From an optimization exercise on the open Yosys and OpenROAD flow, aimed at small area; shortcuts taken in it are not production practice.
RTL that was checked went through simulation tests only; none was proved equivalent to the original.
Some runs may be left out. An edit can pass the tests and still lose a function that they never use.
Only the layout flow was run in run 4; the RTL was not checked for function there.
Power and IR drop assume default switching activity.

### Placement view, run 1

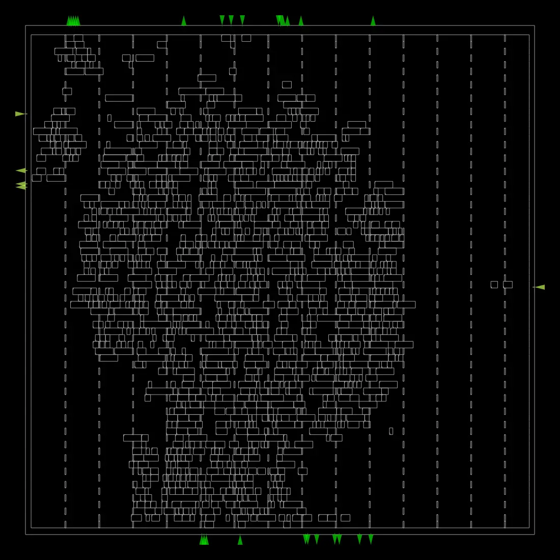
### Routed metal, one colour a layer, run 1

The bar under the picture is 50 um long. Two of the layers only.
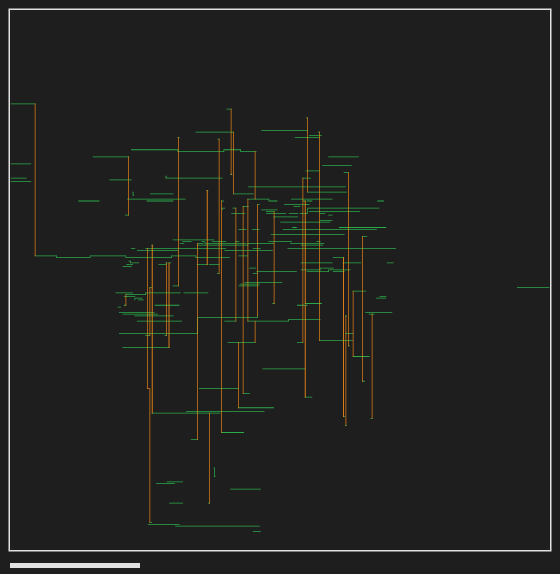
### Cells coloured by class, run 1

Fill, decap, tap and diode cells in grey.
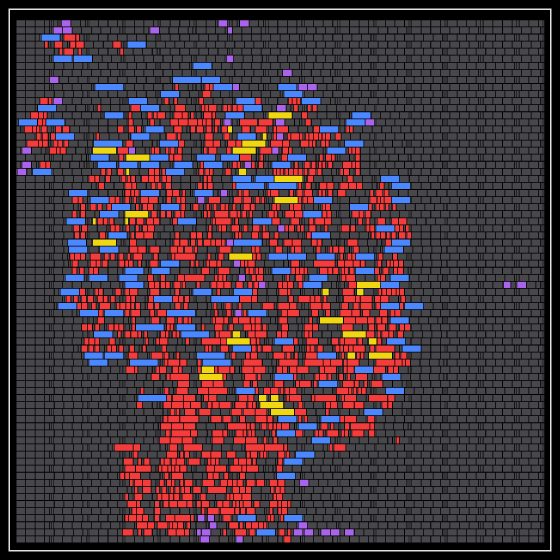
==> design/flow/design.v <==
`timescale 1ns / 1ps
module lab4_2(
			input[2:0] studentID,
			input[2:0] credit,
			input [1:0] mode,
			input  incTime,
			input CLK, 
			input rst,
			output reg [4:0]  stime,
			output reg  [2:0] idOutput,
			output reg endOfListWar,
			output reg  [3:0] studentCount,
			output reg  [6:0] totalCredits
	);
	reg [14:0]students[1:7];
	always @(posedge CLK) 
	begin
	if (rst == 1)
	begin
		stime = 0;
		idOutput = 0;
		endOfListWar = 0;
		studentCount = 0;
		totalCredits = 0;
		students[1] = 15'b0;
		students[2] = 15'b0;
		students[3] = 15'b0;
		students[4] = 15'b0;
		students[5] = 15'b0;
		students[6] = 15'b0;
		students[7] = 15'b0;
	end
	else if (incTime == 1)
	begin
		if(stime < 24)
		begin
		stime = stime +1;
		end
		if(stime == 24)
		begin
		stime = 0;
		end
		if (students[1][14:12] == 3'b001)
		begin
		students[1][4:0] = 5'b00000;
		end
		if (students[2][14:12] == 3'b010)
		begin
		students[2][4:0] = 5'b00000;
		end
		if (students[3][14:12] == 3'b011)
		begin
		students[3][4:0] = 5'b00000;
		end
		if (students[4][14:12] == 3'b100)
		begin
		students[4][4:0] = 5'b00000;
		end
		if (students[5][14:12] == 3'b101)
		begin
		students[5][4:0] = 5'b00000;
		end
		if (students[6][14:12] == 3'b110)
		begin
		students[6][4:0] = 5'b00000;
		end
		if (students[7][14:12] == 3'b111)
		begin
		students[7][4:0] = 5'b00000;
		end
	end
	else if (mode==0)
	begin
		if (students[studentID[2]*4 + studentID[1]*2 + studentID[0]][14:12] != studentID && studentID[2]*4 + studentID[1]*2 + studentID[0] != 0)
		begin
		students[studentID[2]*4 + studentID[1]*2 + studentID[0]][14:12] = studentID;
		students[studentID[2]*4 + studentID[1]*2 + studentID[0]][11:6] = 6'b000000;
		students[studentID[2]*4 + studentID[1]*2 + studentID[0]][5] = 0;
		students[studentID[2]*4 + studentID[1]*2 + studentID[0]][4:0] = 5'b00000;
		studentCount = studentCount + 1;
		end
		idOutput = 0;
		endOfListWar = 0;
		students[1][5] = 0;
		students[2][5] = 0;
		students[3][5] = 0;
		students[4][5] = 0;
		students[5][5] = 0;
		students[6][5] = 0;
		students[7][5] = 0;
	end
	else if (mode==1)
	begin
		if (studentID[2]*4 + studentID[1]*2 + studentID[0] != 0 && students[studentID[2]*4 + studentID[1]*2 + studentID[0]][14:12] == studentID && students[studentID[2]*4 + studentID[1]*2 + studentID[0]][6] + students[studentID[2]*4 + studentID[1]*2 + studentID[0]][7]*2 + students[studentID[2]*4 + studentID[1]*2 + studentID[0]][8]*4 + students[studentID[2]*4 + studentID[1]*2 + studentID[0]][9]*8 + students[studentID[2]*4 + studentID[1]*2 + studentID[0]][10]*16 + students[studentID[2]*4 + studentID[1]*2 + studentID[0]][11]*32 > credit[2]*4 + credit[1]*2 + credit[0])
		begin
		students[studentID[2]*4 + studentID[1]*2 + studentID[0]][11:6] = students[studentID[2]*4 + studentID[1]*2 + studentID[0]][11:6] - credit;
		totalCredits = totalCredits - credit;
		students[studentID[2]*4 + studentID[1]*2 + studentID[0]][4:0] = students[studentID[2]*4 + studentID[1]*2 + studentID[0]][4:0] + credit;
		end
		idOutput = 0;
		endOfListWar = 0;
		students[1][5] = 0;
		students[2][5] = 0;
		students[3][5] = 0;
		students[4][5] = 0;
		students[5][5] = 0;
		students[6][5] = 0;
		students[7][5] = 0;
	end
	else if (mode==2)
	begin
		if (students[1][14:12] == 3'b001 && students[1][0] + students[1][1]*2 + students[1][2]*4 + students[1][3]*8 + students[1][4]*16 < 5)
		begin
		students[1][11:6] = students[1][11:6] + credit;
		totalCredits = totalCredits + credit;
		end
		if(students[1][0] + students[1][1]*2 + students[1][2]*4 + students[1][3]*8 + students[1][4]*16 > 4)
		begin
		students[1][4:0] = 5'b00000;
		end
		if (students[2][14:12] == 3'b010 && students[2][0] + students[2][1]*2 + students[2][2]*4 + students[2][3]*8 + students[2][4]*16 < 5)
		begin
		students[2][11:6] = students[2][11:6] + credit;
		totalCredits = totalCredits + credit;
		end
		if(students[2][0] + students[2][1]*2 + students[2][2]*4 + students[2][3]*8 + students[2][4]*16 > 4)
		begin
		students[2][4:0] = 5'b00000;
		end
		if (students[3][14:12] == 3'b011 && students[3][0] + students[3][1]*2 + students[3][2]*4 + students[3][3]*8 + students[3][4]*16 < 5)	
		begin
		students[3][11:6] = students[3][11:6] +  credit;
		totalCredits = totalCredits + credit;
		end
		if(students[3][0] + students[3][1]*2 + students[3][2]*4 + students[3][3]*8 + students[3][4]*16 > 4)
		begin
		students[3][4:0] = 5'b00000;
		end
		if (students[4][14:12] == 3'b100 && students[4][0] + students[4][1]*2 + students[4][2]*4 + students[4][3]*8 + students[4][4]*16 < 5)	
		begin
		students[4][11:6] = students[4][11:6] + credit;
		totalCredits = totalCredits + credit;
		end
		if(students[4][0] + students[4][1]*2 + students[4][2]*4 + students[4][3]*8 + students[4][4]*16 > 4)
		begin
		students[4][4:0] = 5'b00000;
		end
		if (students[5][14:12] == 3'b101 && students[5][0] + students[5][1]*2 + students[5][2]*4 + students[5][3]*8 + students[5][4]*16 < 5)	
		begin
		students[5][11:6] = students[5][11:6] + credit;
		totalCredits = totalCredits + credit;
		end
		if(students[5][0] + students[5][1]*2 + students[5][2]*4 + students[5][3]*8 + students[5][4]*16 > 4)
		begin
		students[5][4:0] = 5'b00000;
		end
		if (students[6][14:12] == 3'b110 && students[6][0] + students[6][1]*2 + students[6][2]*4 + students[6][3]*8 + students[6][4]*16 < 5)	
		begin
		students[6][11:6] = students[6][11:6] + credit;
		totalCredits = totalCredits + credit;
		end
		if(students[6][0] + students[6][1]*2 + students[6][2]*4 + students[6][3]*8 + students[6][4]*16 > 4)
		begin
		students[6][4:0] = 5'b00000;
		end
		if (students[7][14:12] == 3'b111 && students[7][0] + students[7][1]*2 + students[7][2]*4 + students[7][3]*8 + students[7][4]*16 < 5)	
		begin
		students[7][11:6] = students[7][11:6] + credit;
		totalCredits = totalCredits + credit;
		end
		if(students[7][0] + students[7][1]*2 + students[7][2]*4 + students[7][3]*8 + students[7][4]*16 > 4)
		begin
		students[7][4:0] = 5'b00000;
		end
		idOutput = 0;
		endOfListWar = 0;
		students[1][5] = 0;
		students[2][5] = 0;
		students[3][5] = 0;
		students[4][5] = 0;
		students[5][5] = 0;
		students[6][5] = 0;
		students[7][5] = 0;
	end
	else if (mode==3)
	begin
		if (((students[1][6] + students[1][7]*2 + students[1][8]*4 + students[1][9]*8 + students[1][10]*16 + students[1][11]*32) < (credit[2]*4 + credit[1]*2 + credit[0])) && (students[1][14:12] == 3'b001) && students[1][5] == 0)
		begin
		idOutput[2:0] = students[1][14:12];
		students[1][5] = 1;
		end
		else if (((students[2][6] + students[2][7]*2 + students[2][8]*4 + students[2][9]*8 + students[2][10]*16 + students[2][11]*32) < (credit[2]*4 + credit[1]*2 + credit[0])) && (students[2][14:12] == 3'b010) && students[2][5] == 0)
		begin
		idOutput[2:0] = students[2][14:12];
		students[2][5] = 1;
		end
		else if (((students[3][6] + students[3][7]*2 + students[3][8]*4 + students[3][9]*8 + students[3][10]*16 + students[3][11]*32) < (credit[2]*4 + credit[1]*2 + credit[0])) && (students[3][14:12] == 3'b011) && students[3][5] == 0)
		begin
		idOutput[2:0] = students[3][14:12];
		students[3][5] = 1;
		end
		else if (((students[4][6] + students[4][7]*2 + students[4][8]*4 + students[4][9]*8 + students[4][10]*16 + students[4][11]*32) < (credit[2]*4 + credit[1]*2 + credit[0])) && (students[4][14:12] == 3'b100) && students[4][5] == 0)
		begin
		idOutput[2:0] = students[4][14:12];
		students[4][5] = 1;
		end
		else if (((students[5][6] + students[5][7]*2 + students[5][8]*4 + students[5][9]*8 + students[5][10]*16 + students[5][11]*32) < (credit[2]*4 + credit[1]*2 + credit[0])) && (students[5][14:12] == 3'b101) && students[5][5] == 0)
		begin
		idOutput[2:0] = students[5][14:12];
		students[5][5] = 1;
		end
		else if (((students[6][6] + students[6][7]*2 + students[6][8]*4 + students[6][9]*8 + students[6][10]*16 + students[6][11]*32) < (credit[2]*4 + credit[1]*2 + credit[0])) && (students[6][14:12] == 3'b110) && students[6][5] == 0)
		begin
		idOutput[2:0] = students[6][14:12];
		students[6][5] = 1;
		end
		else if (((students[7][6] + students[7][7]*2 + students[7][8]*4 + students[7][9]*8 + students[7][10]*16 + students[7][11]*32) < (credit[2]*4 + credit[1]*2 + credit[0])) && (students[7][14:12] == 3'b111) && students[7][5] == 0)
		begin
		idOutput[2:0] = students[7][14:12];
		students[7][5] = 1;
		end
		else
		begin
		idOutput = 0;
		endOfListWar = 1;
		end
	end
	end
endmodule
==> design/flow/run.sh <==
#!/bin/bash
# synth_recipe.tcl (not shown) runs the flow's synth.tcl, then flattens the netlist and writes it again
# the make line also repeats each setting of config.mk as NAME=value (left out here)
make -C /OpenROAD-flow-scripts/flow DESIGN_CONFIG=/design/flow/config.mk WORK_HOME=/design/flow/orfs CLKGATE_MAP_FILE= SYNTH_SCRIPT=/design/flow/synth_recipe.tcl finish
==> design/flow/config.mk <==
export PLATFORM = sky130hd
export DESIGN_NAME = lab4_2
export DESIGN_NICKNAME = lab4_2
export VERILOG_FILES = /design/flow/design.v
export SDC_FILE = /design/flow/constraint.sdc
export NUM_CORES = 4
export LEC_CHECK = 0
export CAP_MARGIN = 20
export CORE_MARGIN = 2
export CORE_UTILIZATION = 25
export SLEW_MARGIN = 20
==> design/flow/constraint.sdc <==
create_clock -name core_clock -period 12.0 [get_ports {CLK}]
set_input_delay 2.4000 -clock core_clock [delete_from_list [all_inputs] [get_ports {CLK}]]
set_output_delay 2.4000 -clock core_clock [all_outputs]
set_load 0.01 [all_outputs]
==> results.tsv, run 1 <==
metric	value	unit
status	finished clean	
Logic inverters	63	
Seq. pwr	0.000502	W
Clock power frac	41.5	%
Area Growth Syn to Fin	14.1	%
top-area cell type share of the netlist area	24.1	%
crit-path max cell delay	0.48	ns
Clock transition at path regs	0.06	ns
grt peak-use layer	met2	
Top class by area	multi-input gates	
leading cell type in the layout, fill and taps excluded	a21oi_1	
met3 Use GR	2.38	%
top cells by area, synth	dfxtp_1, ha_1, a21oi_1	
Worst Path Arrival	9.87	ns
Met1 Routed Length	13.7	mm
max cap viols	0	
Pint	0.000860	W
# IOs	31	
Die Y	208	um
placed cells	1822	
Peak Freq	105	MHz
CP delay by family, top	adder cells	
Syn Std Cell Area	10400	um2
Slew Viols, Final	0	
die width	208	um
unrepaired setup endpoints after global routing	false	
Pre-Repair DR Iteration Count	6	
sequential share of power	40.6	%
TritonCTS Buffers	17	
leading cell type by number of instances after synthesis	a21oi_1	
number of synthesized flops with an enable pin	14	
WP buf/inv	3	
largest net degree at the start of global routing	82	
syn_area_per_cell	8.07	um2
drt via density	5.19	
slew at the pin closest to its max-slew limit	1.04	ns
Max power group	the clock network	
Root Buffer	clkbuf_16	
Synth Flop Type	dfxtp_1	
PortBufs	30	
hpwl dp	24.0	mm
Worst setup EP type	flop	
multi-input gates	1039	
clock buffers	20	
area leader, netlist	dfxtp_1	
Starting Density	25.4	%
hold slack	0.455	ns
first-pass GRT wire length	50.7	mm
worst slew margin relative to its limit	30.4	%
ClkCell Share	4.71	%
CP Data Required Time	12.36	ns
instance count of the mapped netlist	1286	
P_leak	4.38	nW
Die ar.	43200	um2
minimum clock period	9.51	ns
Logic pwr share	18.0	%
smallest setup slack after layout	2.49	ns
hold crit path type	reg2reg	
vias in the first global route	9090	
Placement Setup Slack	2.04	ns
metal2 WL	15.8	mm
post-cts resize count	0	
maximum VDD drop	0.0000828	V
Seq/Total Area, Yosys	28.1	%
pwr/cell area	104	nW/um2
cts hold-fix bufs	0	
commonest cells in the netlist	a21oi_1, dfxtp_1, nor2_1	
Final Wtd Congestion	0.864	
fin nets	1416	
clock group total power	0.000513	W
sequential share of cell area	24.7	%
DRC viols	0	
Taps Inserted	532	
Multi-input gate area	7040	um2
fraction of standard cell area in multi-input logic	59.4	%
non-filler cells, final	1854	
gr ovfl total	0	
Final period util	79.3	%
CP max stage cell	or4b_1	
Post-DP Area	11300	um2
clock latency (worst-skew pair)	0.44	ns
initial antenna violation count	0	
CP Launch Type	primary input	
Clock Tree Buf Depth	2	
post-route ant nets	0	
Hold Fails Final Rpt	0	
top layer in use	met4	
Setup Skew	0.0118	ns
final instance area	11900	um2
Sw Ratio	30.5	%
ys async rst share	0	%
CP Max Fanout	24	
htree depth	4	
routing usage on met2	25.6	%
most frequent cells in the layout	a21oi_1, dfxtp_1, nor2_1	
met1 Use GR	17.7	%
Pwr Total	0.00124	W
postcts setup bufs	0	
Seq cells post-synth	139	
comb pwr	0.000222	W
synth unique cells	90	
TritonCTS clock tree	built	
P_sw	0.000377	W
Antenna Cells	0	
1st-iter DRT viols	860	
Final setup viols	0	
Back to the opening pictures, 'Placement view':
core area: 40900 um2
# rows: 74
Fill cells: 4383

Back to the opening pictures, 'Routed metal, one colour a layer':
| colour | layer | wire length |
|---|---|---|
| green | metal 3 | 1510 um |
| orange | metal 4 | 1550 um |
drt wl/cell: 17.6 um
via count: 9615
GR Util All Layers: 14.8%
aggregate routed wire length: 32.6 mm

Back to the opening pictures, 'Cells coloured by class':
| colour | class | cells |
|---|---|---|
| red | combinational and other logic | 1102 |
| yellow | clock drivers and dummy loads | 32 |
| purple | remaining buffers and delay cells | 49 |
| blue | sequential cells | 139 |

[run 1: cells by family after synthesis]
| family | synth area share [%] |
|---|---|
| DFF | 28.1 |
| AOI/OAI and AO/OA | 23.6 |
| buffers and inverters | 4.63 |
| xor gates and xnor gates | 3.77 |
| muxes | 4.33 |
| and+or+nand+nor | 22.5 |
| adders and majority gates | 12.9 |
| other | 0.0361 |
[run 1: final timing paths]
check,startpoint,endpoint,slack (ns),cells after the start
setup reg to reg,students[1][12]$_SDFFE_PP0P_,totalCredits[6]$_SDFFE_PP0P_,4.50,25
setup / recovery,credit[0],totalCredits[6]$_SDFFE_PP0P_,2.49,26
hold reg to reg,idOutput[0]$_SDFFE_PP0P_,idOutput[0]$_SDFFE_PP0P_,0.46,2
hold / removal,idOutput[0]$_SDFFE_PP0P_,idOutput[0]$_SDFFE_PP0P_,0.46,2
[run 1: registers in the layout, indices dropped and copies added, names as in the netlist]
name and count:
students 119, totalCredits 7, stime 5, studentCount 4, idOutput 3, endOfListWar 1
### M4 wires, run 1

The bar under the picture is 50 um long. Supply wires on this layer in grey.
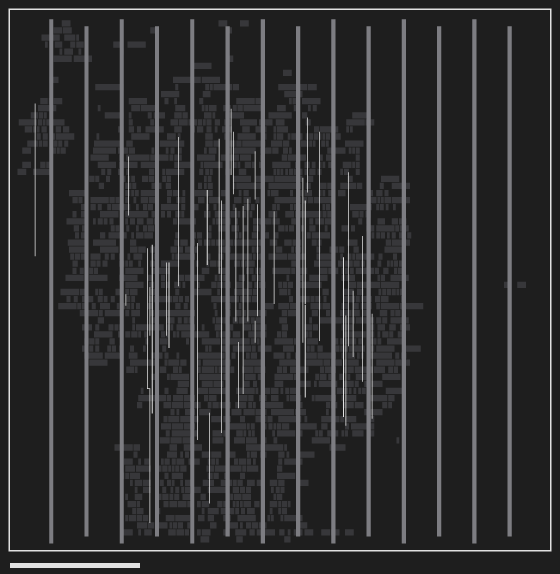

## Run 2: what changed since run 1
==> design/flow/design.v (replaced) <==
`timescale 1ns / 1ps
module lab4_2(
			input[2:0] studentID,
			input[2:0] credit,
			input [1:0] mode,
			input  incTime,
			input CLK,
			input rst,
			output reg [4:0]  stime,
			output reg  [2:0] idOutput,
			output reg endOfListWar,
			output [3:0] studentCount,
			output reg  [6:0] totalCredits
	);
	reg [7:1] rg, rp;
	reg [5:0] R [1:7];
	reg [4:0] S [1:7];
	function [7:0] radd;
		input [7:0] a, b;
		input ci;
		input integer n;
		integer i;
		reg c;
		begin
			radd = 8'd0;
			c = ci;
			for (i = 0; i < 8; i = i + 1)
				if (i < n) begin
					radd[i] = a[i] ^ b[i] ^ c;
					c = (a[i] & b[i]) | (c & (a[i] ^ b[i]));
				end else if (i == n)
					radd[i] = c;
		end
	endfunction
	function [2:0] pop7;
		input [6:0] x;
		reg s1, c1, s2, c2, c3;
		begin
			s1 = x[0] ^ x[1] ^ x[2]; c1 = (x[0] & x[1]) | (x[2] & (x[0] ^ x[1]));
			s2 = x[3] ^ x[4] ^ x[5]; c2 = (x[3] & x[4]) | (x[5] & (x[3] ^ x[4]));
			pop7[0] = s1 ^ s2 ^ x[6]; c3 = (s1 & s2) | (x[6] & (s1 ^ s2));
			pop7[1] = c1 ^ c2 ^ c3;
			pop7[2] = (c1 & c2) | (c3 & (c1 ^ c2));
		end
	endfunction
	wire sub = mode[0];      
	wire [5:0] opnd = {{3{sub}}, credit ^ {3{sub}}};
	reg [7:1] sel, spend, elig, big, low;
	reg [5:0] sum [1:7];
	reg [6:0] t;
	integer k;
	always @* begin
		for (k = 1; k <= 7; k = k + 1) begin
			t = radd({2'b0, R[k]}, {2'b0, opnd}, sub, 6);
			sum[k]   = t[5:0];
			sel[k]   = (studentID == k);
			spend[k] = sel[k] & rg[k] & t[6] & (|sum[k]);
			big[k]   = (S[k] > 4);
			elig[k]  = rg[k] & ~big[k];
			low[k]   = rg[k] & ~rp[k] & ~t[6];
		end
	end
	reg [4:0] Ssel;
	always @* begin
		Ssel = 5'd0;
		for (k = 1; k <= 7; k = k + 1)
			Ssel = Ssel | (S[k] & {5{sel[k]}});
	end
	wire [7:0] Sn = radd({3'b0, Ssel}, {5'b0, credit}, 1'b0, 5);
	wire [4:0] Snew = Sn[4:0];
	reg [7:1] win;
	reg [2:0] wid;
	always @* begin
		win = 7'd0;
		wid = 3'd0;
		for (k = 7; k >= 1; k = k - 1)
			if (low[k]) begin
				win = 7'd0;
				win[k] = 1'b1;
				wid = k;
			end
	end
	wire [2:0] N = pop7(elig);
	wire [5:0] P = ({3'b0, credit & {3{N[0]}}}) + ({2'b0, credit & {3{N[1]}}, 1'b0}) + ({1'b0, credit & {3{N[2]}}, 2'b0});
	wire anyspend = |spend;
	wire [6:0] tadd = mode[1] ? {1'b0, P} : {4'b1111, ~credit};
	wire [7:0] tn = radd({1'b0, totalCredits}, {1'b0, tadd}, ~mode[1], 7);
	assign studentCount = {1'b0, pop7(rg)};
	always @(posedge CLK) begin
		if (rst) begin
			stime <= 0;
			idOutput <= 0;
			endOfListWar <= 0;
			totalCredits <= 0;
			rg <= 0;
			rp <= 0;
			for (k = 1; k <= 7; k = k + 1) begin
				R[k] <= 0;
				S[k] <= 0;
			end
		end else if (incTime) begin
			stime <= (stime == 5'd23) ? 5'd0 : stime + 5'd1;
			for (k = 1; k <= 7; k = k + 1)
				S[k] <= 0;
		end else begin
			if (mode == 2'd3) begin
				idOutput <= wid;
				if (~|low) endOfListWar <= 1'b1;
				rp <= rp | win;
			end else begin
				idOutput <= 0;
				endOfListWar <= 0;
				rp <= 0;
			end
			if (mode == 2'd0)
				rg <= rg | sel;
			if (mode == 2'd2 || (mode == 2'd1 && anyspend))
				totalCredits <= tn[6:0];
			for (k = 1; k <= 7; k = k + 1) begin
				if ((mode == 2'd1 && spend[k]) || (mode == 2'd2 && elig[k]))
					R[k] <= sum[k];
				if (mode == 2'd1 && spend[k])
					S[k] <= Snew;
				if (mode == 2'd2 && big[k])
					S[k] <= 0;
			end
		end
	end
endmodule
==> design/flow/config.mk (replaced) <==
export PLATFORM = sky130hd
export DESIGN_NAME = lab4_2
export DESIGN_NICKNAME = lab4_2
export VERILOG_FILES = /design/flow/design.v
export SDC_FILE = /design/flow/constraint.sdc
export NUM_CORES = 4
export LEC_CHECK = 0
export ABC_AREA = 1
export CAP_MARGIN = 0
export CORE_MARGIN = 2
export CORE_UTILIZATION = 50
export CTS_BUF_LIST = sky130_fd_sc_hd__clkbuf_8
export SLEW_MARGIN = 0
### M4 wires, run 2

The bar under the picture is 20 um long. Supply wires on this layer in grey.
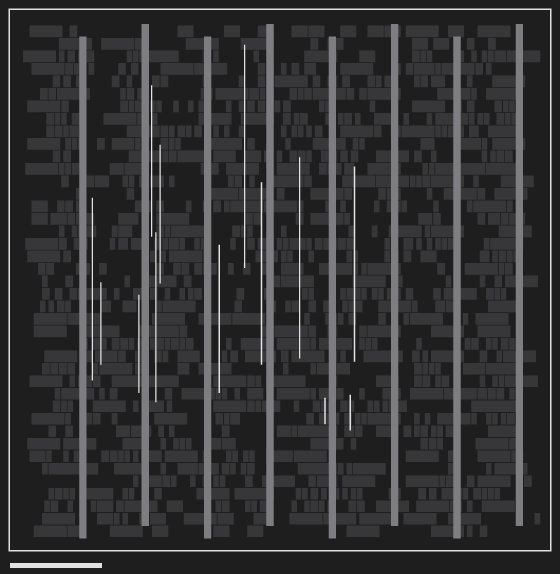
main direction: vertical
share of all routed wire: 2.3%

### Placement view, run 2

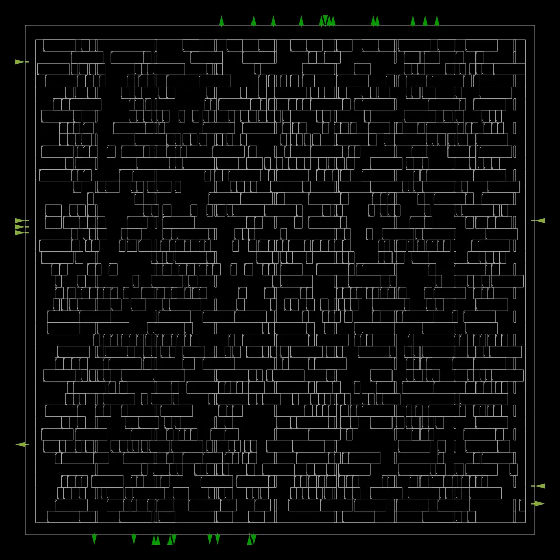
fin util: 56.2%
sequential share of cell area: 30.2%

==> run 2 against run 1 <==
Effect of this change: sequential power fell by 28%; synthesized cell count fell by 34%; hold slack improved by 0.011 ns; flip-flop and latch count fell by 32; combinational power fell by 58%; via count fell by 42%; fmax rose by 39%; register-to-register slack improved by 2.0 ns.
==> results.tsv, run 2 <==
metric	value	unit	change
status	finished clean		
minimum clock period	6.85	ns	-2.66 ns
first-pass GRT wire length	28.1	mm	-45%
TritonCTS Buffers	9		-8
GR Util All Layers	25.8	%	+11 points
final instance area	7090	um2	-40%
Clock power frac	35.9	%	-5.6 points
Seq. pwr	0.000360	W	-28%
number of synthesized flops with an enable pin	0		-14
post-route ant nets	0		unchanged
max reg flops	42		-65%
PortBufs	29		-3.3%
Pwr Total	0.000709	W	-43%
Antenna Cells	0		unchanged
Worst Path Arrival	7.16	ns	-2.71 ns
synth unique cells	36		-60%
Fill cells	1243		-72%
most frequent cells in the layout	inv_1, nand2_1, dfxtp_1		
area leader, netlist	dfxtp_1		
hold crit path type	reg2reg		
Multi-input gate area	3680	um2	-48%
max cap viols	0		unchanged
top-area cell type share of the netlist area	33.2	%	+9.1 points
TritonCTS clock tree	built		
hpwl dp	13.3	mm	-45%
via count	5589		-42%
Pre-Repair DR Iteration Count	5		-1
clock latency (worst-skew pair)	0.39	ns	-0.05 ns
FF-to-FF path depth	20		-20%
CP Data Required Time	12.30	ns	-0.06 ns
top cells by area, synth	dfxtp_1, fa_1, o21ai_0		
proportion of synthesized area in mux cells	0	%	-4.3 points
Synth Area in Adders	18.0	%	+5.1 points
1st-iter DRT viols	348		-60%
Critical R2R Launch	S[1][1]$_SDFFE_PP0P_		
DRC viols	0		unchanged
Hold Fails Final Rpt	0		unchanged
Slew Viols, Final	0		unchanged
CP max stage cell	xor2_1		
Worst setup EP type	flop		
vias in the first global route	5469		-40%
aggregate routed wire length	17.1	mm	-48%
Syn Std Cell Area	6440	um2	-38%
commonest cells in the netlist	inv_1, nand2_1, dfxtp_1		
instance count of the mapped netlist	850		-34%
# IOs	31		unchanged
P_leak	2.88	nW	-34%
end of the critical path	R[3][2]$_SDFFE_PP0P_		
Final setup viols	0		unchanged
RR Endpoint	totalCredits[6]$_SDFFE_PP0P_		
postcts setup bufs	0		unchanged
Clock Tree Buf Depth	2		unchanged
Pint	0.000519	W	-40%
P_sw	0.000189	W	-50%
Setup Skew	0.0129	ns	+0.00102 ns
Post-Synth XOR/XNOR Area	0.951	%	-2.8 points
leading cell type in the layout, fill and taps excluded	inv_1		
slew at the pin closest to its max-slew limit	1.16	ns	+0.117 ns
initial antenna violation count	0		unchanged
largest family of logic cells by synthesized area	simple AND/OR/NAND/NOR gates		
WP buf/inv	5		+2
unrepaired setup endpoints after global routing	false		
Die Y	118	um	-43%
Synth Flop Type	dfxtp_1		
htree depth	3		-1
core area	12600	um2	-69%
ys async rst share	0	%	unchanged
Worst Hold Launch	rp[4]$_SDFFE_PP0N_		
Post-DP Area	6860	um2	-39%
smallest setup slack after layout	5.15	ns	+2.66 ns
hold slack	0.466	ns	+0.0112 ns
post-cts resize count	0		unchanged
drt via density	5.31		+2.3%
Crit path depth	17		-35%
CP Launch Type	primary input		
Placement Setup Slack	4.79	ns	+2.75 ns
worst slew margin relative to its limit	22.6	%	-7.8 points
Area Growth Syn to Fin	10.0	%	
syn_area_per_cell	7.58	um2	-6.1%
cts hold-fix bufs	0		unchanged
Starting Density	51.1	%	+26 points
Final Wtd Congestion	0.924		+6.9%
Compound-Gate Fraction of Synth Area	16.7	%	-6.9 points
Sw Ratio	26.7	%	-3.7 points
sequential share of power	50.9	%	+10 points
maximum VDD drop	0.0000751	V	-9.2%
pwr/cell area	100	nW/um2	-4.2%
Final period util	57.1	%	-22 points
Max power group	registers		
CP Launch Point	credit[1]		
Clock transition at path regs	0.10	ns	+0.04 ns
# rows	41		-45%
non-filler cells, final	1053		-43%
largest net degree at the start of global routing	31		-62%
gr ovfl total	0		unchanged
Min-Delay Endpoint	rp[4]$_SDFFE_PP0N_		
drt wl/cell	16.2	um	-7.8%
Die ar.	13800	um2	-68%
Peak Freq	146	MHz	+39%
clock group total power	0.000254	W	-50%
placed cells	1037		-43%
worst reg-to-reg setup slack	6.47	ns	+1.97 ns
Simple-Gate Fraction of Synth Area	21.2	%	-1.3 points
Root Buffer	clkbuf_8		
comb pwr	0.0000938	W	-58%
crit-path max cell delay	0.93	ns	+0.45 ns
Seq/Total Area, Yosys	33.2	%	+5.1 points
Hold Path Cell Cnt	2		unchanged
-- run 2: changes by cell type after synthesis, sizes merged, moves of 25 or more --
| cell | previous run | this run |
|---|---|---|
| o211ai | 26 | 0 |
| nor2b | 25 | 0 |
| nand2 | 106 | 136 |
| o21ai | 75 | 102 |
| nand2b | 25 | 0 |
| fa | 17 | 53 |
| xnor2 | 31 | 5 |
| or2 | 44 | 8 |
| clkbuf | 39 | 5 |
| ha | 79 | 8 |
| inv | 63 | 140 |
| a21oi | 159 | 88 |
-- run 2: routing by layer --
| metal | up-vias | track usage, % | part of all wire (%) |
|---|---|---|---|
| met1 | 2657 | 33.7 | 44 |
| met5 | - | 0 | 0 |
| li1 | 2788 | - | - |
| met2 | 114 | 43.6 | 49 |
| met3 | 30 | 5.33 | 3.9 |
| met4 | 0 | 6.85 | 2.3 |
-- run 2: layout make-up --
class	count	area share [%]
Sequential cell	107	30.2
Inverter	140	7.41
Clock buffer	11	2.14
Tap cell	172	3.04
Multi-Input combinational cell	587	51.9
Clock inverter	5	1.08
Timing Repair Buffer	31	4.24
### Cells coloured by class, run 2

Fill, decap, tap and diode cells in grey.
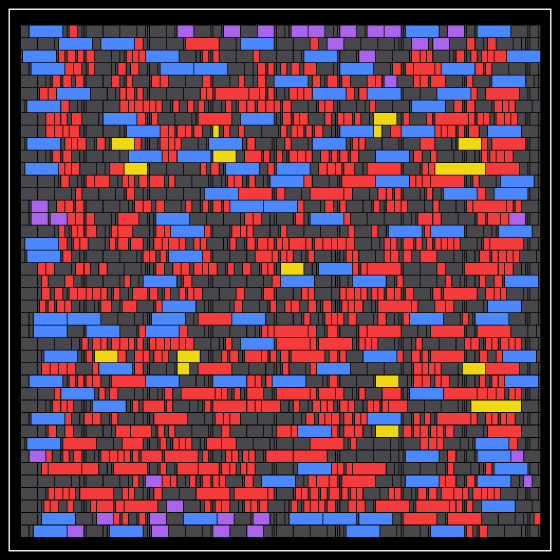

## Run 3: what changed since run 2
==> design/flow/flow/run.sh (new file) <==
#!/bin/bash
# Own layout flow: the standard synthesis, then an area-oriented re-mapping of the
# combinational logic with ABC (registers, adder cells and tie cells kept as they are),
# then the rest of the standard layout (floorplan to finish) on that netlist.
set -euo pipefail
WORK=$(pwd)
RES=$WORK/orfs/results/$FLOW_PLATFORM/lab4_2/base
YOSYS=yosys
if [[ -x $FLOW_HOME/../tools/install/yosys/bin/yosys ]]; then
  YOSYS=$FLOW_HOME/../tools/install/yosys/bin/yosys
fi

# 1. standard synthesis, unchanged
bash standard.sh synth > $WORK/flow_1_synth.log 2>&1

# 2. re-map the combinational logic for area
cp $RES/1_2_yosys.v $WORK/1_2_yosys_standard.v
LIB=$FLOW_HOME/platforms/$FLOW_PLATFORM/lib/sky130_fd_sc_hd__tt_025C_1v80.lib
DU=$(sed -n '/DONT_USE_CELLS +=/,/^$/p' $FLOW_HOME/platforms/$FLOW_PLATFORM/config.mk \
  | grep -o 'sky130_fd_sc_hd__[A-Za-z0-9_]*' | sed 's/^/-dont_use /' | tr '\n' ' ')
sed -e "s#@LIB@#$LIB#g" -e "s#@IN@#$WORK/1_2_yosys_standard.v#g" \
    -e "s#@OUT@#$WORK/1_2_yosys_remap.v#g" -e "s#@ABC@#$WORK/flow/area.abc#g" \
    -e "s#@DU@#$DU#g" flow/remap.ys > $WORK/remap.ys
$YOSYS -s $WORK/remap.ys > $WORK/flow_2_remap.log 2>&1
cp $WORK/1_2_yosys_remap.v $RES/1_2_yosys.v
rm -f $RES/1_synth.odb $RES/1_synth.sdc

# 3. the rest of the standard layout: ports buffered with the smallest buffer, and a clock
# tree without dummy loads
bash standard.sh \
  "BUFFER_PORTS_ARGS=-buffer_cell sky130_fd_sc_hd__buf_1" \
  "CTS_ARGS=-sink_clustering_enable -repair_clock_nets -dont_use_dummy_load -buf_list sky130_fd_sc_hd__clkbuf_8" \
  finish > $WORK/flow_3_layout.log 2>&1
==> design/flow/flow/area.abc (new file) <==
strash
&get -n
&dch -f
&nf -p -C 32 -R 1000
&put
topo
==> design/flow/flow/remap.ys (new file) <==
read_liberty -ignore_miss_func @LIB@
read_verilog @IN@
hierarchy -top lab4_2
setattr -mod -set keep_hierarchy 1 sky130_fd_sc_hd__*df* sky130_fd_sc_hd__conb_* sky130_fd_sc_hd__fa_* sky130_fd_sc_hd__ha_*
flatten -noscopeinfo
opt_clean
stat -liberty @LIB@
abc -script @ABC@ -liberty @LIB@ @DU@
opt_clean -purge
hilomap -singleton -hicell sky130_fd_sc_hd__conb_1 HI -locell sky130_fd_sc_hd__conb_1 LO
insbuf -buf sky130_fd_sc_hd__buf_4 A X
splitnets
opt_clean -purge
stat -liberty @LIB@
blackbox sky130_fd_sc_hd__*
write_verilog -noattr -nohex -nodec @OUT@
==> design/flow/standard.sh (new file) <==
#!/bin/bash
# synth_recipe.tcl (not shown) runs the flow's synth.tcl, then flattens the netlist and writes it again
# the make line also repeats each setting of config.mk as NAME=value (left out here)
make -C /OpenROAD-flow-scripts/flow DESIGN_CONFIG=/design/flow/config.mk WORK_HOME=/design/flow/orfs CLKGATE_MAP_FILE= SYNTH_SCRIPT=/design/flow/synth_recipe.tcl "${@:-finish}"
--- a/design/flow/config.mk
+++ b/design/flow/config.mk
@@ -9,5 +9,4 @@
 export CAP_MARGIN = 0
 export CORE_MARGIN = 2
 export CORE_UTILIZATION = 50
-export CTS_BUF_LIST = sky130_fd_sc_hd__clkbuf_8
 export SLEW_MARGIN = 0
removed: design/flow/run.sh
### Cells coloured by class, run 3

Fill, decap, tap and diode cells in grey.
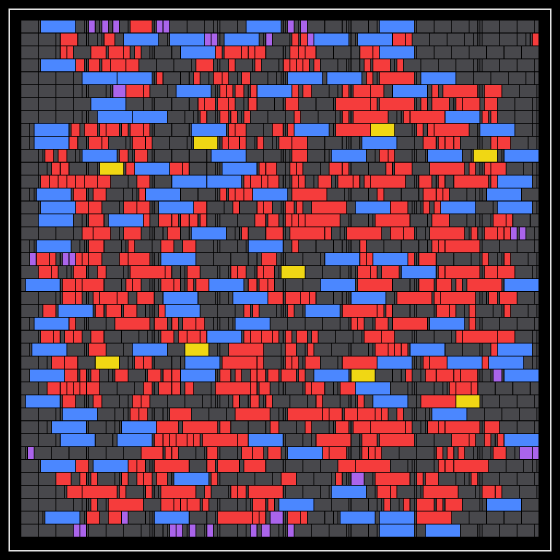
| colour | class | cells |
|---|---|---|
| purple | remaining buffers and delay cells | 33 |
| yellow | clock drivers | 9 |
| red | combinational and other logic | 532 |
| blue | sequential cells | 107 |

==> run 3 against run 2 <==
Effect of this change: still clean; combinational power down 22%; hold slack better by 0.016 ns; sequential power about the same; total power down 14%; cell area down 11%; largest cell class unchanged; largest power group unchanged.
==> results.tsv, run 3 <==
metric	value	unit	change
status	finished clean		
Setup Skew	0.0318	ns	+0.0190 ns
final instance area	6340	um2	-11%
Pwr Total	0.000613	W	-14%
Starting Density	50.7	%	-0.39 points
Root Buffer	clkbuf_8		
YS warnings	4		
Syn Std Cell Area	6010	um2	-6.7%
initial antenna violation count	0		unchanged
Peak Freq	137	MHz	-6.5%
DRC viols	0		unchanged
Critical R2R Launch	S[1][1]$_SDFFE_PP0P_		
Seq. pwr	0.000361	W	about the same
cell breakdown of the critical path	clkbuf_2 > buf_4 > xor2_1 > fa_1 > clkinv_1 > fa_1 > clkinv_1 > fa_1 > fa_1 > clkinv_1 > fa_1 > nand3b_1 > nor3_1 > nand2_1 > nand4b_1 > nor2_1 > a31oi_1 > nor2_1 > mux2i_1 > nor2_1		
WP buf/inv	5		unchanged
TritonCTS clock tree	built		
gr ovfl total	0		unchanged
drt wl/cell	17.0	um	+5.2%
max reg flops	42		unchanged
instance count of the mapped netlist	655		-23%
Slew Viols, Final	0		unchanged
Max power group	registers		
layout cell share with drive strength beyond 1	2.20	%	
P_leak	2.07	nW	-28%
GR Util All Layers	24.0	%	-1.8 points
unrepaired setup endpoints after global routing	false		
Antenna Cells	0		unchanged
1st-iter DRT viols	354		+1.7%
pwr/cell area	96.7	nW/um2	-3.3%
Hold Fails Final Rpt	0		unchanged
worst slew margin relative to its limit	27.3	%	+4.7 points
core area	11900	um2	-6.0%
Sw Ratio	26.5	%	-0.19 points
fin util	53.4	%	-2.7 points
hold crit path type	reg2reg		
post-cts resize count	0		unchanged
PortBufs	29		unchanged
TritonCTS Buffers	9		unchanged
CP max stage cell	xor2_1		
CP Launch Point	mode[0]		
postcts setup bufs	0		unchanged
CP Launch Type	primary input		
fin nets	755		
htree depth	3		unchanged
leading cell type in the layout, fill and taps excluded	nor2_1		
cts hold-fix bufs	0		unchanged
# rows	40		-2.4%
die width	114	um	
Clock power frac	29.2	%	-6.7 points
Worst setup EP type	flop		
most frequent cells in the layout	nor2_1, dfxtp_1, clkinv_1		
post-route ant nets	0		unchanged
max cap viols	0		unchanged
setup tns final	0	ns	
hpwl dp	10.7	mm	-19%
clk sinks	107		
Fill cells	1127		-9.3%
sequential share of power	58.9	%	+8.0 points
vias in the first global route	4733		-13%
Final period util	61.0	%	+3.9 points
Clock transition at path regs	0.10	ns	about the same
CP delay by family, top	simple AND/OR/NAND/NOR gates		
Top cell by count, worst path	fa_1		
CP Max Fanout	22		
clock group total power	0.000179	W	-30%
critical path class	in2reg		
crit-path max cell delay	0.90	ns	-0.03 ns
CP Data Required Time	12.22	ns	-0.08 ns
Clock Tree Buf Depth	2		unchanged
P_sw	0.000163	W	-14%
Die ar.	12900	um2	-6.5%
Final Wtd Congestion	0.844		-8.7%
Worst Path Arrival	7.55	ns	+0.39 ns
maximum VDD drop	0.0000648	V	-14%
largest net degree at the start of global routing	47		+52%
Final setup viols	0		unchanged
clock latency (worst-skew pair)	0.38	ns	about the same
Pre-Repair DR Iteration Count	5		unchanged
comb pwr	0.0000729	W	-22%
Logic pwr share	11.9	%	
minimum clock period	7.33	ns	+0.473 ns
Post-DP Area	6220	um2	-9.4%
Pint	0.000450	W	-13%
# IOs	31		unchanged
hold slack	0.482	ns	+0.0156 ns
drt via density	5.66		+6.6%
Worst Hold Launch	idOutput[2]$_SDFFE_PP0N_		
Die Y	114	um	-3.3%
Area Growth Syn to Fin	5.47	%	
syn_area_per_cell	9.18	um2	+21%
first-pass GRT wire length	24.0	mm	-15%
slew at the pin closest to its max-slew limit	1.09	ns	-0.0700 ns
### M4 wires, run 3

The bar under the picture is 20 um long. Supply wires on this layer in grey.
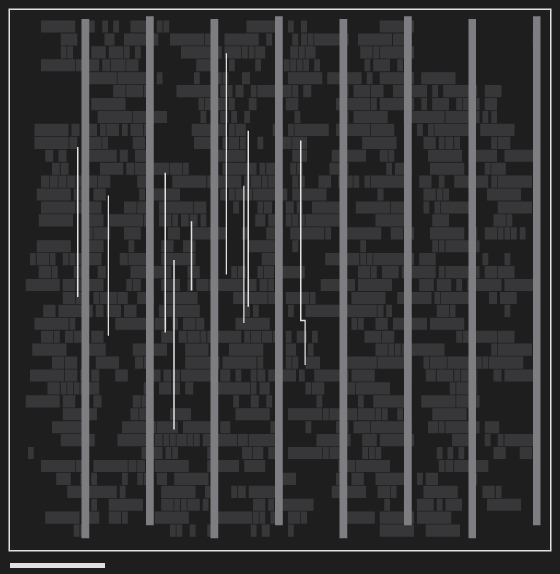
wire length on this layer: 303 um
longest straight run: 46.2 um
nets with wire on the layer: 8
share of all routed wire: 2.2%
main direction: vertical
aggregate routed wire length: 14.1 mm
via count: 4686

[run 3: routing by layer]
layer,track usage [%],part of all wire [%],vias to the layer above
met3,5.58,3.8,20
met2,39.7,48,95
met4,7.48,2.1,0
li1,-,-,2296
met5,0,0,-
met1,31.3,46,2275
[run 3: worst paths after layout]
kind | end | slack [ns] | depth (start not counted)
setup / recovery | R[1][1]$_SDFFE_PP0P_ | 4.67 | 20
hold / removal | idOutput[2]$_SDFFE_PP0N_ | 0.48 | 1
setup reg to reg | totalCredits[6]$_SDFFE_PP0P_ | 6.25 | 19
hold reg to reg | idOutput[2]$_SDFFE_PP0N_ | 0.48 | 1
[run 3: area by class of cell]
type	count	area (um2)	share of cell area [%]
multi-input combinational	467	3500	55.3
sequential	107	2140	33.8
inverter	65	244	3.85
tap	147	184	2.90
timing repair buffer	33	141	2.23
clock buffer	9	124	1.95
[run 3: metrics by stage]
stage          std cells  setup slack, ns
2_1_floorplan        655             5.58
3_3_place_gp         819             4.34
3_5_place_dp         819             4.22
4_1_cts              828             4.62
5_1_grt              828             4.07
6_report             828             4.67
### Placement view, run 3

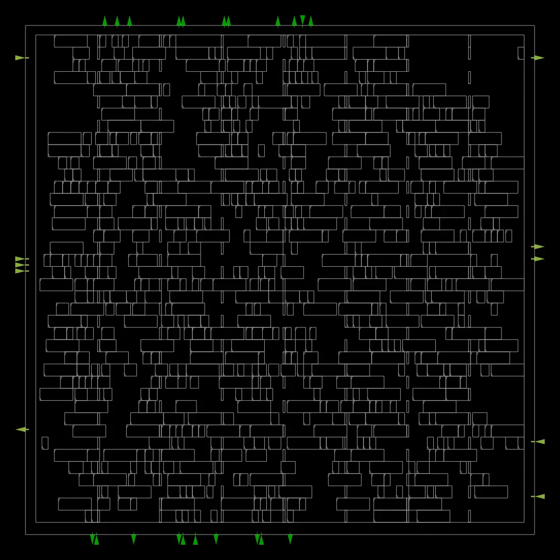

## Run 4: files that changed since run 3, shown whole
removed: design/flow/flow/area.abc
==> design/flow/design.v <==
`timescale 1ns / 1ps
module lab4_2(
			input[2:0] studentID,
			input[2:0] credit,
			input [1:0] mode,
			input  incTime,
			input CLK,
			input rst,
			output reg [4:0]  stime,
			output reg  [2:0] idOutput,
			output reg endOfListWar,
			output [3:0] studentCount,
			output reg  [6:0] totalCredits
	);
	reg [7:1] rg, rp;
	reg [5:0] R [1:7];
	reg [4:0] S [1:7];
	function [7:0] radd;
		input [7:0] a, b;
		input ci;
		input integer n;
		integer i;
		reg c;
		begin
			radd = 8'd0;
			c = ci;
			for (i = 0; i < 8; i = i + 1)
				if (i < n) begin
					radd[i] = a[i] ^ b[i] ^ c;
					c = (a[i] & b[i]) | (c & (a[i] ^ b[i]));
				end else if (i == n)
					radd[i] = c;
		end
	endfunction
	function [2:0] pop7;
		input [6:0] x;
		reg s1, c1, s2, c2, c3;
		begin
			s1 = x[0] ^ x[1] ^ x[2]; c1 = (x[0] & x[1]) | (x[2] & (x[0] ^ x[1]));
			s2 = x[3] ^ x[4] ^ x[5]; c2 = (x[3] & x[4]) | (x[5] & (x[3] ^ x[4]));
			pop7[0] = s1 ^ s2 ^ x[6]; c3 = (s1 & s2) | (x[6] & (s1 ^ s2));
			pop7[1] = c1 ^ c2 ^ c3;
			pop7[2] = (c1 & c2) | (c3 & (c1 ^ c2));
		end
	endfunction
	wire live = ~rst & ~incTime;
	wire m0 = live & (mode == 2'd0);
	wire m1 = live & (mode == 2'd1);
	wire m2 = live & (mode == 2'd2);
	wire m3 = live & (mode == 2'd3);
	wire sub = mode[0];      
	wire [5:0] opnd = {{3{sub}}, credit ^ {3{sub}}};
	reg [7:1] sel, spend, elig, big, low, updR, holdR, updS, holdS;
	reg [5:0] sum [1:7];
	reg [7:0] t;
	integer k;
	always @* begin
		for (k = 1; k <= 7; k = k + 1) begin
			t = radd({2'b0, R[k]}, {2'b0, opnd}, sub, 6);
			sum[k]   = t[5:0];
			sel[k]   = (studentID == k);
			spend[k] = sel[k] & rg[k] & t[6] & (|sum[k]);
			big[k]   = (S[k] > 4);
			elig[k]  = rg[k] & ~big[k];
			low[k]   = rg[k] & ~rp[k] & ~t[6];
			updR[k]  = (m1 & spend[k]) | (m2 & elig[k]);
			holdR[k] = ~rst & ~updR[k];
			updS[k]  = m1 & spend[k];
			holdS[k] = live & ~updS[k] & ~(m2 & big[k]);
		end
	end
	reg [4:0] Ssel;
	always @* begin
		Ssel = 5'd0;
		for (k = 1; k <= 7; k = k + 1)
			Ssel = Ssel | (S[k] & {5{sel[k]}});
	end
	wire [7:0] Sn = radd({3'b0, Ssel}, {5'b0, credit}, 1'b0, 5);
	wire [4:0] Snew = Sn[4:0];
	reg [7:1] win;
	reg [2:0] wid;
	always @* begin
		win = 7'd0;
		wid = 3'd0;
		for (k = 7; k >= 1; k = k - 1)
			if (low[k]) begin
				win = 7'd0;
				win[k] = 1'b1;
				wid = k;
			end
	end
	wire [2:0] N = pop7(elig);
	wire [5:0] P = ({3'b0, credit & {3{N[0]}}}) + ({2'b0, credit & {3{N[1]}}, 1'b0}) + ({1'b0, credit & {3{N[2]}}, 2'b0});
	wire anyspend = |spend;
	wire [6:0] tadd = mode[1] ? {1'b0, P} : {4'b1111, ~credit};
	wire [7:0] tn = radd({1'b0, totalCredits}, {1'b0, tadd}, ~mode[1], 7);
	assign studentCount = {1'b0, pop7(rg)};
	always @(posedge CLK) begin
		for (k = 1; k <= 7; k = k + 1) begin
			R[k] <= ({6{updR[k]}} & sum[k]) | ({6{holdR[k]}} & R[k]);
			S[k] <= ({5{updS[k]}} & Snew) | ({5{holdS[k]}} & S[k]);
		end
		if (rst) begin
			stime <= 0;
			idOutput <= 0;
			endOfListWar <= 0;
			totalCredits <= 0;
			rg <= 0;
			rp <= 0;
		end else if (incTime) begin
			stime <= (stime == 5'd23) ? 5'd0 : stime + 5'd1;
		end else begin
			if (mode == 2'd3) begin
				idOutput <= wid;
				if (~|low) endOfListWar <= 1'b1;
				rp <= rp | win;
			end else begin
				idOutput <= 0;
				endOfListWar <= 0;
				rp <= 0;
			end
			if (mode == 2'd0)
				rg <= rg | sel;
			if (mode == 2'd2 || (mode == 2'd1 && anyspend))
				totalCredits <= tn[6:0];
		end
	end
endmodule
==> design/flow/flow/run.sh <==
#!/bin/bash
# Own layout flow:
#  1. the standard synthesis, unchanged;
#  2. the combinational logic re-mapped for area with a few ABC scripts (registers, full-adder
#     and tie cells kept as they are); the smallest result that yosys proves equivalent to the
#     standard netlist is kept, else the standard netlist;
#  3. the rest of the standard layout, with the ports buffered by the smallest buffer and a
#     clock tree without dummy loads.
# Each tool's output goes to a log file of its own in this folder.
set -uo pipefail
WORK=$(pwd)
RES=$WORK/orfs/results/$FLOW_PLATFORM/lab4_2/base
YOSYS=yosys
if [[ -x $FLOW_HOME/../tools/install/yosys/bin/yosys ]]; then
  YOSYS=$FLOW_HOME/../tools/install/yosys/bin/yosys
fi

bash standard.sh synth > $WORK/flow_1_synth.log 2>&1 || exit 1

cp $RES/1_2_yosys.v $WORK/std.v
LIB=$FLOW_HOME/platforms/$FLOW_PLATFORM/lib/sky130_fd_sc_hd__tt_025C_1v80.lib
DU=$(sed -n '/DONT_USE_CELLS +=/,/^$/p' $FLOW_HOME/platforms/$FLOW_PLATFORM/config.mk \
  | grep -o 'sky130_fd_sc_hd__[A-Za-z0-9_]*' | sed 's/^/-dont_use /' | tr '\n' ' ')
mkdir -p $WORK/remap
for s in flow/abc_*.abc; do
  n=$(basename $s .abc)
  sed -e "s#@LIB@#$LIB#g" -e "s#@IN@#$WORK/std.v#g" -e "s#@OUT@#$WORK/remap/$n.v#g" \
      -e "s#@ABC@#$WORK/$s#g" -e "s#@DU@#$DU#g" flow/remap.ys > $WORK/remap/$n.ys
  ( $YOSYS -s $WORK/remap/$n.ys > $WORK/remap/$n.log 2>&1 ) &
done
wait
# smallest first
ls $WORK/remap/*.log | while read l; do
  a=$(grep "Chip area for top module" $l | tail -1 | awk '{print $NF}')
  [[ -n "$a" && -s ${l%.log}.v ]] && echo "$a ${l%.log}"
done | sort -g > $WORK/remap/areas.txt
cat $WORK/remap/areas.txt
chosen=""
while read a base; do
  sed -e "s#@LIB@#$LIB#g" -e "s#@GOLD@#$WORK/std.v#g" -e "s#@GATE@#$base.v#g" flow/equiv.ys > $base.eq.ys
  if timeout 900 $YOSYS -s $base.eq.ys > $base.eq.log 2>&1; then chosen=$base; break; fi
done < $WORK/remap/areas.txt
if [[ -n "$chosen" ]]; then
  echo "remap: using $chosen"
  cp $chosen.v $RES/1_2_yosys.v
  rm -f $RES/1_synth.odb $RES/1_synth.sdc
else
  echo "remap: none proven, keeping the standard netlist"
fi

bash standard.sh \
  "BUFFER_PORTS_ARGS=-buffer_cell sky130_fd_sc_hd__buf_1" \
  "CTS_ARGS=-sink_clustering_enable -repair_clock_nets -dont_use_dummy_load -buf_list sky130_fd_sc_hd__clkbuf_8" \
  finish > $WORK/flow_3_layout.log 2>&1
==> design/flow/flow/abc_amap.abc <==
strash
dch -f
amap
topo
==> design/flow/flow/abc_ds3_nf.abc <==
strash
&get -n
&deepsyn -T 20 -S 3
&dch -f
&nf -p -C 32 -R 1000
&put
topo
==> design/flow/flow/abc_ds_amap.abc <==
strash
&get -n
&deepsyn -T 20
&put
dch -f
amap
topo
==> design/flow/flow/abc_ds_nf.abc <==
strash
&get -n
&deepsyn -T 20
&dch -f
&nf -p -C 32 -R 1000
&put
topo
==> design/flow/flow/abc_nf.abc <==
strash
&get -n
&dch -f
&nf -p -C 32 -R 1000
&put
topo
==> design/flow/flow/equiv.ys <==
read_liberty -ignore_miss_func @LIB@
read_verilog @GOLD@
rename lab4_2 gold
read_verilog @GATE@
rename lab4_2 gate
flatten -noscopeinfo gold gate
opt_clean
equiv_make gold gate equiv
hierarchy -top equiv
equiv_simple -seq 2
equiv_induct
equiv_status -assert
==> design/flow/flow/remap.ys <==
read_liberty -ignore_miss_func @LIB@
read_verilog @IN@
hierarchy -top lab4_2
setattr -mod -set keep_hierarchy 1 sky130_fd_sc_hd__*df* sky130_fd_sc_hd__conb_* sky130_fd_sc_hd__fa_*
flatten -noscopeinfo
opt_clean
abc -script @ABC@ -liberty @LIB@ @DU@
opt_clean -purge
hilomap -singleton -hicell sky130_fd_sc_hd__conb_1 HI -locell sky130_fd_sc_hd__conb_1 LO
insbuf -buf sky130_fd_sc_hd__buf_4 A X
splitnets
opt_clean -purge
stat -liberty @LIB@
blackbox sky130_fd_sc_hd__*
write_verilog -noattr -nohex -nodec @OUT@
### Placement view, run 4

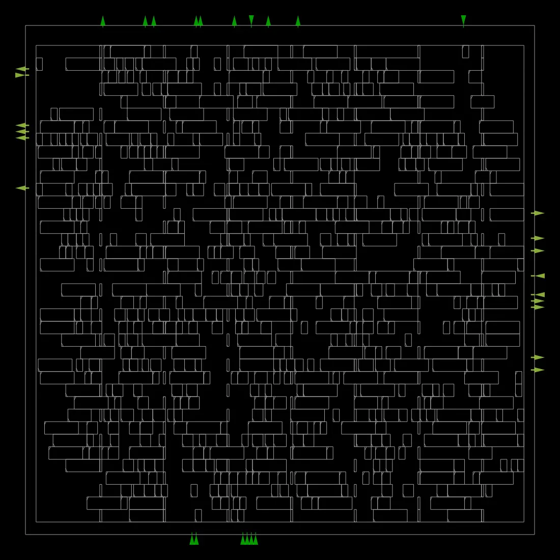
# rows: 38
Taps Inserted: 140

==> run 4 against run 3 <==
Effect of this change: area after synthesis decreased by 5.8%; flip-flop and latch count did not move; cell count is 3.1% lower; clock-buffer cell count stayed put; largest cell class unchanged.
==> results.tsv, run 4 <==
metric	value	unit	change
aggregate routed wire length	14.2	mm	+0.40%
Worst Hold Launch	idOutput[2]$_SDFFE_PP0N_		
Die Y	110	um	-2.9%
vias in the first global route	4680		-1.1%
DRC viols	0		unchanged
CP Launch Point	mode[0]		
pwr/cell area	103	nW/um2	+6.3%
post-cts resize count	0		unchanged
Critical R2R Launch	S[4][1]$_DFF_P_		
Final Wtd Congestion	0.929		+10%
Final setup viols	0		unchanged
Slew Viols, Final	0		unchanged
Post-DP Area	5860	um2	-5.8%
core area	10900	um2	-7.8%
CP Max Fanout	27		+23%
worst slew margin relative to its limit	23.0	%	-4.3 points
max reg flops	42		unchanged
WP buf/inv	6		+1
Final period util	69.7	%	+8.7 points
YS warnings	4		unchanged
Peak Freq	120	MHz	-12%
Syn Std Cell Area	5660	um2	-5.8%
Clock Tree Buf Depth	2		unchanged
die width	110	um	-2.9%
Top cell by count, worst path	fa_1		
unrepaired setup endpoints after global routing	false		
Antenna Cells	0		unchanged
metal2 WL	6.65	mm	-2.5%
Die ar.	12200	um2	-5.6%
hpwl dp	11.1	mm	+3.5%
via count	4565		-2.6%
Root Buffer	clkbuf_8		
drt via density	5.69		+0.58%
PortBufs	29		unchanged
fin nets	728		-3.6%
# IOs	31		unchanged
slew at the pin closest to its max-slew limit	1.14	ns	+0.0565 ns
TritonCTS clock tree	built		
met3 routed WL	845	um	+56%
Clock transition at path regs	0.08	ns	-0.02 ns
met1 Use GR	32.7	%	+1.4 points
clk sinks	107		unchanged
setup tns final	0	ns	unchanged
gr ovfl total	0		unchanged
CP delay by family, top	compound AO/OA/AOI/OAI gates		
Setup Skew	0.0295	ns	-0.00233 ns
layout cell share with drive strength beyond 1	2.11	%	-0.088 points
Area Growth Syn to Fin	5.64	%	
cell breakdown of the critical path	clkbuf_2 > buf_4 > clkinv_1 > o22ai_1 > fa_1 > clkinv_1 > fa_1 > clkinv_1 > fa_1 > fa_1 > clkinv_1 > fa_1 > nand2_1 > nor4_1 > a2111oi_0 > nand4_1 > o21ai_0 > nor2_1 > a22o_1		
maximum VDD drop	0.0000878	V	+36%
1st-iter DRT viols	375		+5.9%
initial antenna violation count	0		unchanged
met3 Use GR	5.38	%	-0.20 points
routing usage on met2	39.7	%	-0.048 points
FF-to-FF path depth	22		+3
postcts setup bufs	0		unchanged
Min-Delay Endpoint	idOutput[2]$_SDFFE_PP0N_		
crit-path max cell delay	0.91	ns	about the same
grt peak-use layer	met2		
Hold Fails Final Rpt	0		unchanged
minimum clock period	8.37	ns	+1.04 ns
top layer in use	met4		
largest net degree at the start of global routing	28		-40%
worst reg-to-reg setup slack	6.20	ns	-0.05 ns
max cap viols	0		unchanged
P_leak	1.96	nW	-5.6%
Hold Path Cell Cnt	2		+1
GR Util All Layers	24.6	%	+0.66 points
RR Endpoint	totalCredits[6]$_SDFFE_PP0P_		
most frequent cells in the layout	clkinv_1, dfxtp_1, o22ai_1		
status	finished clean		
final instance area	5980	um2	-5.7%
hold crit path type	reg2reg		
htree depth	3		unchanged
Worst Path Arrival	8.65	ns	+1.10 ns
Fill cells	1048		-7.0%
clock latency (worst-skew pair)	0.40	ns	+0.02 ns
syn_area_per_cell	8.90	um2	-3.0%
Starting Density	51.8	%	+1.1 points
Crit path depth	19		-5.0%
post-route ant nets	0		unchanged
CP Data Required Time	12.28	ns	+0.06 ns
CP max stage cell	o22ai_1		
CP Launch Type	primary input		
drt wl/cell	17.7	um	+3.7%
cts hold-fix bufs	0		unchanged
leading cell type in the layout, fill and taps excluded	clkinv_1		
TritonCTS Buffers	9		unchanged
first-pass GRT wire length	23.7	mm	-1.2%
critical path class	in2reg		
end of the critical path	R[5][1]$_DFF_P_		
### Sequential cells coloured by netlist name, run 4

The bar under the picture is 20 um long. Other sequential cells in the stronger grey, the rest of the logic in the fainter grey.
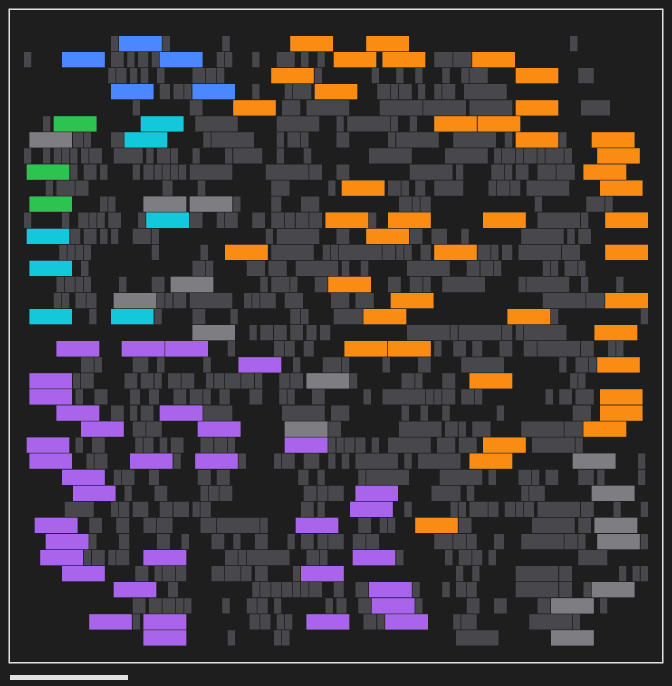
| colour | signal | flops |
|---|---|---|
| blue | stime | 5 |
| purple | S | 35 |
| cyan | rp | 7 |
| orange | R | 42 |
| green | idOutput | 3 |

## run 4: through the flow
stage	hold WS [ns]	worst slack [ns]	cells	utilization [%]	power, W
after global placement	0.448	3.46	793	53.5	0.000439
after floorplan	0.426	5.32	636	-	0.000417
final	0.468	3.63	802	54.7	0.000614
after detailed placement	0.446	3.38	793	53.5	0.000440
after global routing	0.505	3.20	802	54.7	0.000642
after CTS	0.472	3.79	802	54.7	0.000620
## run 4: layout make-up
type / instances / area, um2 / area share (%)
Multi-Input combinational cell: 375 / 2880 / 48.2
Timing Repair Buffer: 33 / 140 / 2.34
Inverter: 138 / 518 / 8.66
Tap cell: 140 / 175 / 2.93
Sequential cell: 107 / 2140 / 35.8
Clock buffer: 9 / 124 / 2.07
## run 4: power by group
group | internal, W | switching, W
Clock | 0.0000676 | 0.000115
Sequential | 0.000358 | 0.00000214
Combinational | 0.0000229 | 0.0000492
## run 4: worst min-delay path, delay by kind of cell, from the launching register on
kind / cells / cell delay [ns]
flip-flops: 1 / 0.32
AO/OA/AOI/OAI: 1 / 0.06
buffers and inverters: 1 / 0.04
### Cells coloured by class, run 4

Fill, decap, tap and diode cells in grey.
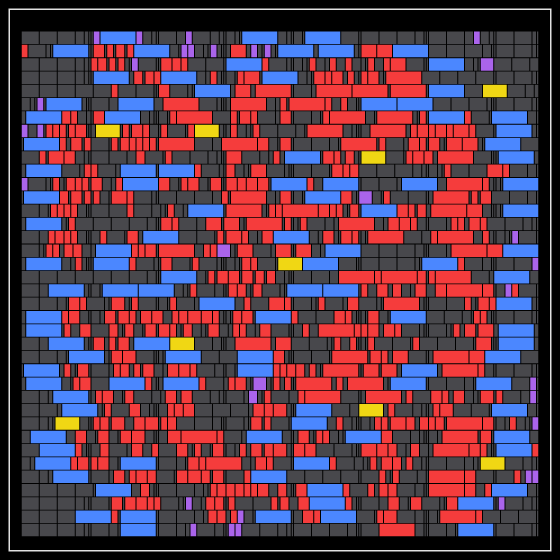

## Run 5: what changed since run 4
--- a/design/flow/design.v
+++ b/design/flow/design.v
@@ -89,22 +89,20 @@
 				wid = k;
 			end
 	end
-	wire [2:0] N = pop7(elig);
+	wire [2:0] N = pop7(updR);
 	wire [5:0] P = ({3'b0, credit & {3{N[0]}}}) + ({2'b0, credit & {3{N[1]}}, 1'b0}) + ({1'b0, credit & {3{N[2]}}, 2'b0});
-	wire anyspend = |spend;
-	wire [6:0] tadd = mode[1] ? {1'b0, P} : {4'b1111, ~credit};
-	wire [7:0] tn = radd({1'b0, totalCredits}, {1'b0, tadd}, ~mode[1], 7);
+	wire [7:0] tn = radd({1'b0, totalCredits}, {1'b0, sub, P ^ {6{sub}}}, sub, 7);
 	assign studentCount = {1'b0, pop7(rg)};
 	always @(posedge CLK) begin
 		for (k = 1; k <= 7; k = k + 1) begin
 			R[k] <= ({6{updR[k]}} & sum[k]) | ({6{holdR[k]}} & R[k]);
 			S[k] <= ({5{updS[k]}} & Snew) | ({5{holdS[k]}} & S[k]);
 		end
+		totalCredits <= {7{~rst}} & tn[6:0];
 		if (rst) begin
 			stime <= 0;
 			idOutput <= 0;
 			endOfListWar <= 0;
-			totalCredits <= 0;
 			rg <= 0;
 			rp <= 0;
 		end else if (incTime) begin
@@ -121,8 +119,6 @@
 			end
 			if (mode == 2'd0)
 				rg <= rg | sel;
-			if (mode == 2'd2 || (mode == 2'd1 && anyspend))
-				totalCredits <= tn[6:0];
 		end
 	end
 endmodule
### Cells coloured by class, run 5

Fill, decap, tap and diode cells in grey.
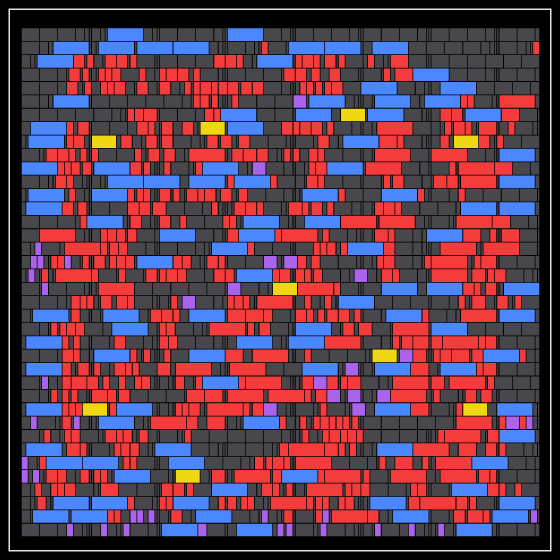
| colour | class | cells |
|---|---|---|
| blue | sequential cells | 107 |
| red | combinational and other logic | 506 |
| purple | remaining buffers and delay cells | 45 |
| yellow | clock drivers | 9 |

==> run 5 against run 4 <==
Effect of this change: critical path type unchanged; area after synthesis shrank 1.3%; synthesized cell count shrank 1.7%; still clean on timing, DRC and antenna; clock skew shrank 0.0068 ns; highest routed layer unchanged; worst setup slack lost 2.6 ns; utilization grew 0.69 points.
==> results.tsv, run 5 <==
metric	value	unit	change
status	finished clean		
Hold Fails Final Rpt	0		unchanged
clock group total power	0.000177	W	-3%
P_leak	1.99	nW	+1.7%
postcts setup bufs	0		unchanged
maximum VDD drop	0.0000882	V	+0.41%
# rows	38		unchanged
TritonCTS clock tree	built		
minimum clock period	10.99	ns	+2.62 ns
Logic pwr share	14.3	%	+2.6 points
Clock power frac	27.7	%	-2.0 points
Top cell by count, worst path	fa_1		
Multi-input gate area	2850	um2	-1.2%
FF-to-FF path depth	35		+59%
DRC viols	0		unchanged
ClkCell Share	2.05	%	-0.017 points
largest net degree at the start of global routing	28		unchanged
Max power group	registers		
Setup Skew	0.0227	ns	-0.00680 ns
slew at the pin closest to its max-slew limit	0.948	ns	-0.196 ns
Die ar.	12000	um2	-1.2%
1st-iter DRT viols	319		-15%
fin util	55.4	%	+0.69 points
fin nets	732		+0.55%
gr ovfl total	0		unchanged
clk sinks	107		unchanged
Seq. pwr	0.000370	W	+3%
Post-DP Area	5900	um2	+0.83%
Final period util	91.6	%	+22 points
hold crit path type	reg2reg		
Area Growth Syn to Fin	7.86	%	
pwr/cell area	106	nW/um2	+3.1%
smallest setup slack after layout	1.01	ns	-2.62 ns
max cap viols	0		unchanged
sequential share of cell area	35.5	%	-0.29 points
worst reg-to-reg setup slack	3.32	ns	-2.88 ns
clock latency (worst-skew pair)	0.39	ns	about the same
final instance area	6030	um2	+0.82%
syn_area_per_cell	8.94	um2	+0.48%
Buffers excl. clock	45		+36%
comb pwr	0.0000916	W	+27%
Starting Density	51.3	%	-0.43 points
Fill cells	1032		-1.5%
Syn Std Cell Area	5590	um2	-1.3%
unrepaired setup endpoints after global routing	false		
CP Max Fanout	15		-44%
most frequent cells in the layout	clkinv_1, dfxtp_1, o22ai_1		
CP Launch Type	primary input		
leading cell type in the layout, fill and taps excluded	clkinv_1		
Antenna Cells	0		unchanged
max reg flops	42		unchanged
worst slew margin relative to its limit	36.8	%	+14 points
fraction of standard cell area in multi-input logic	47.2	%	-0.95 points
Final setup viols	0		unchanged
Worst Path Arrival	11.27	ns	+2.62 ns
Die Y	110	um	-0.61%
final-layout non-clock buffer area share	3.82	%	+1.5 points
Logic inverters	136		-1.4%
clock buffers	9		unchanged
core area	10900	um2	-0.44%
multi-input gates	370		-1.3%
GR Util All Layers	25.9	%	+1.2 points
Peak Freq	91.0	MHz	-24%
post-route ant nets	0		unchanged
CP max stage cell	fa_1		
Clock Tree Buf Depth	2		unchanged
initial antenna violation count	0		unchanged
### M4 wires, run 5

The bar under the picture is 20 um long. Supply wires on this layer in grey.
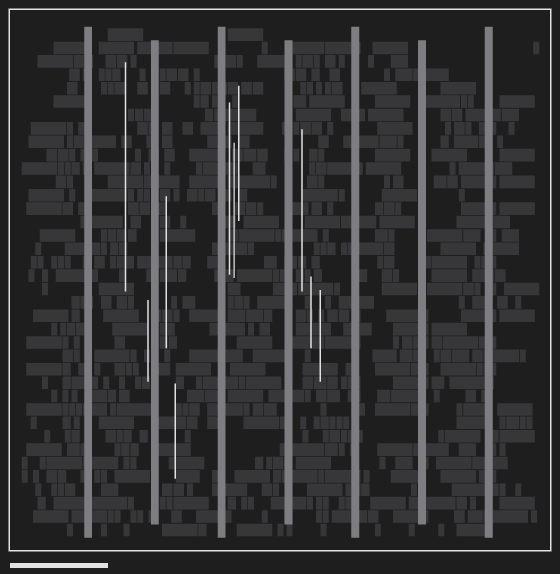
nets with wire on the layer: 8
longest straight run: 46.2 um
main direction: vertical
aggregate routed wire length: 14.1 mm
via count: 4625

run 5: path summary, 6_finish.rpt:
kind,startpoint,endpoint
worst max-delay path,mode[0],totalCredits[6]$_DFF_P_
worst min-delay path,idOutput[1]$_SDFFE_PP0N_,idOutput[1]$_SDFFE_PP0N_
worst max register to register,R[3][0]$_DFF_P_,totalCredits[6]$_DFF_P_
worst min register to register,idOutput[1]$_SDFFE_PP0N_,idOutput[1]$_SDFFE_PP0N_
run 5: metrics by stage:
step / total power [W] / instances
2_1_floorplan: 0.000440 / 625
3_3_place_gp: 0.000468 / 798
3_5_place_dp: 0.000470 / 798
4_1_cts: 0.000648 / 807
5_1_grt: 0.000673 / 807
6_report: 0.000639 / 807
run 5: metal layers:
layer / part of all wire [%] / track usage (%) / vias to the layer above
met5: 0 / 0 / -
met4: 1.9 / 8.14 / 0
met3: 6.4 / 7.11 / 22
met2: 46 / 41.2 / 140
met1: 46 / 34.3 / 2191
li1: - / - / 2272
run 5: worst max-delay path: cells and delay by family:
family	cells	cell delay, ns
fa+ha+maj	13	5.04
buf+inv	12	1.66
compound gates	7	1.21
simple gates	7	0.96
### Routed metal, one colour a layer, run 5

The bar under the picture is 20 um long. Two of the layers only.
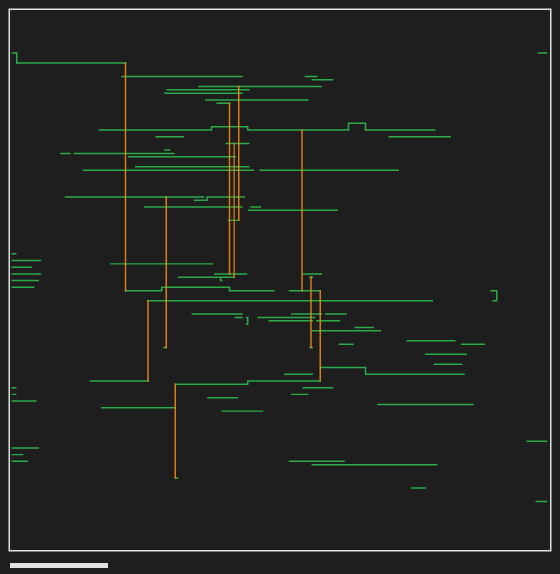

## Run 6: what changed since run 5
--- a/design/flow/design.v
+++ b/design/flow/design.v
@@ -59,7 +59,7 @@
 			t = radd({2'b0, R[k]}, {2'b0, opnd}, sub, 6);
 			sum[k]   = t[5:0];
 			sel[k]   = (studentID == k);
-			spend[k] = sel[k] & rg[k] & t[6] & (|sum[k]);
+			spend[k] = sel[k] & t[6] & (|sum[k]);    
 			big[k]   = (S[k] > 4);
 			elig[k]  = rg[k] & ~big[k];
 			low[k]   = rg[k] & ~rp[k] & ~t[6];
@@ -91,7 +91,7 @@
 	end
 	wire [2:0] N = pop7(updR);
 	wire [5:0] P = ({3'b0, credit & {3{N[0]}}}) + ({2'b0, credit & {3{N[1]}}, 1'b0}) + ({1'b0, credit & {3{N[2]}}, 2'b0});
-	wire [7:0] tn = radd({1'b0, totalCredits}, {1'b0, sub, P ^ {6{sub}}}, sub, 7);
+	wire [7:0] tn = radd({1'b0, totalCredits}, {1'b0, sub, P[5:3] | {3{sub}}, P[2:0] ^ {3{sub}}}, sub, 7);
 	assign studentCount = {1'b0, pop7(rg)};
 	always @(posedge CLK) begin
 		for (k = 1; k <= 7; k = k + 1) begin
### Routed metal, one colour a layer, run 6

The bar under the picture is 20 um long. Two of the layers only.
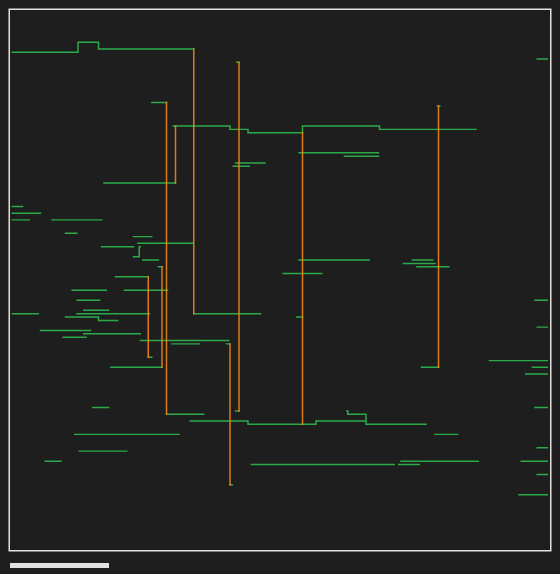
| colour | layer | wire length |
|---|---|---|
| green | metal 3 | 588 um |
| orange | metal 4 | 377 um |
via count: 4264
drt wl/cell: 17.4 um
aggregate routed wire length: 13.1 mm
GR Util All Layers: 24.0%

==> run 6 against run 5 <==
Effect of this change: clock skew up 0.013 ns; flip-flop and latch count unchanged; wire length down 6.9%; worst setup slack worse by 0.31 ns; critical path depth down 4; clock power about the same; fmax down 2.8%; via count down 7.8%; sequential share of layout area up 0.33 points.
==> results.tsv, run 6 <==
metric	value	unit	change
Final period util	94.2	%	+2.6 points
Die ar.	12000	um2	-0.30%
DRC viols	0		unchanged
ClkCell Share	2.07	%	+0.019 points
Final setup viols	0		unchanged
Antenna Cells	0		unchanged
Clock transition at path regs	0.08	ns	
Top class by area	multi-input gates		
Setup Skew	0.0352	ns	+0.0125 ns
clock latency (worst-skew pair)	0.40	ns	about the same
hpwl dp	9.93	mm	
worst slew margin relative to its limit	22.9	%	-14 points
clk sinks	107		unchanged
syn_area_per_cell	9.64	um2	+7.8%
CP delay by family, top	adder cells		
first-pass GRT wire length	21.3	mm	
CP max stage cell	xnor2_1		
TritonCTS Buffers	9		
htree depth	3		
instance count of the mapped netlist	578		
# rows	38		unchanged
Fill cells	998		-3.3%
gr ovfl total	0		unchanged
Root Buffer	clkbuf_8		
core area	10800	um2	-0.44%
YS warnings	4		
Post-DP Area	5850	um2	-0.93%
fin nets	680		-7.1%
initial antenna violation count	0		unchanged
Worst setup EP type	flop		
fin util	55.1	%	-0.27 points
slew at the pin closest to its max-slew limit	1.15	ns	+0.199 ns
drt via density	5.65		
maximum VDD drop	0.0000786	V	-11%
CP Max Fanout	7		-8
Taps Inserted	140		
post-route ant nets	0		unchanged
hold crit path type	reg2reg		
sequential share of cell area	35.9	%	+0.33 points
clock buffers	9		unchanged
largest net degree at the start of global routing	29		+3.6%
Starting Density	51.4	%	+0.064 points
multi-input gates	390		+5.4%
Logic inverters	69		-49%
Syn Std Cell Area	5570	um2	-0.31%
status	finished clean		
unrepaired setup endpoints after global routing	false		
Slew Viols, Final	0		
1st-iter DRT viols	296		-7.2%
layout cell share with drive strength beyond 1	3.41	%	
TritonCTS clock tree	built		
P_leak	2.13	nW	+6.9%
PortBufs	29		
final-layout non-clock buffer area share	3.23	%	-0.59 points
cts hold-fix bufs	0		
Worst Path Arrival	11.54	ns	+0.27 ns
max reg flops	42		unchanged
fraction of standard cell area in multi-input logic	51.6	%	+4.4 points
max cap viols	0		unchanged
Area Growth Syn to Fin	7.21	%	
Hold Fails Final Rpt	0		unchanged
Seq cells	107		
Pre-Repair DR Iteration Count	5		
smallest setup slack after layout	0.697	ns	-0.314 ns
storage element area	2140	um2	
hold slack	0.464	ns	
Die Y	110	um	-0.15%
minimum clock period	11.30	ns	+0.314 ns
CP Launch Type	primary input		
Top cell by count, worst path	fa_1		
CP Data Required Time	12.24	ns	
die width	110	um	
post-cts resize count	0		
most frequent cells in the layout	dfxtp_1, clkinv_1, nand2_1		
postcts setup bufs	0		unchanged
final instance area	5970	um2	-0.91%
leading cell type in the layout, fill and taps excluded	dfxtp_1		
Clock Tree Buf Depth	2		unchanged
Buffers excl. clock	40		-11%
vias in the first global route	4130		
Peak Freq	88.5	MHz	-2.8%
pwr/cell area	107	nW/um2	+0.64%
Placement Setup Slack	0.314	ns	
Multi-input gate area	3080	um2	+8.2%
critical path class	in2reg		
setup tns final	0	ns	
# IOs	31		
Final Wtd Congestion	0.913		
WP buf/inv	11		-1
crit-path max cell delay	0.92	ns	
### Sequential cells coloured by netlist name, run 6

The bar under the picture is 20 um long. Other sequential cells in the stronger grey, the rest of the logic in the fainter grey.
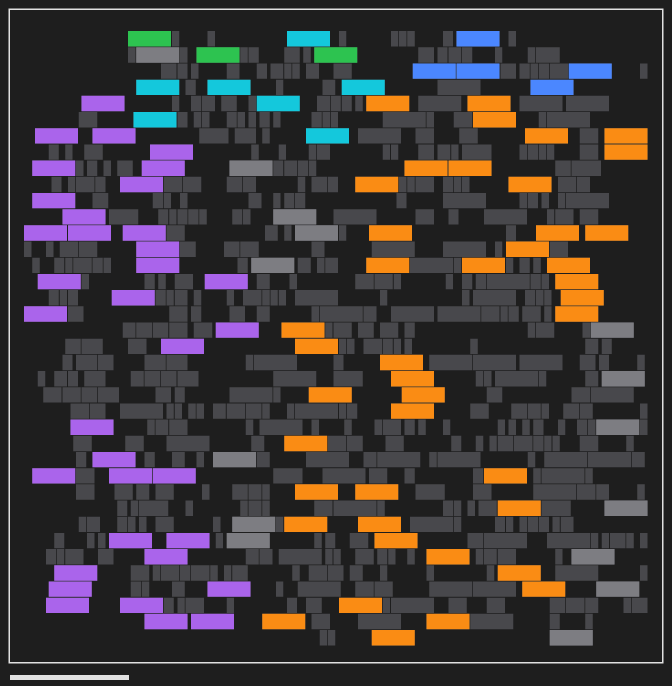
| colour | signal | flops |
|---|---|---|
| cyan | rp | 7 |
| purple | S | 35 |
| green | idOutput | 3 |
| blue | stime | 5 |
| orange | R | 42 |

run 6: worst paths after layout:
check / start / endpoint / slack, ns / cells past startpoint
worst max-delay path: credit[1] / totalCredits[6]$_DFF_P_ / 0.70 / 35
worst min-delay path: R[1][1]$_DFF_P_ / R[1][1]$_DFF_P_ / 0.46 / 2
worst max register to register: R[2][0]$_DFF_P_ / totalCredits[6]$_DFF_P_ / 3.44 / 34
worst min register to register: R[1][1]$_DFF_P_ / R[1][1]$_DFF_P_ / 0.46 / 2
run 6: power by group:
group          internal, W  switching, W  total (W)
sequential        0.000364    0.00000635   0.000370
clock            0.0000676      0.000110   0.000178
combinational    0.0000335     0.0000559  0.0000894
run 6: per-layer routing:
| layer | global-route usage (%) | vias to the layer above | part of all wire, % | wire (um) |
|---|---|---|---|---|
| li1 | - | 2079 | - | - |
| met1 | 32.0 | 2057 | 46 | 6060 |
| met2 | 38.0 | 109 | 46 | 6090 |
| met3 | 5.69 | 19 | 4.5 | 587 |
| met4 | 9.13 | 0 | 2.9 | 376 |
| met5 | 0 | - | 0 | 0 |
run 6: through the flow:
stage,power [W],cells
floorplan,0.000440,578
global placement,0.000467,746
detailed placement,0.000468,746
CTS,0.000645,755
global route,0.000673,755
finish,0.000637,755
### Placement view, run 6

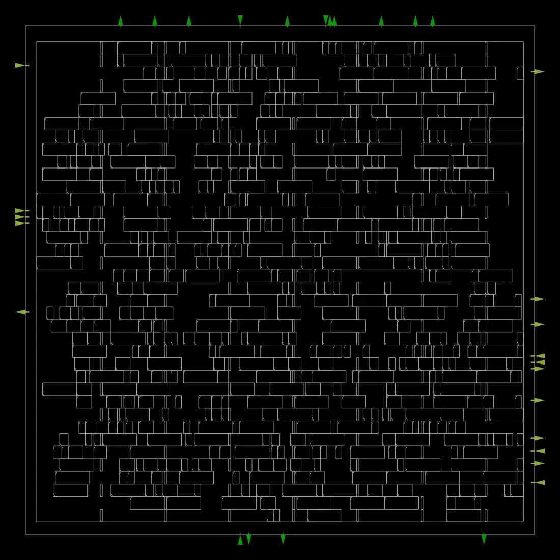

## Run 7: what changed since run 6
--- a/design/flow/config.mk
+++ b/design/flow/config.mk
@@ -9,4 +9,5 @@
 export CAP_MARGIN = 0
 export CORE_MARGIN = 2
 export CORE_UTILIZATION = 50
+export GPL_TIMING_DRIVEN = 0
 export SLEW_MARGIN = 0
### Placement view, run 7

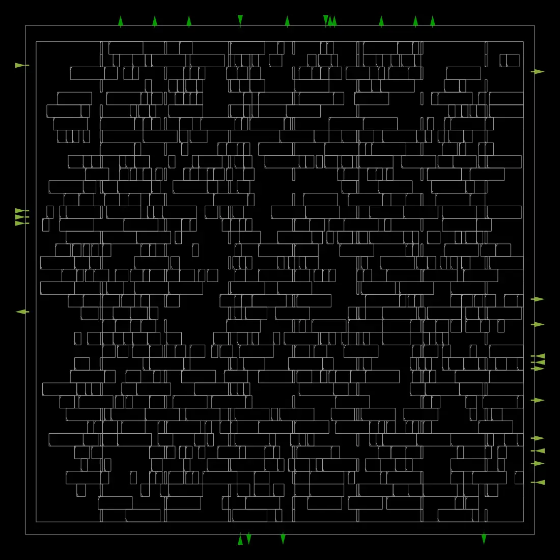
core area: 10800 um2
non-filler cells, final: 756
Seq cells: 107
fin util: 55.6%

### Cells coloured by class, run 7

Fill, decap, tap and diode cells in grey.
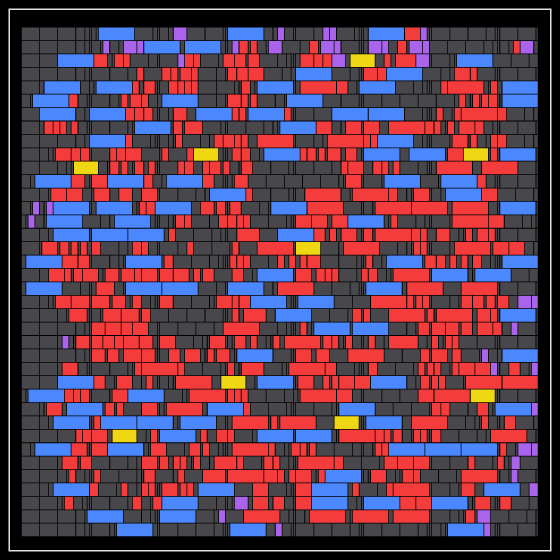
| colour | class | cells |
|---|---|---|
| blue | sequential cells | 107 |
| yellow | clock drivers | 9 |
| purple | remaining buffers and delay cells | 41 |
| red | combinational and other logic | 459 |
sequential share of cell area: 35.5%
final instance area: 6030 um2

==> run 7 against run 6 <==
Effect of this change: flip-flop and latch count is the same; first-iteration DRC count grew 24%; critical endpoint unchanged; non-clock buffer count grew 1.
==> results.tsv, run 7 <==
metric	value	unit	change
TritonCTS clock tree	built		
Clock Tree Buf Depth	2		unchanged
Pwr Total	0.000645	W	+1.2%
grt peak-use layer	met2		
cts hold-fix bufs	0		unchanged
1st-iter DRT viols	366		+24%
Pre-Repair DR Iteration Count	5		unchanged
fin nets	681		+0.15%
Slew Viols, Final	0		unchanged
metal2 WL	6.42	mm	+5.4%
TritonCTS Buffers	9		unchanged
YS warnings	4		unchanged
drt wl/cell	17.9	um	+3.2%
syn_area_per_cell	9.64	um2	unchanged
P_leak	2.15	nW	+1.1%
Clock transition at path regs	0.11	ns	+0.03 ns
clk sinks	107		unchanged
Peak Freq	87.8	MHz	-0.81%
CP Launch Type	primary input		
CP Max Fanout	25		+18
max cap viols	0		unchanged
met3 routed WL	632	um	+7.7%
Post-DP Area	5860	um2	+0.15%
GR Util All Layers	24.7	%	+0.75 points
Root Buffer	clkbuf_8		
minimum clock period	11.40	ns	+0.0918 ns
Area Growth Syn to Fin	8.22	%	
CP max stage cell	nor4_1		
clock latency (worst-skew pair)	0.40	ns	about the same
PortBufs	29		unchanged
via count	4365		+2.4%
CP delay by family, top	adder cells		
# IOs	31		unchanged
met1 Use GR	32.0	%	about the same
gr ovfl total	0		unchanged
setup tns final	0	ns	unchanged
slew at the pin closest to its max-slew limit	1.13	ns	-0.0131 ns
pwr/cell area	107	nW/um2	+0.26%
Die ar.	12000	um2	unchanged
Final setup viols	0		unchanged
DRC viols	0		unchanged
crit-path max cell delay	0.66	ns	-0.26 ns
die width	110	um	unchanged
top layer in use	met4		
drt via density	5.77		+2.2%
aggregate routed wire length	13.5	mm	+3.3%
unrepaired setup endpoints after global routing	false		
Starting Density	51.4	%	unchanged
max reg flops	42		unchanged
hold crit path type	reg2reg		
Placement Setup Slack	-1.29	ns	-1.60 ns
initial antenna violation count	0		unchanged
Worst Path Arrival	11.65	ns	+0.11 ns
Fill cells	993		-0.50%
instance count of the mapped netlist	578		unchanged
Syn Std Cell Area	5570	um2	unchanged
storage element area	2140	um2	unchanged
WP buf/inv	10		-1
routing usage on met2	39.4	%	+1.5 points
CP Data Required Time	12.25	ns	about the same
most frequent cells in the layout	dfxtp_1, clkinv_1, nand2_1		
hold slack	0.461	ns	-0.00243 ns
Antenna Cells	0		unchanged
status	finished clean		
post-route ant nets	0		unchanged
first-pass GRT wire length	22.1	mm	+3.8%
Met1 Routed Length	6.05	mm	about the same
leading cell type in the layout, fill and taps excluded	dfxtp_1		
smallest setup slack after layout	0.605	ns	-0.0918 ns
Hold Fails Final Rpt	0		unchanged
worst slew margin relative to its limit	24.2	%	+1.3 points
Multi-input gate area	3120	um2	+1.3%
hpwl dp	10.1	mm	+1.9%
Setup Skew	0.0327	ns	-0.00256 ns
maximum VDD drop	0.0000851	V	+8.2%
largest net degree at the start of global routing	29		unchanged
vias in the first global route	4334		+4.9%
Final period util	95.0	%	+0.76 points
critical path class	in2reg		
layout cell share with drive strength beyond 1	5.19	%	+1.8 points
placed cells	747		+0.13%
Final Wtd Congestion	0.911		-0.15%
Die Y	110	um	unchanged
htree depth	3		unchanged
# rows	38		unchanged
met3 Use GR	6.34	%	+0.65 points
Top cell by count, worst path	fa_1		
Worst setup EP type	flop		
==> run 7: worst paths after layout <==
kind                                           startpoint                   endpoint  slack [ns]  cells past startpoint
worst max-delay path                              mode[0]    totalCredits[6]$_DFF_P_        0.60                     34
worst min-delay path            endOfListWar$_SDFFE_PP0P_  endOfListWar$_SDFFE_PP0P_        0.46                      1
worst max register to register            R[5][0]$_DFF_P_    totalCredits[6]$_DFF_P_        3.07                     33
worst min register to register  endOfListWar$_SDFFE_PP0P_  endOfListWar$_SDFFE_PP0P_        0.46                      1
==> run 7: final cells by class <==
type,instances,area share (%)
Buffer,12,1.49
Clock buffer,9,2.05
Inverter,69,4.34
Multi-Input combinational cell,390,51.8
Sequential cell,107,35.5
Tap cell,140,2.91
Timing Repair Buffer,29,1.91
==> run 7: repair_timing <==
| action | 4_1_cts | 5_1_grt |
|---|---|---|
| endpoints found under the setup margin | 3 | 3 |
| pin swaps | 0 | 0 |
| resized for setup | 6 | 6 |
| setup buffers | 0 | 0 |
| gates cloned | 0 | 0 |
==> run 7: power breakdown <==
group          internal (W)  switching (W)
combinational     0.0000369      0.0000582
sequential         0.000364     0.00000615
clock             0.0000676       0.000112
### Routed metal, one colour a layer, run 7

The bar under the picture is 20 um long. Two of the layers only.
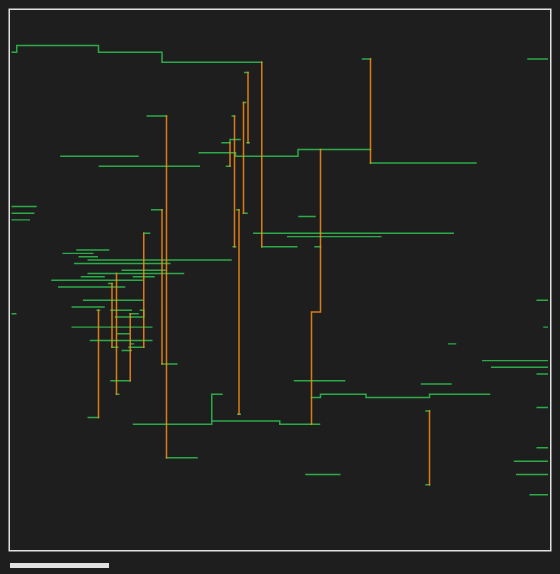

## Run 8: what changed since run 7
==> design/flow/flow/remap.ys (replaced) <==
read_liberty -ignore_miss_func @LIB@
read_verilog @IN@
hierarchy -top lab4_2
setattr -mod -set keep_hierarchy 1 sky130_fd_sc_hd__*df* sky130_fd_sc_hd__conb_* sky130_fd_sc_hd__fa_*
flatten -noscopeinfo
rename -hide w:*.*
opt_clean -purge
abc -script @ABC@ -liberty @LIB@ @DU@
opt_clean -purge
hilomap -singleton -hicell sky130_fd_sc_hd__conb_1 HI -locell sky130_fd_sc_hd__conb_1 LO
opt_clean -purge
insbuf -buf sky130_fd_sc_hd__buf_1 A X
splitnets
opt_clean -purge
stat -liberty @LIB@
blackbox sky130_fd_sc_hd__*
write_verilog -noattr -nohex -nodec @OUT@
### Routed metal, one colour a layer, run 8

The bar under the picture is 20 um long. Two of the layers only.
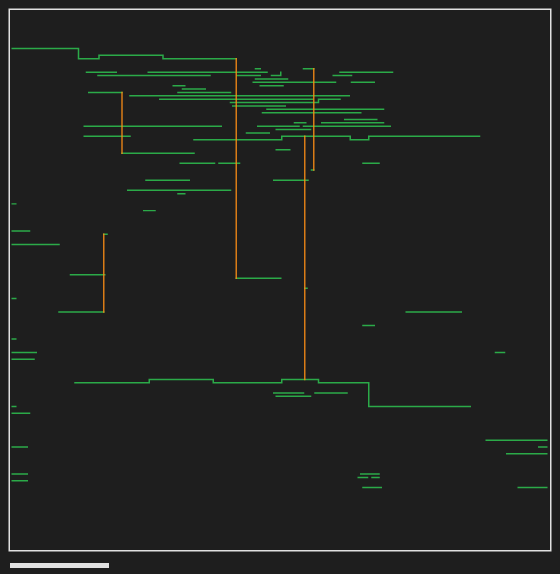
| colour | layer | wire length |
|---|---|---|
| green | metal 3 | 783 um |
| orange | metal 4 | 141 um |
GR Util All Layers: 24.3%
drt wl/cell: 17.5 um
via count: 4244
aggregate routed wire length: 13.0 mm

### Cells coloured by class, run 8

Fill, decap, tap and diode cells in grey.
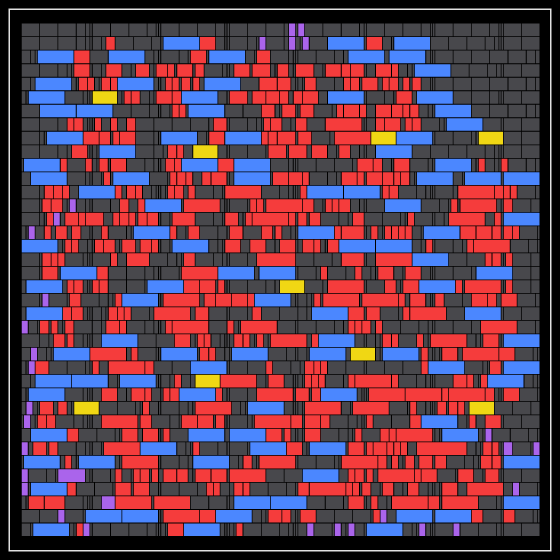
| colour | class | cells |
|---|---|---|
| blue | sequential cells | 107 |
| purple | remaining buffers and delay cells | 31 |
| yellow | clock drivers | 9 |
| red | combinational and other logic | 459 |

==> run 8 against run 7 <==
Effect of this change: still clean on timing, DRC and antenna; first-iteration DRC count grew 7.1%; worst setup slack improved by 0.050 ns; clock power about the same; clock-buffer cell count unchanged; via count fell by 2.8%; non-clock buffer count decreased by 10; area after synthesis is 1.5% lower; sequential power barely moved; flip-flop and latch count did not move; global-route usage fell by 0.44 points; critical path type unchanged.
==> results.tsv, run 8 <==
metric	value	unit	change
status	finished clean		
Post-DP Area	5790	um2	-1.2%
leading cell type in the layout, fill and taps excluded	dfxtp_1		
initial antenna violation count	0		unchanged
syn_area_per_cell	9.67	um2	+0.36%
Logic pwr share	14.0	%	-0.7 points
Crit path depth	36		+5.9%
final-layout non-clock buffer area share	2.22	%	-1.2 points
routing usage on met2	35.8	%	-3.6 points
Slew Viols, Final	0		unchanged
drt via density	5.69		-1.5%
Hold Path Cell Cnt	2		+1
Sw Ratio	27.5	%	+0.12 points
# IOs	31		unchanged
sequential share of cell area	35.8	%	+0.30 points
core area	10800	um2	-0.44%
TritonCTS clock tree	built		
pwr/cell area	107	nW/um2	+0.26%
hpwl dp	9.79	mm	-3.3%
CP delay by family, top	adder cells		
fin nets	671		-1.5%
DRC viols	0		unchanged
Root Buffer	clkbuf_8		
Multi-input gate area	3140	um2	+0.64%
max cap viols	0		unchanged
met3 Use GR	6.99	%	+0.65 points
Die Y	109	um	-0.75%
sequential share of power	57.7	%	+0.3 points
multi-input gates	390		unchanged
Die ar.	11800	um2	-1.5%
post-cts resize count	6		unchanged
Top cell by count, worst path	fa_1		
storage element area	2140	um2	unchanged
Area Growth Syn to Fin	9.01	%	
Clock transition at path regs	0.11	ns	about the same
CP Max Fanout	25		unchanged
gr ovfl total	0		unchanged
Clock Tree Buf Depth	2		unchanged
htree depth	3		unchanged
Pre-Repair DR Iteration Count	5		unchanged
Worst setup EP type	flop		
Syn Std Cell Area	5490	um2	-1.5%
met1 Use GR	35.1	%	+3.1 points
non-filler cells, final	746		-1.3%
YS warnings	4		unchanged
hold crit path type	reg2reg		
Placement Setup Slack	-1.48	ns	-0.191 ns
worst slew margin relative to its limit	25.7	%	+1.5 points
hold slack	0.461	ns	-0.000566 ns
Hold Fails Final Rpt	0		unchanged
postcts setup bufs	0		unchanged
slew at the pin closest to its max-slew limit	1.11	ns	-0.0228 ns
grt peak-use layer	met2		
critical path class	in2reg		
1st-iter DRT viols	392		+7.1%
WP buf/inv	11		+1
P_leak	2.09	nW	-2.7%
Final setup viols	0		unchanged
PortBufs	29		unchanged
P_sw	0.000176	W	-0.14%
CP Data Required Time	12.27	ns	+0.02 ns
instance count of the mapped netlist	567		-1.9%
smallest setup slack after layout	0.655	ns	+0.0499 ns
Fill cells	1001		+0.81%
Final period util	94.5	%	-0.42 points
clock latency (worst-skew pair)	0.39	ns	about the same
Antenna Cells	0		unchanged
minimum clock period	11.35	ns	-0.0499 ns
first-pass GRT wire length	21.5	mm	-2.6%
largest net degree at the start of global routing	26		-10%
Peak Freq	88.1	MHz	+0.44%
Worst Path Arrival	11.62	ns	-0.03 ns
Seq cells	107		unchanged
final instance area	5980	um2	-0.83%
maximum VDD drop	0.0000926	V	+8.8%
crit-path max cell delay	0.71	ns	+0.05 ns
Taps Inserted	140		unchanged
CP max stage cell	nor4_1		
Top class by area	multi-input gates		
Final Wtd Congestion	0.885		-2.8%
max reg flops	42		unchanged
vias in the first global route	4150		-4.2%
Logic inverters	69		unchanged
fraction of standard cell area in multi-input logic	52.5	%	+0.77 points
Setup Skew	0.0298	ns	-0.00287 ns
unrepaired setup endpoints after global routing	false		
TritonCTS Buffers	9		unchanged
placed cells	737		-1.3%
ClkCell Share	2.07	%	+0.017 points
clk sinks	107		unchanged
Pint	0.000465	W	-0.73%
die width	109	um	-0.75%
Pwr Total	0.000641	W	-0.57%
clock buffers	9		unchanged
Buffers excl. clock	31		-24%
# rows	38		unchanged
FF-to-FF path depth	33		unchanged
Clock power frac	28.2	%	+0.3 points
most frequent cells in the layout	dfxtp_1, clkinv_1, nand2_1		
CP Launch Type	primary input		
Starting Density	50.8	%	-0.57 points
layout cell share with drive strength beyond 1	3.30	%	-1.9 points
post-route ant nets	0		unchanged
cts hold-fix bufs	0		unchanged
[run 8: path summary, 6_finish.rpt]
path,end,startpoint,slack (ns)
min reg2reg,R[1][1]$_DFF_P_,R[1][1]$_DFF_P_,0.46
min,R[1][1]$_DFF_P_,R[1][1]$_DFF_P_,0.46
max reg2reg,totalCredits[6]$_DFF_P_,R[6][0]$_DFF_P_,3.19
max,totalCredits[6]$_DFF_P_,mode[0],0.65
[run 8: power groups by stage]
stage	logic, W	clock network [W]	registers, W
3_5_place_dp	0.0000878	0	0.000379
5_1_grt	0.000102	0.000202	0.000372
2_1_floorplan	0.0000533	0	0.000382
4_1_cts	0.0000896	0.000189	0.000370
6_report	0.0000901	0.000181	0.000370
3_3_place_gp	0.0000861	0	0.000378
[run 8: stage by stage]
step	utilization, %	setup TNS (ns)
final	55.4	0
after global routing	55.4	0
after CTS	55.0	0
after detailed placement	53.6	-4.50
after global placement	53.5	-11.81
after floorplan	-	0
[run 8: metal layers]
layer  wire, um  vias to the layer above
li1           -                     2070
met1       6410                     2026
met2       5720                      137
met3        782                       11
met4        141                        0
met5          0                        -
[run 8: worst min-delay path, stage by stage (launching register included)]
cell	delay, ns
dfxtp_1	0.33
nand2_1	0.04
o21ai_0	0.05
### Sequential cells coloured by netlist name, run 8

The bar under the picture is 20 um long. Other sequential cells in the stronger grey, the rest of the logic in the fainter grey.
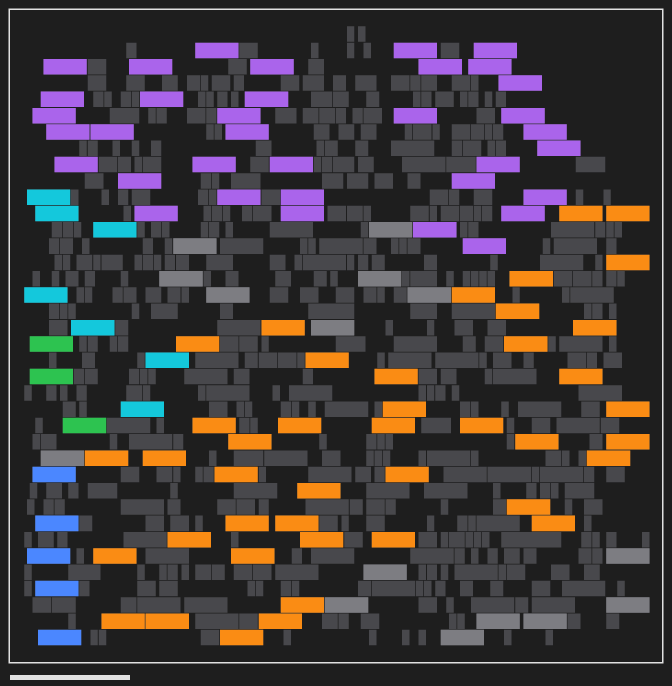

## Run 9: what changed since run 8
--- a/design/flow/config.mk
+++ b/design/flow/config.mk
@@ -8,6 +8,6 @@
 export ABC_AREA = 1
 export CAP_MARGIN = 0
 export CORE_MARGIN = 2
-export CORE_UTILIZATION = 50
+export CORE_UTILIZATION = 70
 export GPL_TIMING_DRIVEN = 0
 export SLEW_MARGIN = 0
### Sequential cells coloured by netlist name, run 9

The bar under the picture is 20 um long. Other sequential cells in the stronger grey, the rest of the logic in the fainter grey.
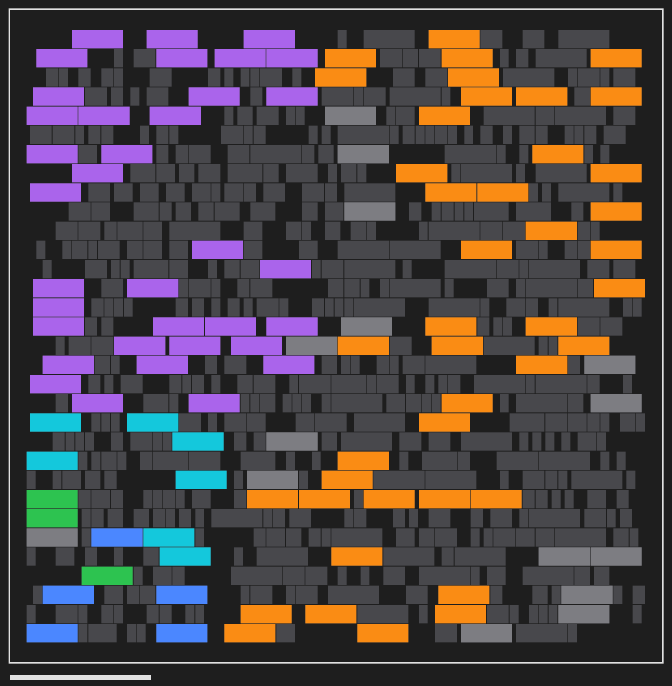
| colour | signal | flops |
|---|---|---|
| orange | R | 42 |
| cyan | rp | 7 |
| purple | S | 35 |
| blue | stime | 5 |
| green | idOutput | 3 |
fin util: 77.1%
Seq. pwr: 0.000371 W

### Placement view, run 9

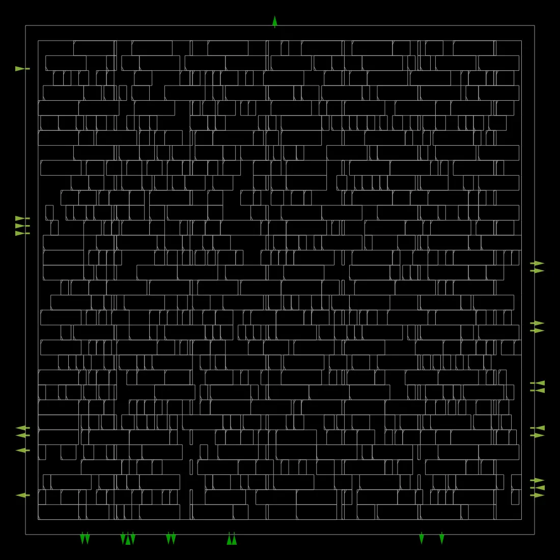
Taps Inserted: 102
non-filler cells, final: 707
core area: 7650 um2
# rows: 32

==> run 9 against run 8 <==
Effect of this change: still clean on timing, DRC and antenna; area after synthesis stayed put; clock-buffer cell count unchanged; clock power fell by 2%; total power shrank 0.45%; global-route usage increased by 8.8 points; die area down 28%; combinational power about the same; flip-flop and latch count unchanged; first-iteration DRC count down 27%; worst setup slack got worse by 0.18 ns; non-clock buffer count down 1; critical path type unchanged; largest power group unchanged.
==> results.tsv, run 9 <==
metric	value	unit	change
Starting Density	71.7	%	+21 points
Final Wtd Congestion	1.00		+13%
critical path class	in2reg		
storage element area	2140	um2	unchanged
status	finished clean		
Pwr Total	0.000638	W	-0.45%
multi-input gates	391		+0.26%
Logic inverters	68		-1.4%
most frequent cells in the layout	dfxtp_1, clkinv_1, nand2_1		
hold crit path type	reg2reg		
Buffers excl. clock	30		-3.2%
Slew Viols, Final	0		unchanged
Seq cells	107		unchanged
Placement Setup Slack	-1.10	ns	+0.377 ns
Final setup viols	0		unchanged
aggregate routed wire length	12.8	mm	-1.9%
Final period util	96.0	%	+1.5 points
max cap viols	0		unchanged
Hold Fails Final Rpt	0		unchanged
Clock Tree Buf Depth	2		unchanged
Die ar.	8560	um2	-28%
CP Max Fanout	23		-8.0%
hpwl dp	9.62	mm	-1.7%
Clock transition at path regs	0.11	ns	about the same
DRC viols	0		unchanged
sequential share of cell area	36.3	%	+0.49 points
worst slew margin relative to its limit	27.4	%	+1.6 points
clock latency (worst-skew pair)	0.38	ns	about the same
clock buffers	9		unchanged
drt wl/cell	18.1	um	+3.5%
YS warnings	4		unchanged
slew at the pin closest to its max-slew limit	1.08	ns	-0.0306 ns
fin nets	670		-0.15%
final-layout non-clock buffer area share	2.02	%	-0.20 points
fraction of standard cell area in multi-input logic	53.0	%	+0.45 points
Top cell by count, worst path	fa_1		
clk sinks	107		unchanged
P_leak	2.09	nW	-0.26%
die width	92.5	um	-15%
Peak Freq	86.8	MHz	-1.5%
final instance area	5900	um2	-1.4%
1st-iter DRT viols	288		-27%
unrepaired setup endpoints after global routing	false		
drt via density	6.29		+11%
post-route ant nets	0		unchanged
# IOs	31		unchanged
CP Launch Type	primary input		
layout cell share with drive strength beyond 1	3.31	%	+0.0055 points
pwr/cell area	108	nW/um2	+0.92%
CP delay by family, top	adder cells		
Worst Path Arrival	11.78	ns	+0.16 ns
ClkCell Share	2.10	%	+0.029 points
GR Util All Layers	33.1	%	+8.8 points
Setup Skew	0.0354	ns	+0.00563 ns
Root Buffer	clkbuf_8		
largest net degree at the start of global routing	29		+12%
Post-DP Area	5720	um2	-1.1%
PortBufs	29		unchanged
setup tns final	0	ns	unchanged
Worst setup EP type	flop		
CP max stage cell	xnor2_2		
cts hold-fix bufs	0		unchanged
TritonCTS Buffers	9		unchanged
syn_area_per_cell	9.67	um2	unchanged
postcts setup bufs	0		unchanged
TritonCTS clock tree	built		
Die Y	92.5	um	-15%
via count	4447		+4.8%
smallest setup slack after layout	0.477	ns	-0.178 ns
crit-path max cell delay	0.68	ns	-0.03 ns
htree depth	3		unchanged
maximum VDD drop	0.0000898	V	-3.0%
minimum clock period	11.52	ns	+0.178 ns
placed cells	698		-5.3%
instance count of the mapped netlist	567		unchanged
hold slack	0.464	ns	+0.00335 ns
WP buf/inv	10		-1
Pre-Repair DR Iteration Count	5		unchanged
Fill cells	569		-43%
Area Growth Syn to Fin	7.53	%	
Syn Std Cell Area	5490	um2	unchanged
leading cell type in the layout, fill and taps excluded	dfxtp_1		
## run 9: layer usage
layer	track usage, %	share of wire, %	up-vias
li1	-	-	2067
met1	43.4	40	2133
met2	53.3	47	210
met3	7.49	9.2	37
met4	13.7	3.1	0
met5	0	0	-
## run 9: worst paths after layout
| kind | startpoint | endpoint | slack [ns] | depth (start not counted) |
|---|---|---|---|---|
| worst max-delay path | mode[0] | totalCredits[6]$_DFF_P_ | 0.48 | 34 |
| worst min-delay path | idOutput[2]$_SDFFE_PP0N_ | idOutput[2]$_SDFFE_PP0N_ | 0.46 | 2 |
| worst max register to register | R[2][0]$_DFF_P_ | totalCredits[6]$_DFF_P_ | 3.12 | 33 |
| worst min register to register | idOutput[2]$_SDFFE_PP0N_ | idOutput[2]$_SDFFE_PP0N_ | 0.46 | 2 |
## run 9: power breakdown
| group | internal [W] | total, W | switching, W |
|---|---|---|---|
| clock | 0.0000677 | 0.000177 | 0.000110 |
| sequential | 0.000364 | 0.000371 | 0.00000686 |
| combinational | 0.0000334 | 0.0000904 | 0.0000570 |
## run 9: what timing repair did
action,in CTS,in global routing
resized for setup,6,6
pin swaps,0,0
setup endpoints to repair,3,2
### Cells coloured by class, run 9

Fill, decap, tap and diode cells in grey.
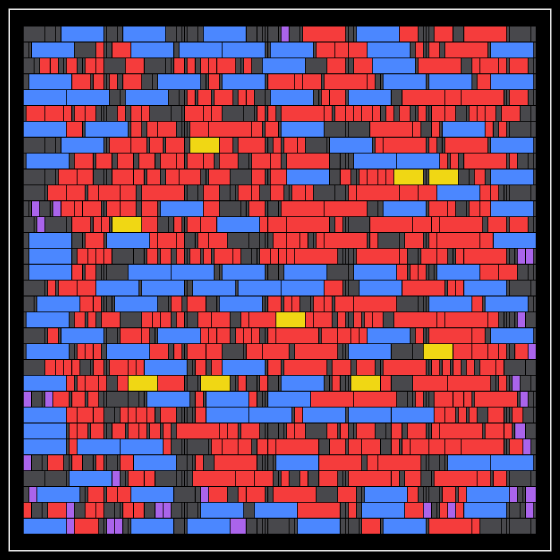

## Run 10: what changed since run 9
--- a/design/flow/flow/run.sh
+++ b/design/flow/flow/run.sh
@@ -1,8 +1,8 @@
 #!/bin/bash
 # Own layout flow:
 #  1. the standard synthesis, unchanged;
-#  2. the combinational logic re-mapped for area with a few ABC scripts (registers, full-adder
-#     and tie cells kept as they are); the smallest result that yosys proves equivalent to the
+#  2. the combinational logic re-mapped for area with a few ABC scripts (registers and tie
+#     cells kept as they are; full adders kept, or extracted again); the smallest result that yosys proves equivalent to the
 #     standard netlist is kept, else the standard netlist;
 #  3. the rest of the standard layout, with the ports buffered by the smallest buffer and a
 #     clock tree without dummy loads.
@@ -22,13 +22,16 @@
 DU=$(sed -n '/DONT_USE_CELLS +=/,/^$/p' $FLOW_HOME/platforms/$FLOW_PLATFORM/config.mk \
   | grep -o 'sky130_fd_sc_hd__[A-Za-z0-9_]*' | sed 's/^/-dont_use /' | tr '\n' ' ')
 mkdir -p $WORK/remap
-for s in flow/abc_*.abc; do
-  n=$(basename $s .abc)
-  sed -e "s#@LIB@#$LIB#g" -e "s#@IN@#$WORK/std.v#g" -e "s#@OUT@#$WORK/remap/$n.v#g" \
-      -e "s#@ABC@#$WORK/$s#g" -e "s#@DU@#$DU#g" flow/remap.ys > $WORK/remap/$n.ys
-  ( $YOSYS -s $WORK/remap/$n.ys > $WORK/remap/$n.log 2>&1 ) &
+ADDERS=$FLOW_HOME/platforms/$FLOW_PLATFORM/cells_adders_hd.v
+for r in remap remapx; do
+  for s in flow/abc_*.abc; do
+    n=${r}_$(basename $s .abc)
+    sed -e "s#@LIB@#$LIB#g" -e "s#@IN@#$WORK/std.v#g" -e "s#@OUT@#$WORK/remap/$n.v#g" \
+        -e "s#@ABC@#$WORK/$s#g" -e "s#@DU@#$DU#g" -e "s#@ADDERS@#$ADDERS#g" flow/$r.ys > $WORK/remap/$n.ys
+    ( $YOSYS -s $WORK/remap/$n.ys > $WORK/remap/$n.log 2>&1 ) &
+  done
+  wait
 done
-wait
 # smallest first
 ls $WORK/remap/*.log | while read l; do
   a=$(grep "Chip area for top module" $l | tail -1 | awk '{print $NF}')
==> design/flow/flow/remapx.ys (new file) <==
read_liberty -ignore_miss_func @LIB@
read_verilog @IN@
hierarchy -top lab4_2
setattr -mod -set keep_hierarchy 1 sky130_fd_sc_hd__*df* sky130_fd_sc_hd__conb_*
flatten -noscopeinfo
rename -hide w:*.*
opt_clean -purge
techmap
opt -fast
extract_fa -fa
techmap -map @ADDERS@
techmap
opt -fast -purge
abc -script @ABC@ -liberty @LIB@ @DU@
opt_clean -purge
hilomap -singleton -hicell sky130_fd_sc_hd__conb_1 HI -locell sky130_fd_sc_hd__conb_1 LO
opt_clean -purge
insbuf -buf sky130_fd_sc_hd__buf_1 A X
splitnets
opt_clean -purge
stat -liberty @LIB@
blackbox sky130_fd_sc_hd__*
write_verilog -noattr -nohex -nodec @OUT@
### Cells coloured by class, run 10

Fill, decap, tap and diode cells in grey.
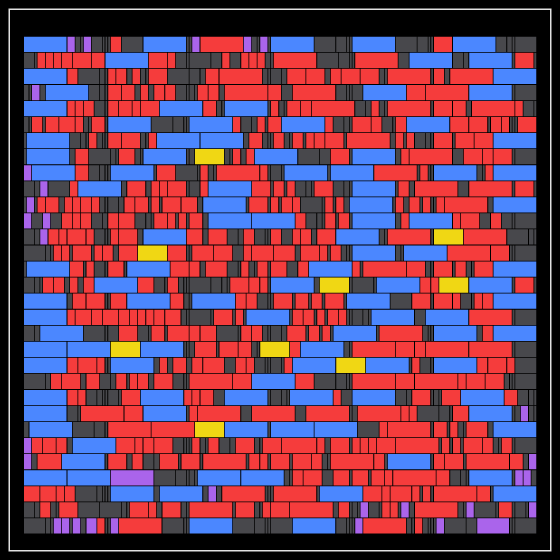
| colour | class | cells |
|---|---|---|
| red | combinational and other logic | 418 |
| blue | sequential cells | 107 |
| purple | remaining buffers and delay cells | 32 |
| yellow | clock drivers | 9 |

==> run 10 against run 9 <==
Effect of this change: still clean on timing, DRC and antenna; clock-buffer cell count stayed put; register-to-register slack better by 0.12 ns; cell area is 2.3% lower; utilization is 1.5 points higher; clock skew is 0.011 ns lower; flip-flop and latch count stayed put; wire length is 2.9% lower; via count is 1.3% lower; hold slack better by 0.0080 ns; global-route usage is 1.7 points lower; fmax is 0.23% higher; largest power group unchanged; highest routed layer unchanged.
==> results.tsv, run 10 <==
metric	value	unit	change
status	finished clean		
Starting Density	73.1	%	+1.4 points
aggregate routed wire length	12.4	mm	-2.9%
metal2 WL	5.92	mm	-2.6%
post-route ant nets	0		unchanged
CP delay by family, top	adder cells		
clock latency (worst-skew pair)	0.37	ns	about the same
FF-to-FF path depth	25		-24%
pwr/cell area	110	nW/um2	+2.1%
Clock Tree Buf Depth	2		unchanged
core area	7330	um2	-4.1%
Worst Hold Launch	rp[2]$_SDFFE_PP0N_		
TritonCTS clock tree	built		
die width	91.5	um	-1.1%
crit-path max cell delay	0.63	ns	-0.05 ns
Area Growth Syn to Fin	7.52	%	about the same
YS warnings	4		unchanged
Antenna Cells	0		
slew at the pin closest to its max-slew limit	1.37	ns	+0.286 ns
CP max stage cell	fa_1		
# rows	31		-3.1%
CP Data Required Time	12.28	ns	
grt peak-use layer	met2		
CP Launch Point	credit[0]		
Clock transition at path regs	0.09	ns	-0.02 ns
placed cells	655		-6.2%
# IOs	31		unchanged
met3 routed WL	992	um	-15%
CP Launch Type	primary input		
Setup Skew	0.0242	ns	-0.0112 ns
syn_area_per_cell	10.2	um2	+5.3%
Critical R2R Launch	R[3][0]$_DFF_P_		
Final Wtd Congestion	0.969		-3.2%
met3 Use GR	5.81	%	-1.7 points
worst slew margin relative to its limit	8.24	%	-19 points
Hold Fails Final Rpt	0		unchanged
gr ovfl total	0		
minimum clock period	11.50	ns	-0.0262 ns
met1 Use GR	43.2	%	-0.14 points
fin nets	631		-5.8%
largest net degree at the start of global routing	29		unchanged
hpwl dp	9.44	mm	-1.9%
drt via density	6.60		+5.0%
fin util	78.6	%	+1.5 points
top layer in use	met4		
unrepaired setup endpoints after global routing	false		
1st-iter DRT viols	478		+66%
most frequent cells in the layout	dfxtp_1, a22o_1, fa_1		
Met1 Routed Length	5.17	mm	+0.49%
via count	4390		-1.3%
Final period util	95.8	%	-0.22 points
layout cell share with drive strength beyond 1	2.47	%	-0.83 points
Final setup viols	0		unchanged
Peak Freq	87.0	MHz	+0.23%
Slew Viols, Final	0		unchanged
Pre-Repair DR Iteration Count	6		+1
instance count of the mapped netlist	526		-7.2%
WP buf/inv	3		-7
Worst Path Arrival	11.78	ns	about the same
maximum VDD drop	0.000121	V	+35%
Hold Path Cell Cnt	2		unchanged
Die ar.	8370	um2	-2.2%
critical path class	in2reg		
P_leak	2.16	nW	+3.3%
Syn Std Cell Area	5360	um2	-2.3%
clk sinks	107		unchanged
DRC viols	0		unchanged
Worst setup EP type	flop		
leading cell type in the layout, fill and taps excluded	dfxtp_1		
PortBufs	29		unchanged
htree depth	3		unchanged
Min-Delay Endpoint	rp[2]$_SDFFE_PP0N_		
hold crit path type	reg2reg		
Placement Setup Slack	0.00202	ns	+1.10 ns
smallest setup slack after layout	0.503	ns	+0.0262 ns
max cap viols	0		unchanged
Top cell by count, worst path	fa_1		
end of the critical path	totalCredits[5]$_DFF_P_		
RR Endpoint	totalCredits[5]$_DFF_P_		
non-filler cells, final	665		-5.9%
Crit path depth	26		-24%
routing usage on met2	49.2	%	-4.1 points
CP Max Fanout	22		-4.3%
Root Buffer	clkbuf_8		
Die Y	91.5	um	-1.1%
worst reg-to-reg setup slack	3.24	ns	+0.12 ns
TritonCTS Buffers	9		unchanged
### Routed metal, one colour a layer, run 10

The bar under the picture is 20 um long. Two of the layers only.
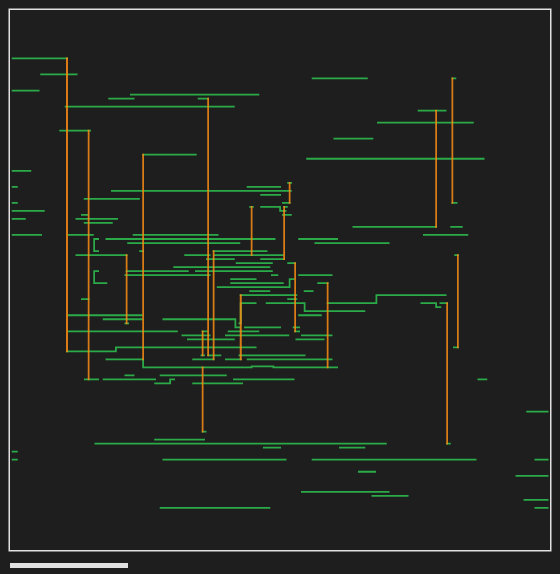
| colour | layer | wire length |
|---|---|---|
| green | metal 3 | 992 um |
| orange | metal 4 | 352 um |
GR Util All Layers: 31.4%
drt wl/cell: 18.7 um

run 10: cell type report:
type | count | area (um2)
multi-input cells | 380 | 3080
well taps | 99 | 124
clock buffers | 9 | 124
fillers | 487 | 1570
plain buffers | 1 | 3.75
flip-flops and latches | 107 | 2140
repair buffers | 31 | 145
inverters | 38 | 143
run 10: report_power, final:
part | switching, W | internal (W)
Combinational | 0.0000600 | 0.0000351
Clock | 0.000103 | 0.0000676
Sequential | 0.00000675 | 0.000364
run 10: what timing repair did:
| item | CTS | global route |
|---|---|---|
| setup buffers | 0 | 0 |
| endpoints found under the setup margin | 0 | 2 |
| hold buffers | 0 | 0 |
| gates resized for setup | 0 | 1 |
run 10: stage by stage:
step | cell area, um2 | TNS, ns | hold WS, ns | power [W]
floorplan | 5360 | 0 | 0.418 | 0.000439
CTS | 5740 | 0 | 0.467 | 0.000639
detailed placement | 5610 | 0 | 0.446 | 0.000473
finish | 5760 | 0 | 0.472 | 0.000637
global route | 5760 | 0 | 0.482 | 0.000666
global placement | 5590 | -5.58 | 0.428 | 0.000465

static timing again, ports no longer ideal:
How much do the figures lean on ideal ports? The routed layouts below were timed once more, with nothing changed but the port constraints.
Step 1 (the two cells are an assumption about what drives the block):
set clk [get_ports {CLK}]
set_driving_cell -lib_cell sky130_fd_sc_hd__clkbuf_16 $clk
set_driving_cell -lib_cell sky130_fd_sc_hd__buf_2 [delete_from_list [all_inputs] $clk]
Step 2 adds t to the input delays and takes it off the output delays; t is the mean of the earliest and latest rising clock arrival at the registers after step 1. Input paths then give back, and output paths get back, about the clock's delay inside the block.
Slacks: no drivers / after step 1 / after step 2; pairs: no drivers / after step 1.
run	t (ns)	setup slack, ns	cell pins on the clock port's net
run 1	0.479	2.489 / 2.514 / 2.035	1
run 2	0.417	5.148 / 5.161 / 4.743	1
run 3	0.403	4.675 / 4.689 / 4.286	1
run 4	0.420	3.635 / 3.621 / 3.200	1
run 5	0.412	1.011 / 1.015 / 0.603	1
run 6	0.412	0.697 / 0.704 / 0.291	1
run 7	0.414	0.605 / 0.615 / 0.200	1
run 8	0.417	0.655 / 0.670 / 0.253	1
run 9	0.400	0.477 / 0.494 / 0.093	1
run 10	0.390	0.503 / 0.519 / 0.129	1
After both steps every run listed still meets setup and hold. For run 1, which loses most, drivers alone change the setup slack by +0.025 ns; drivers and shift together by -0.454 ns.
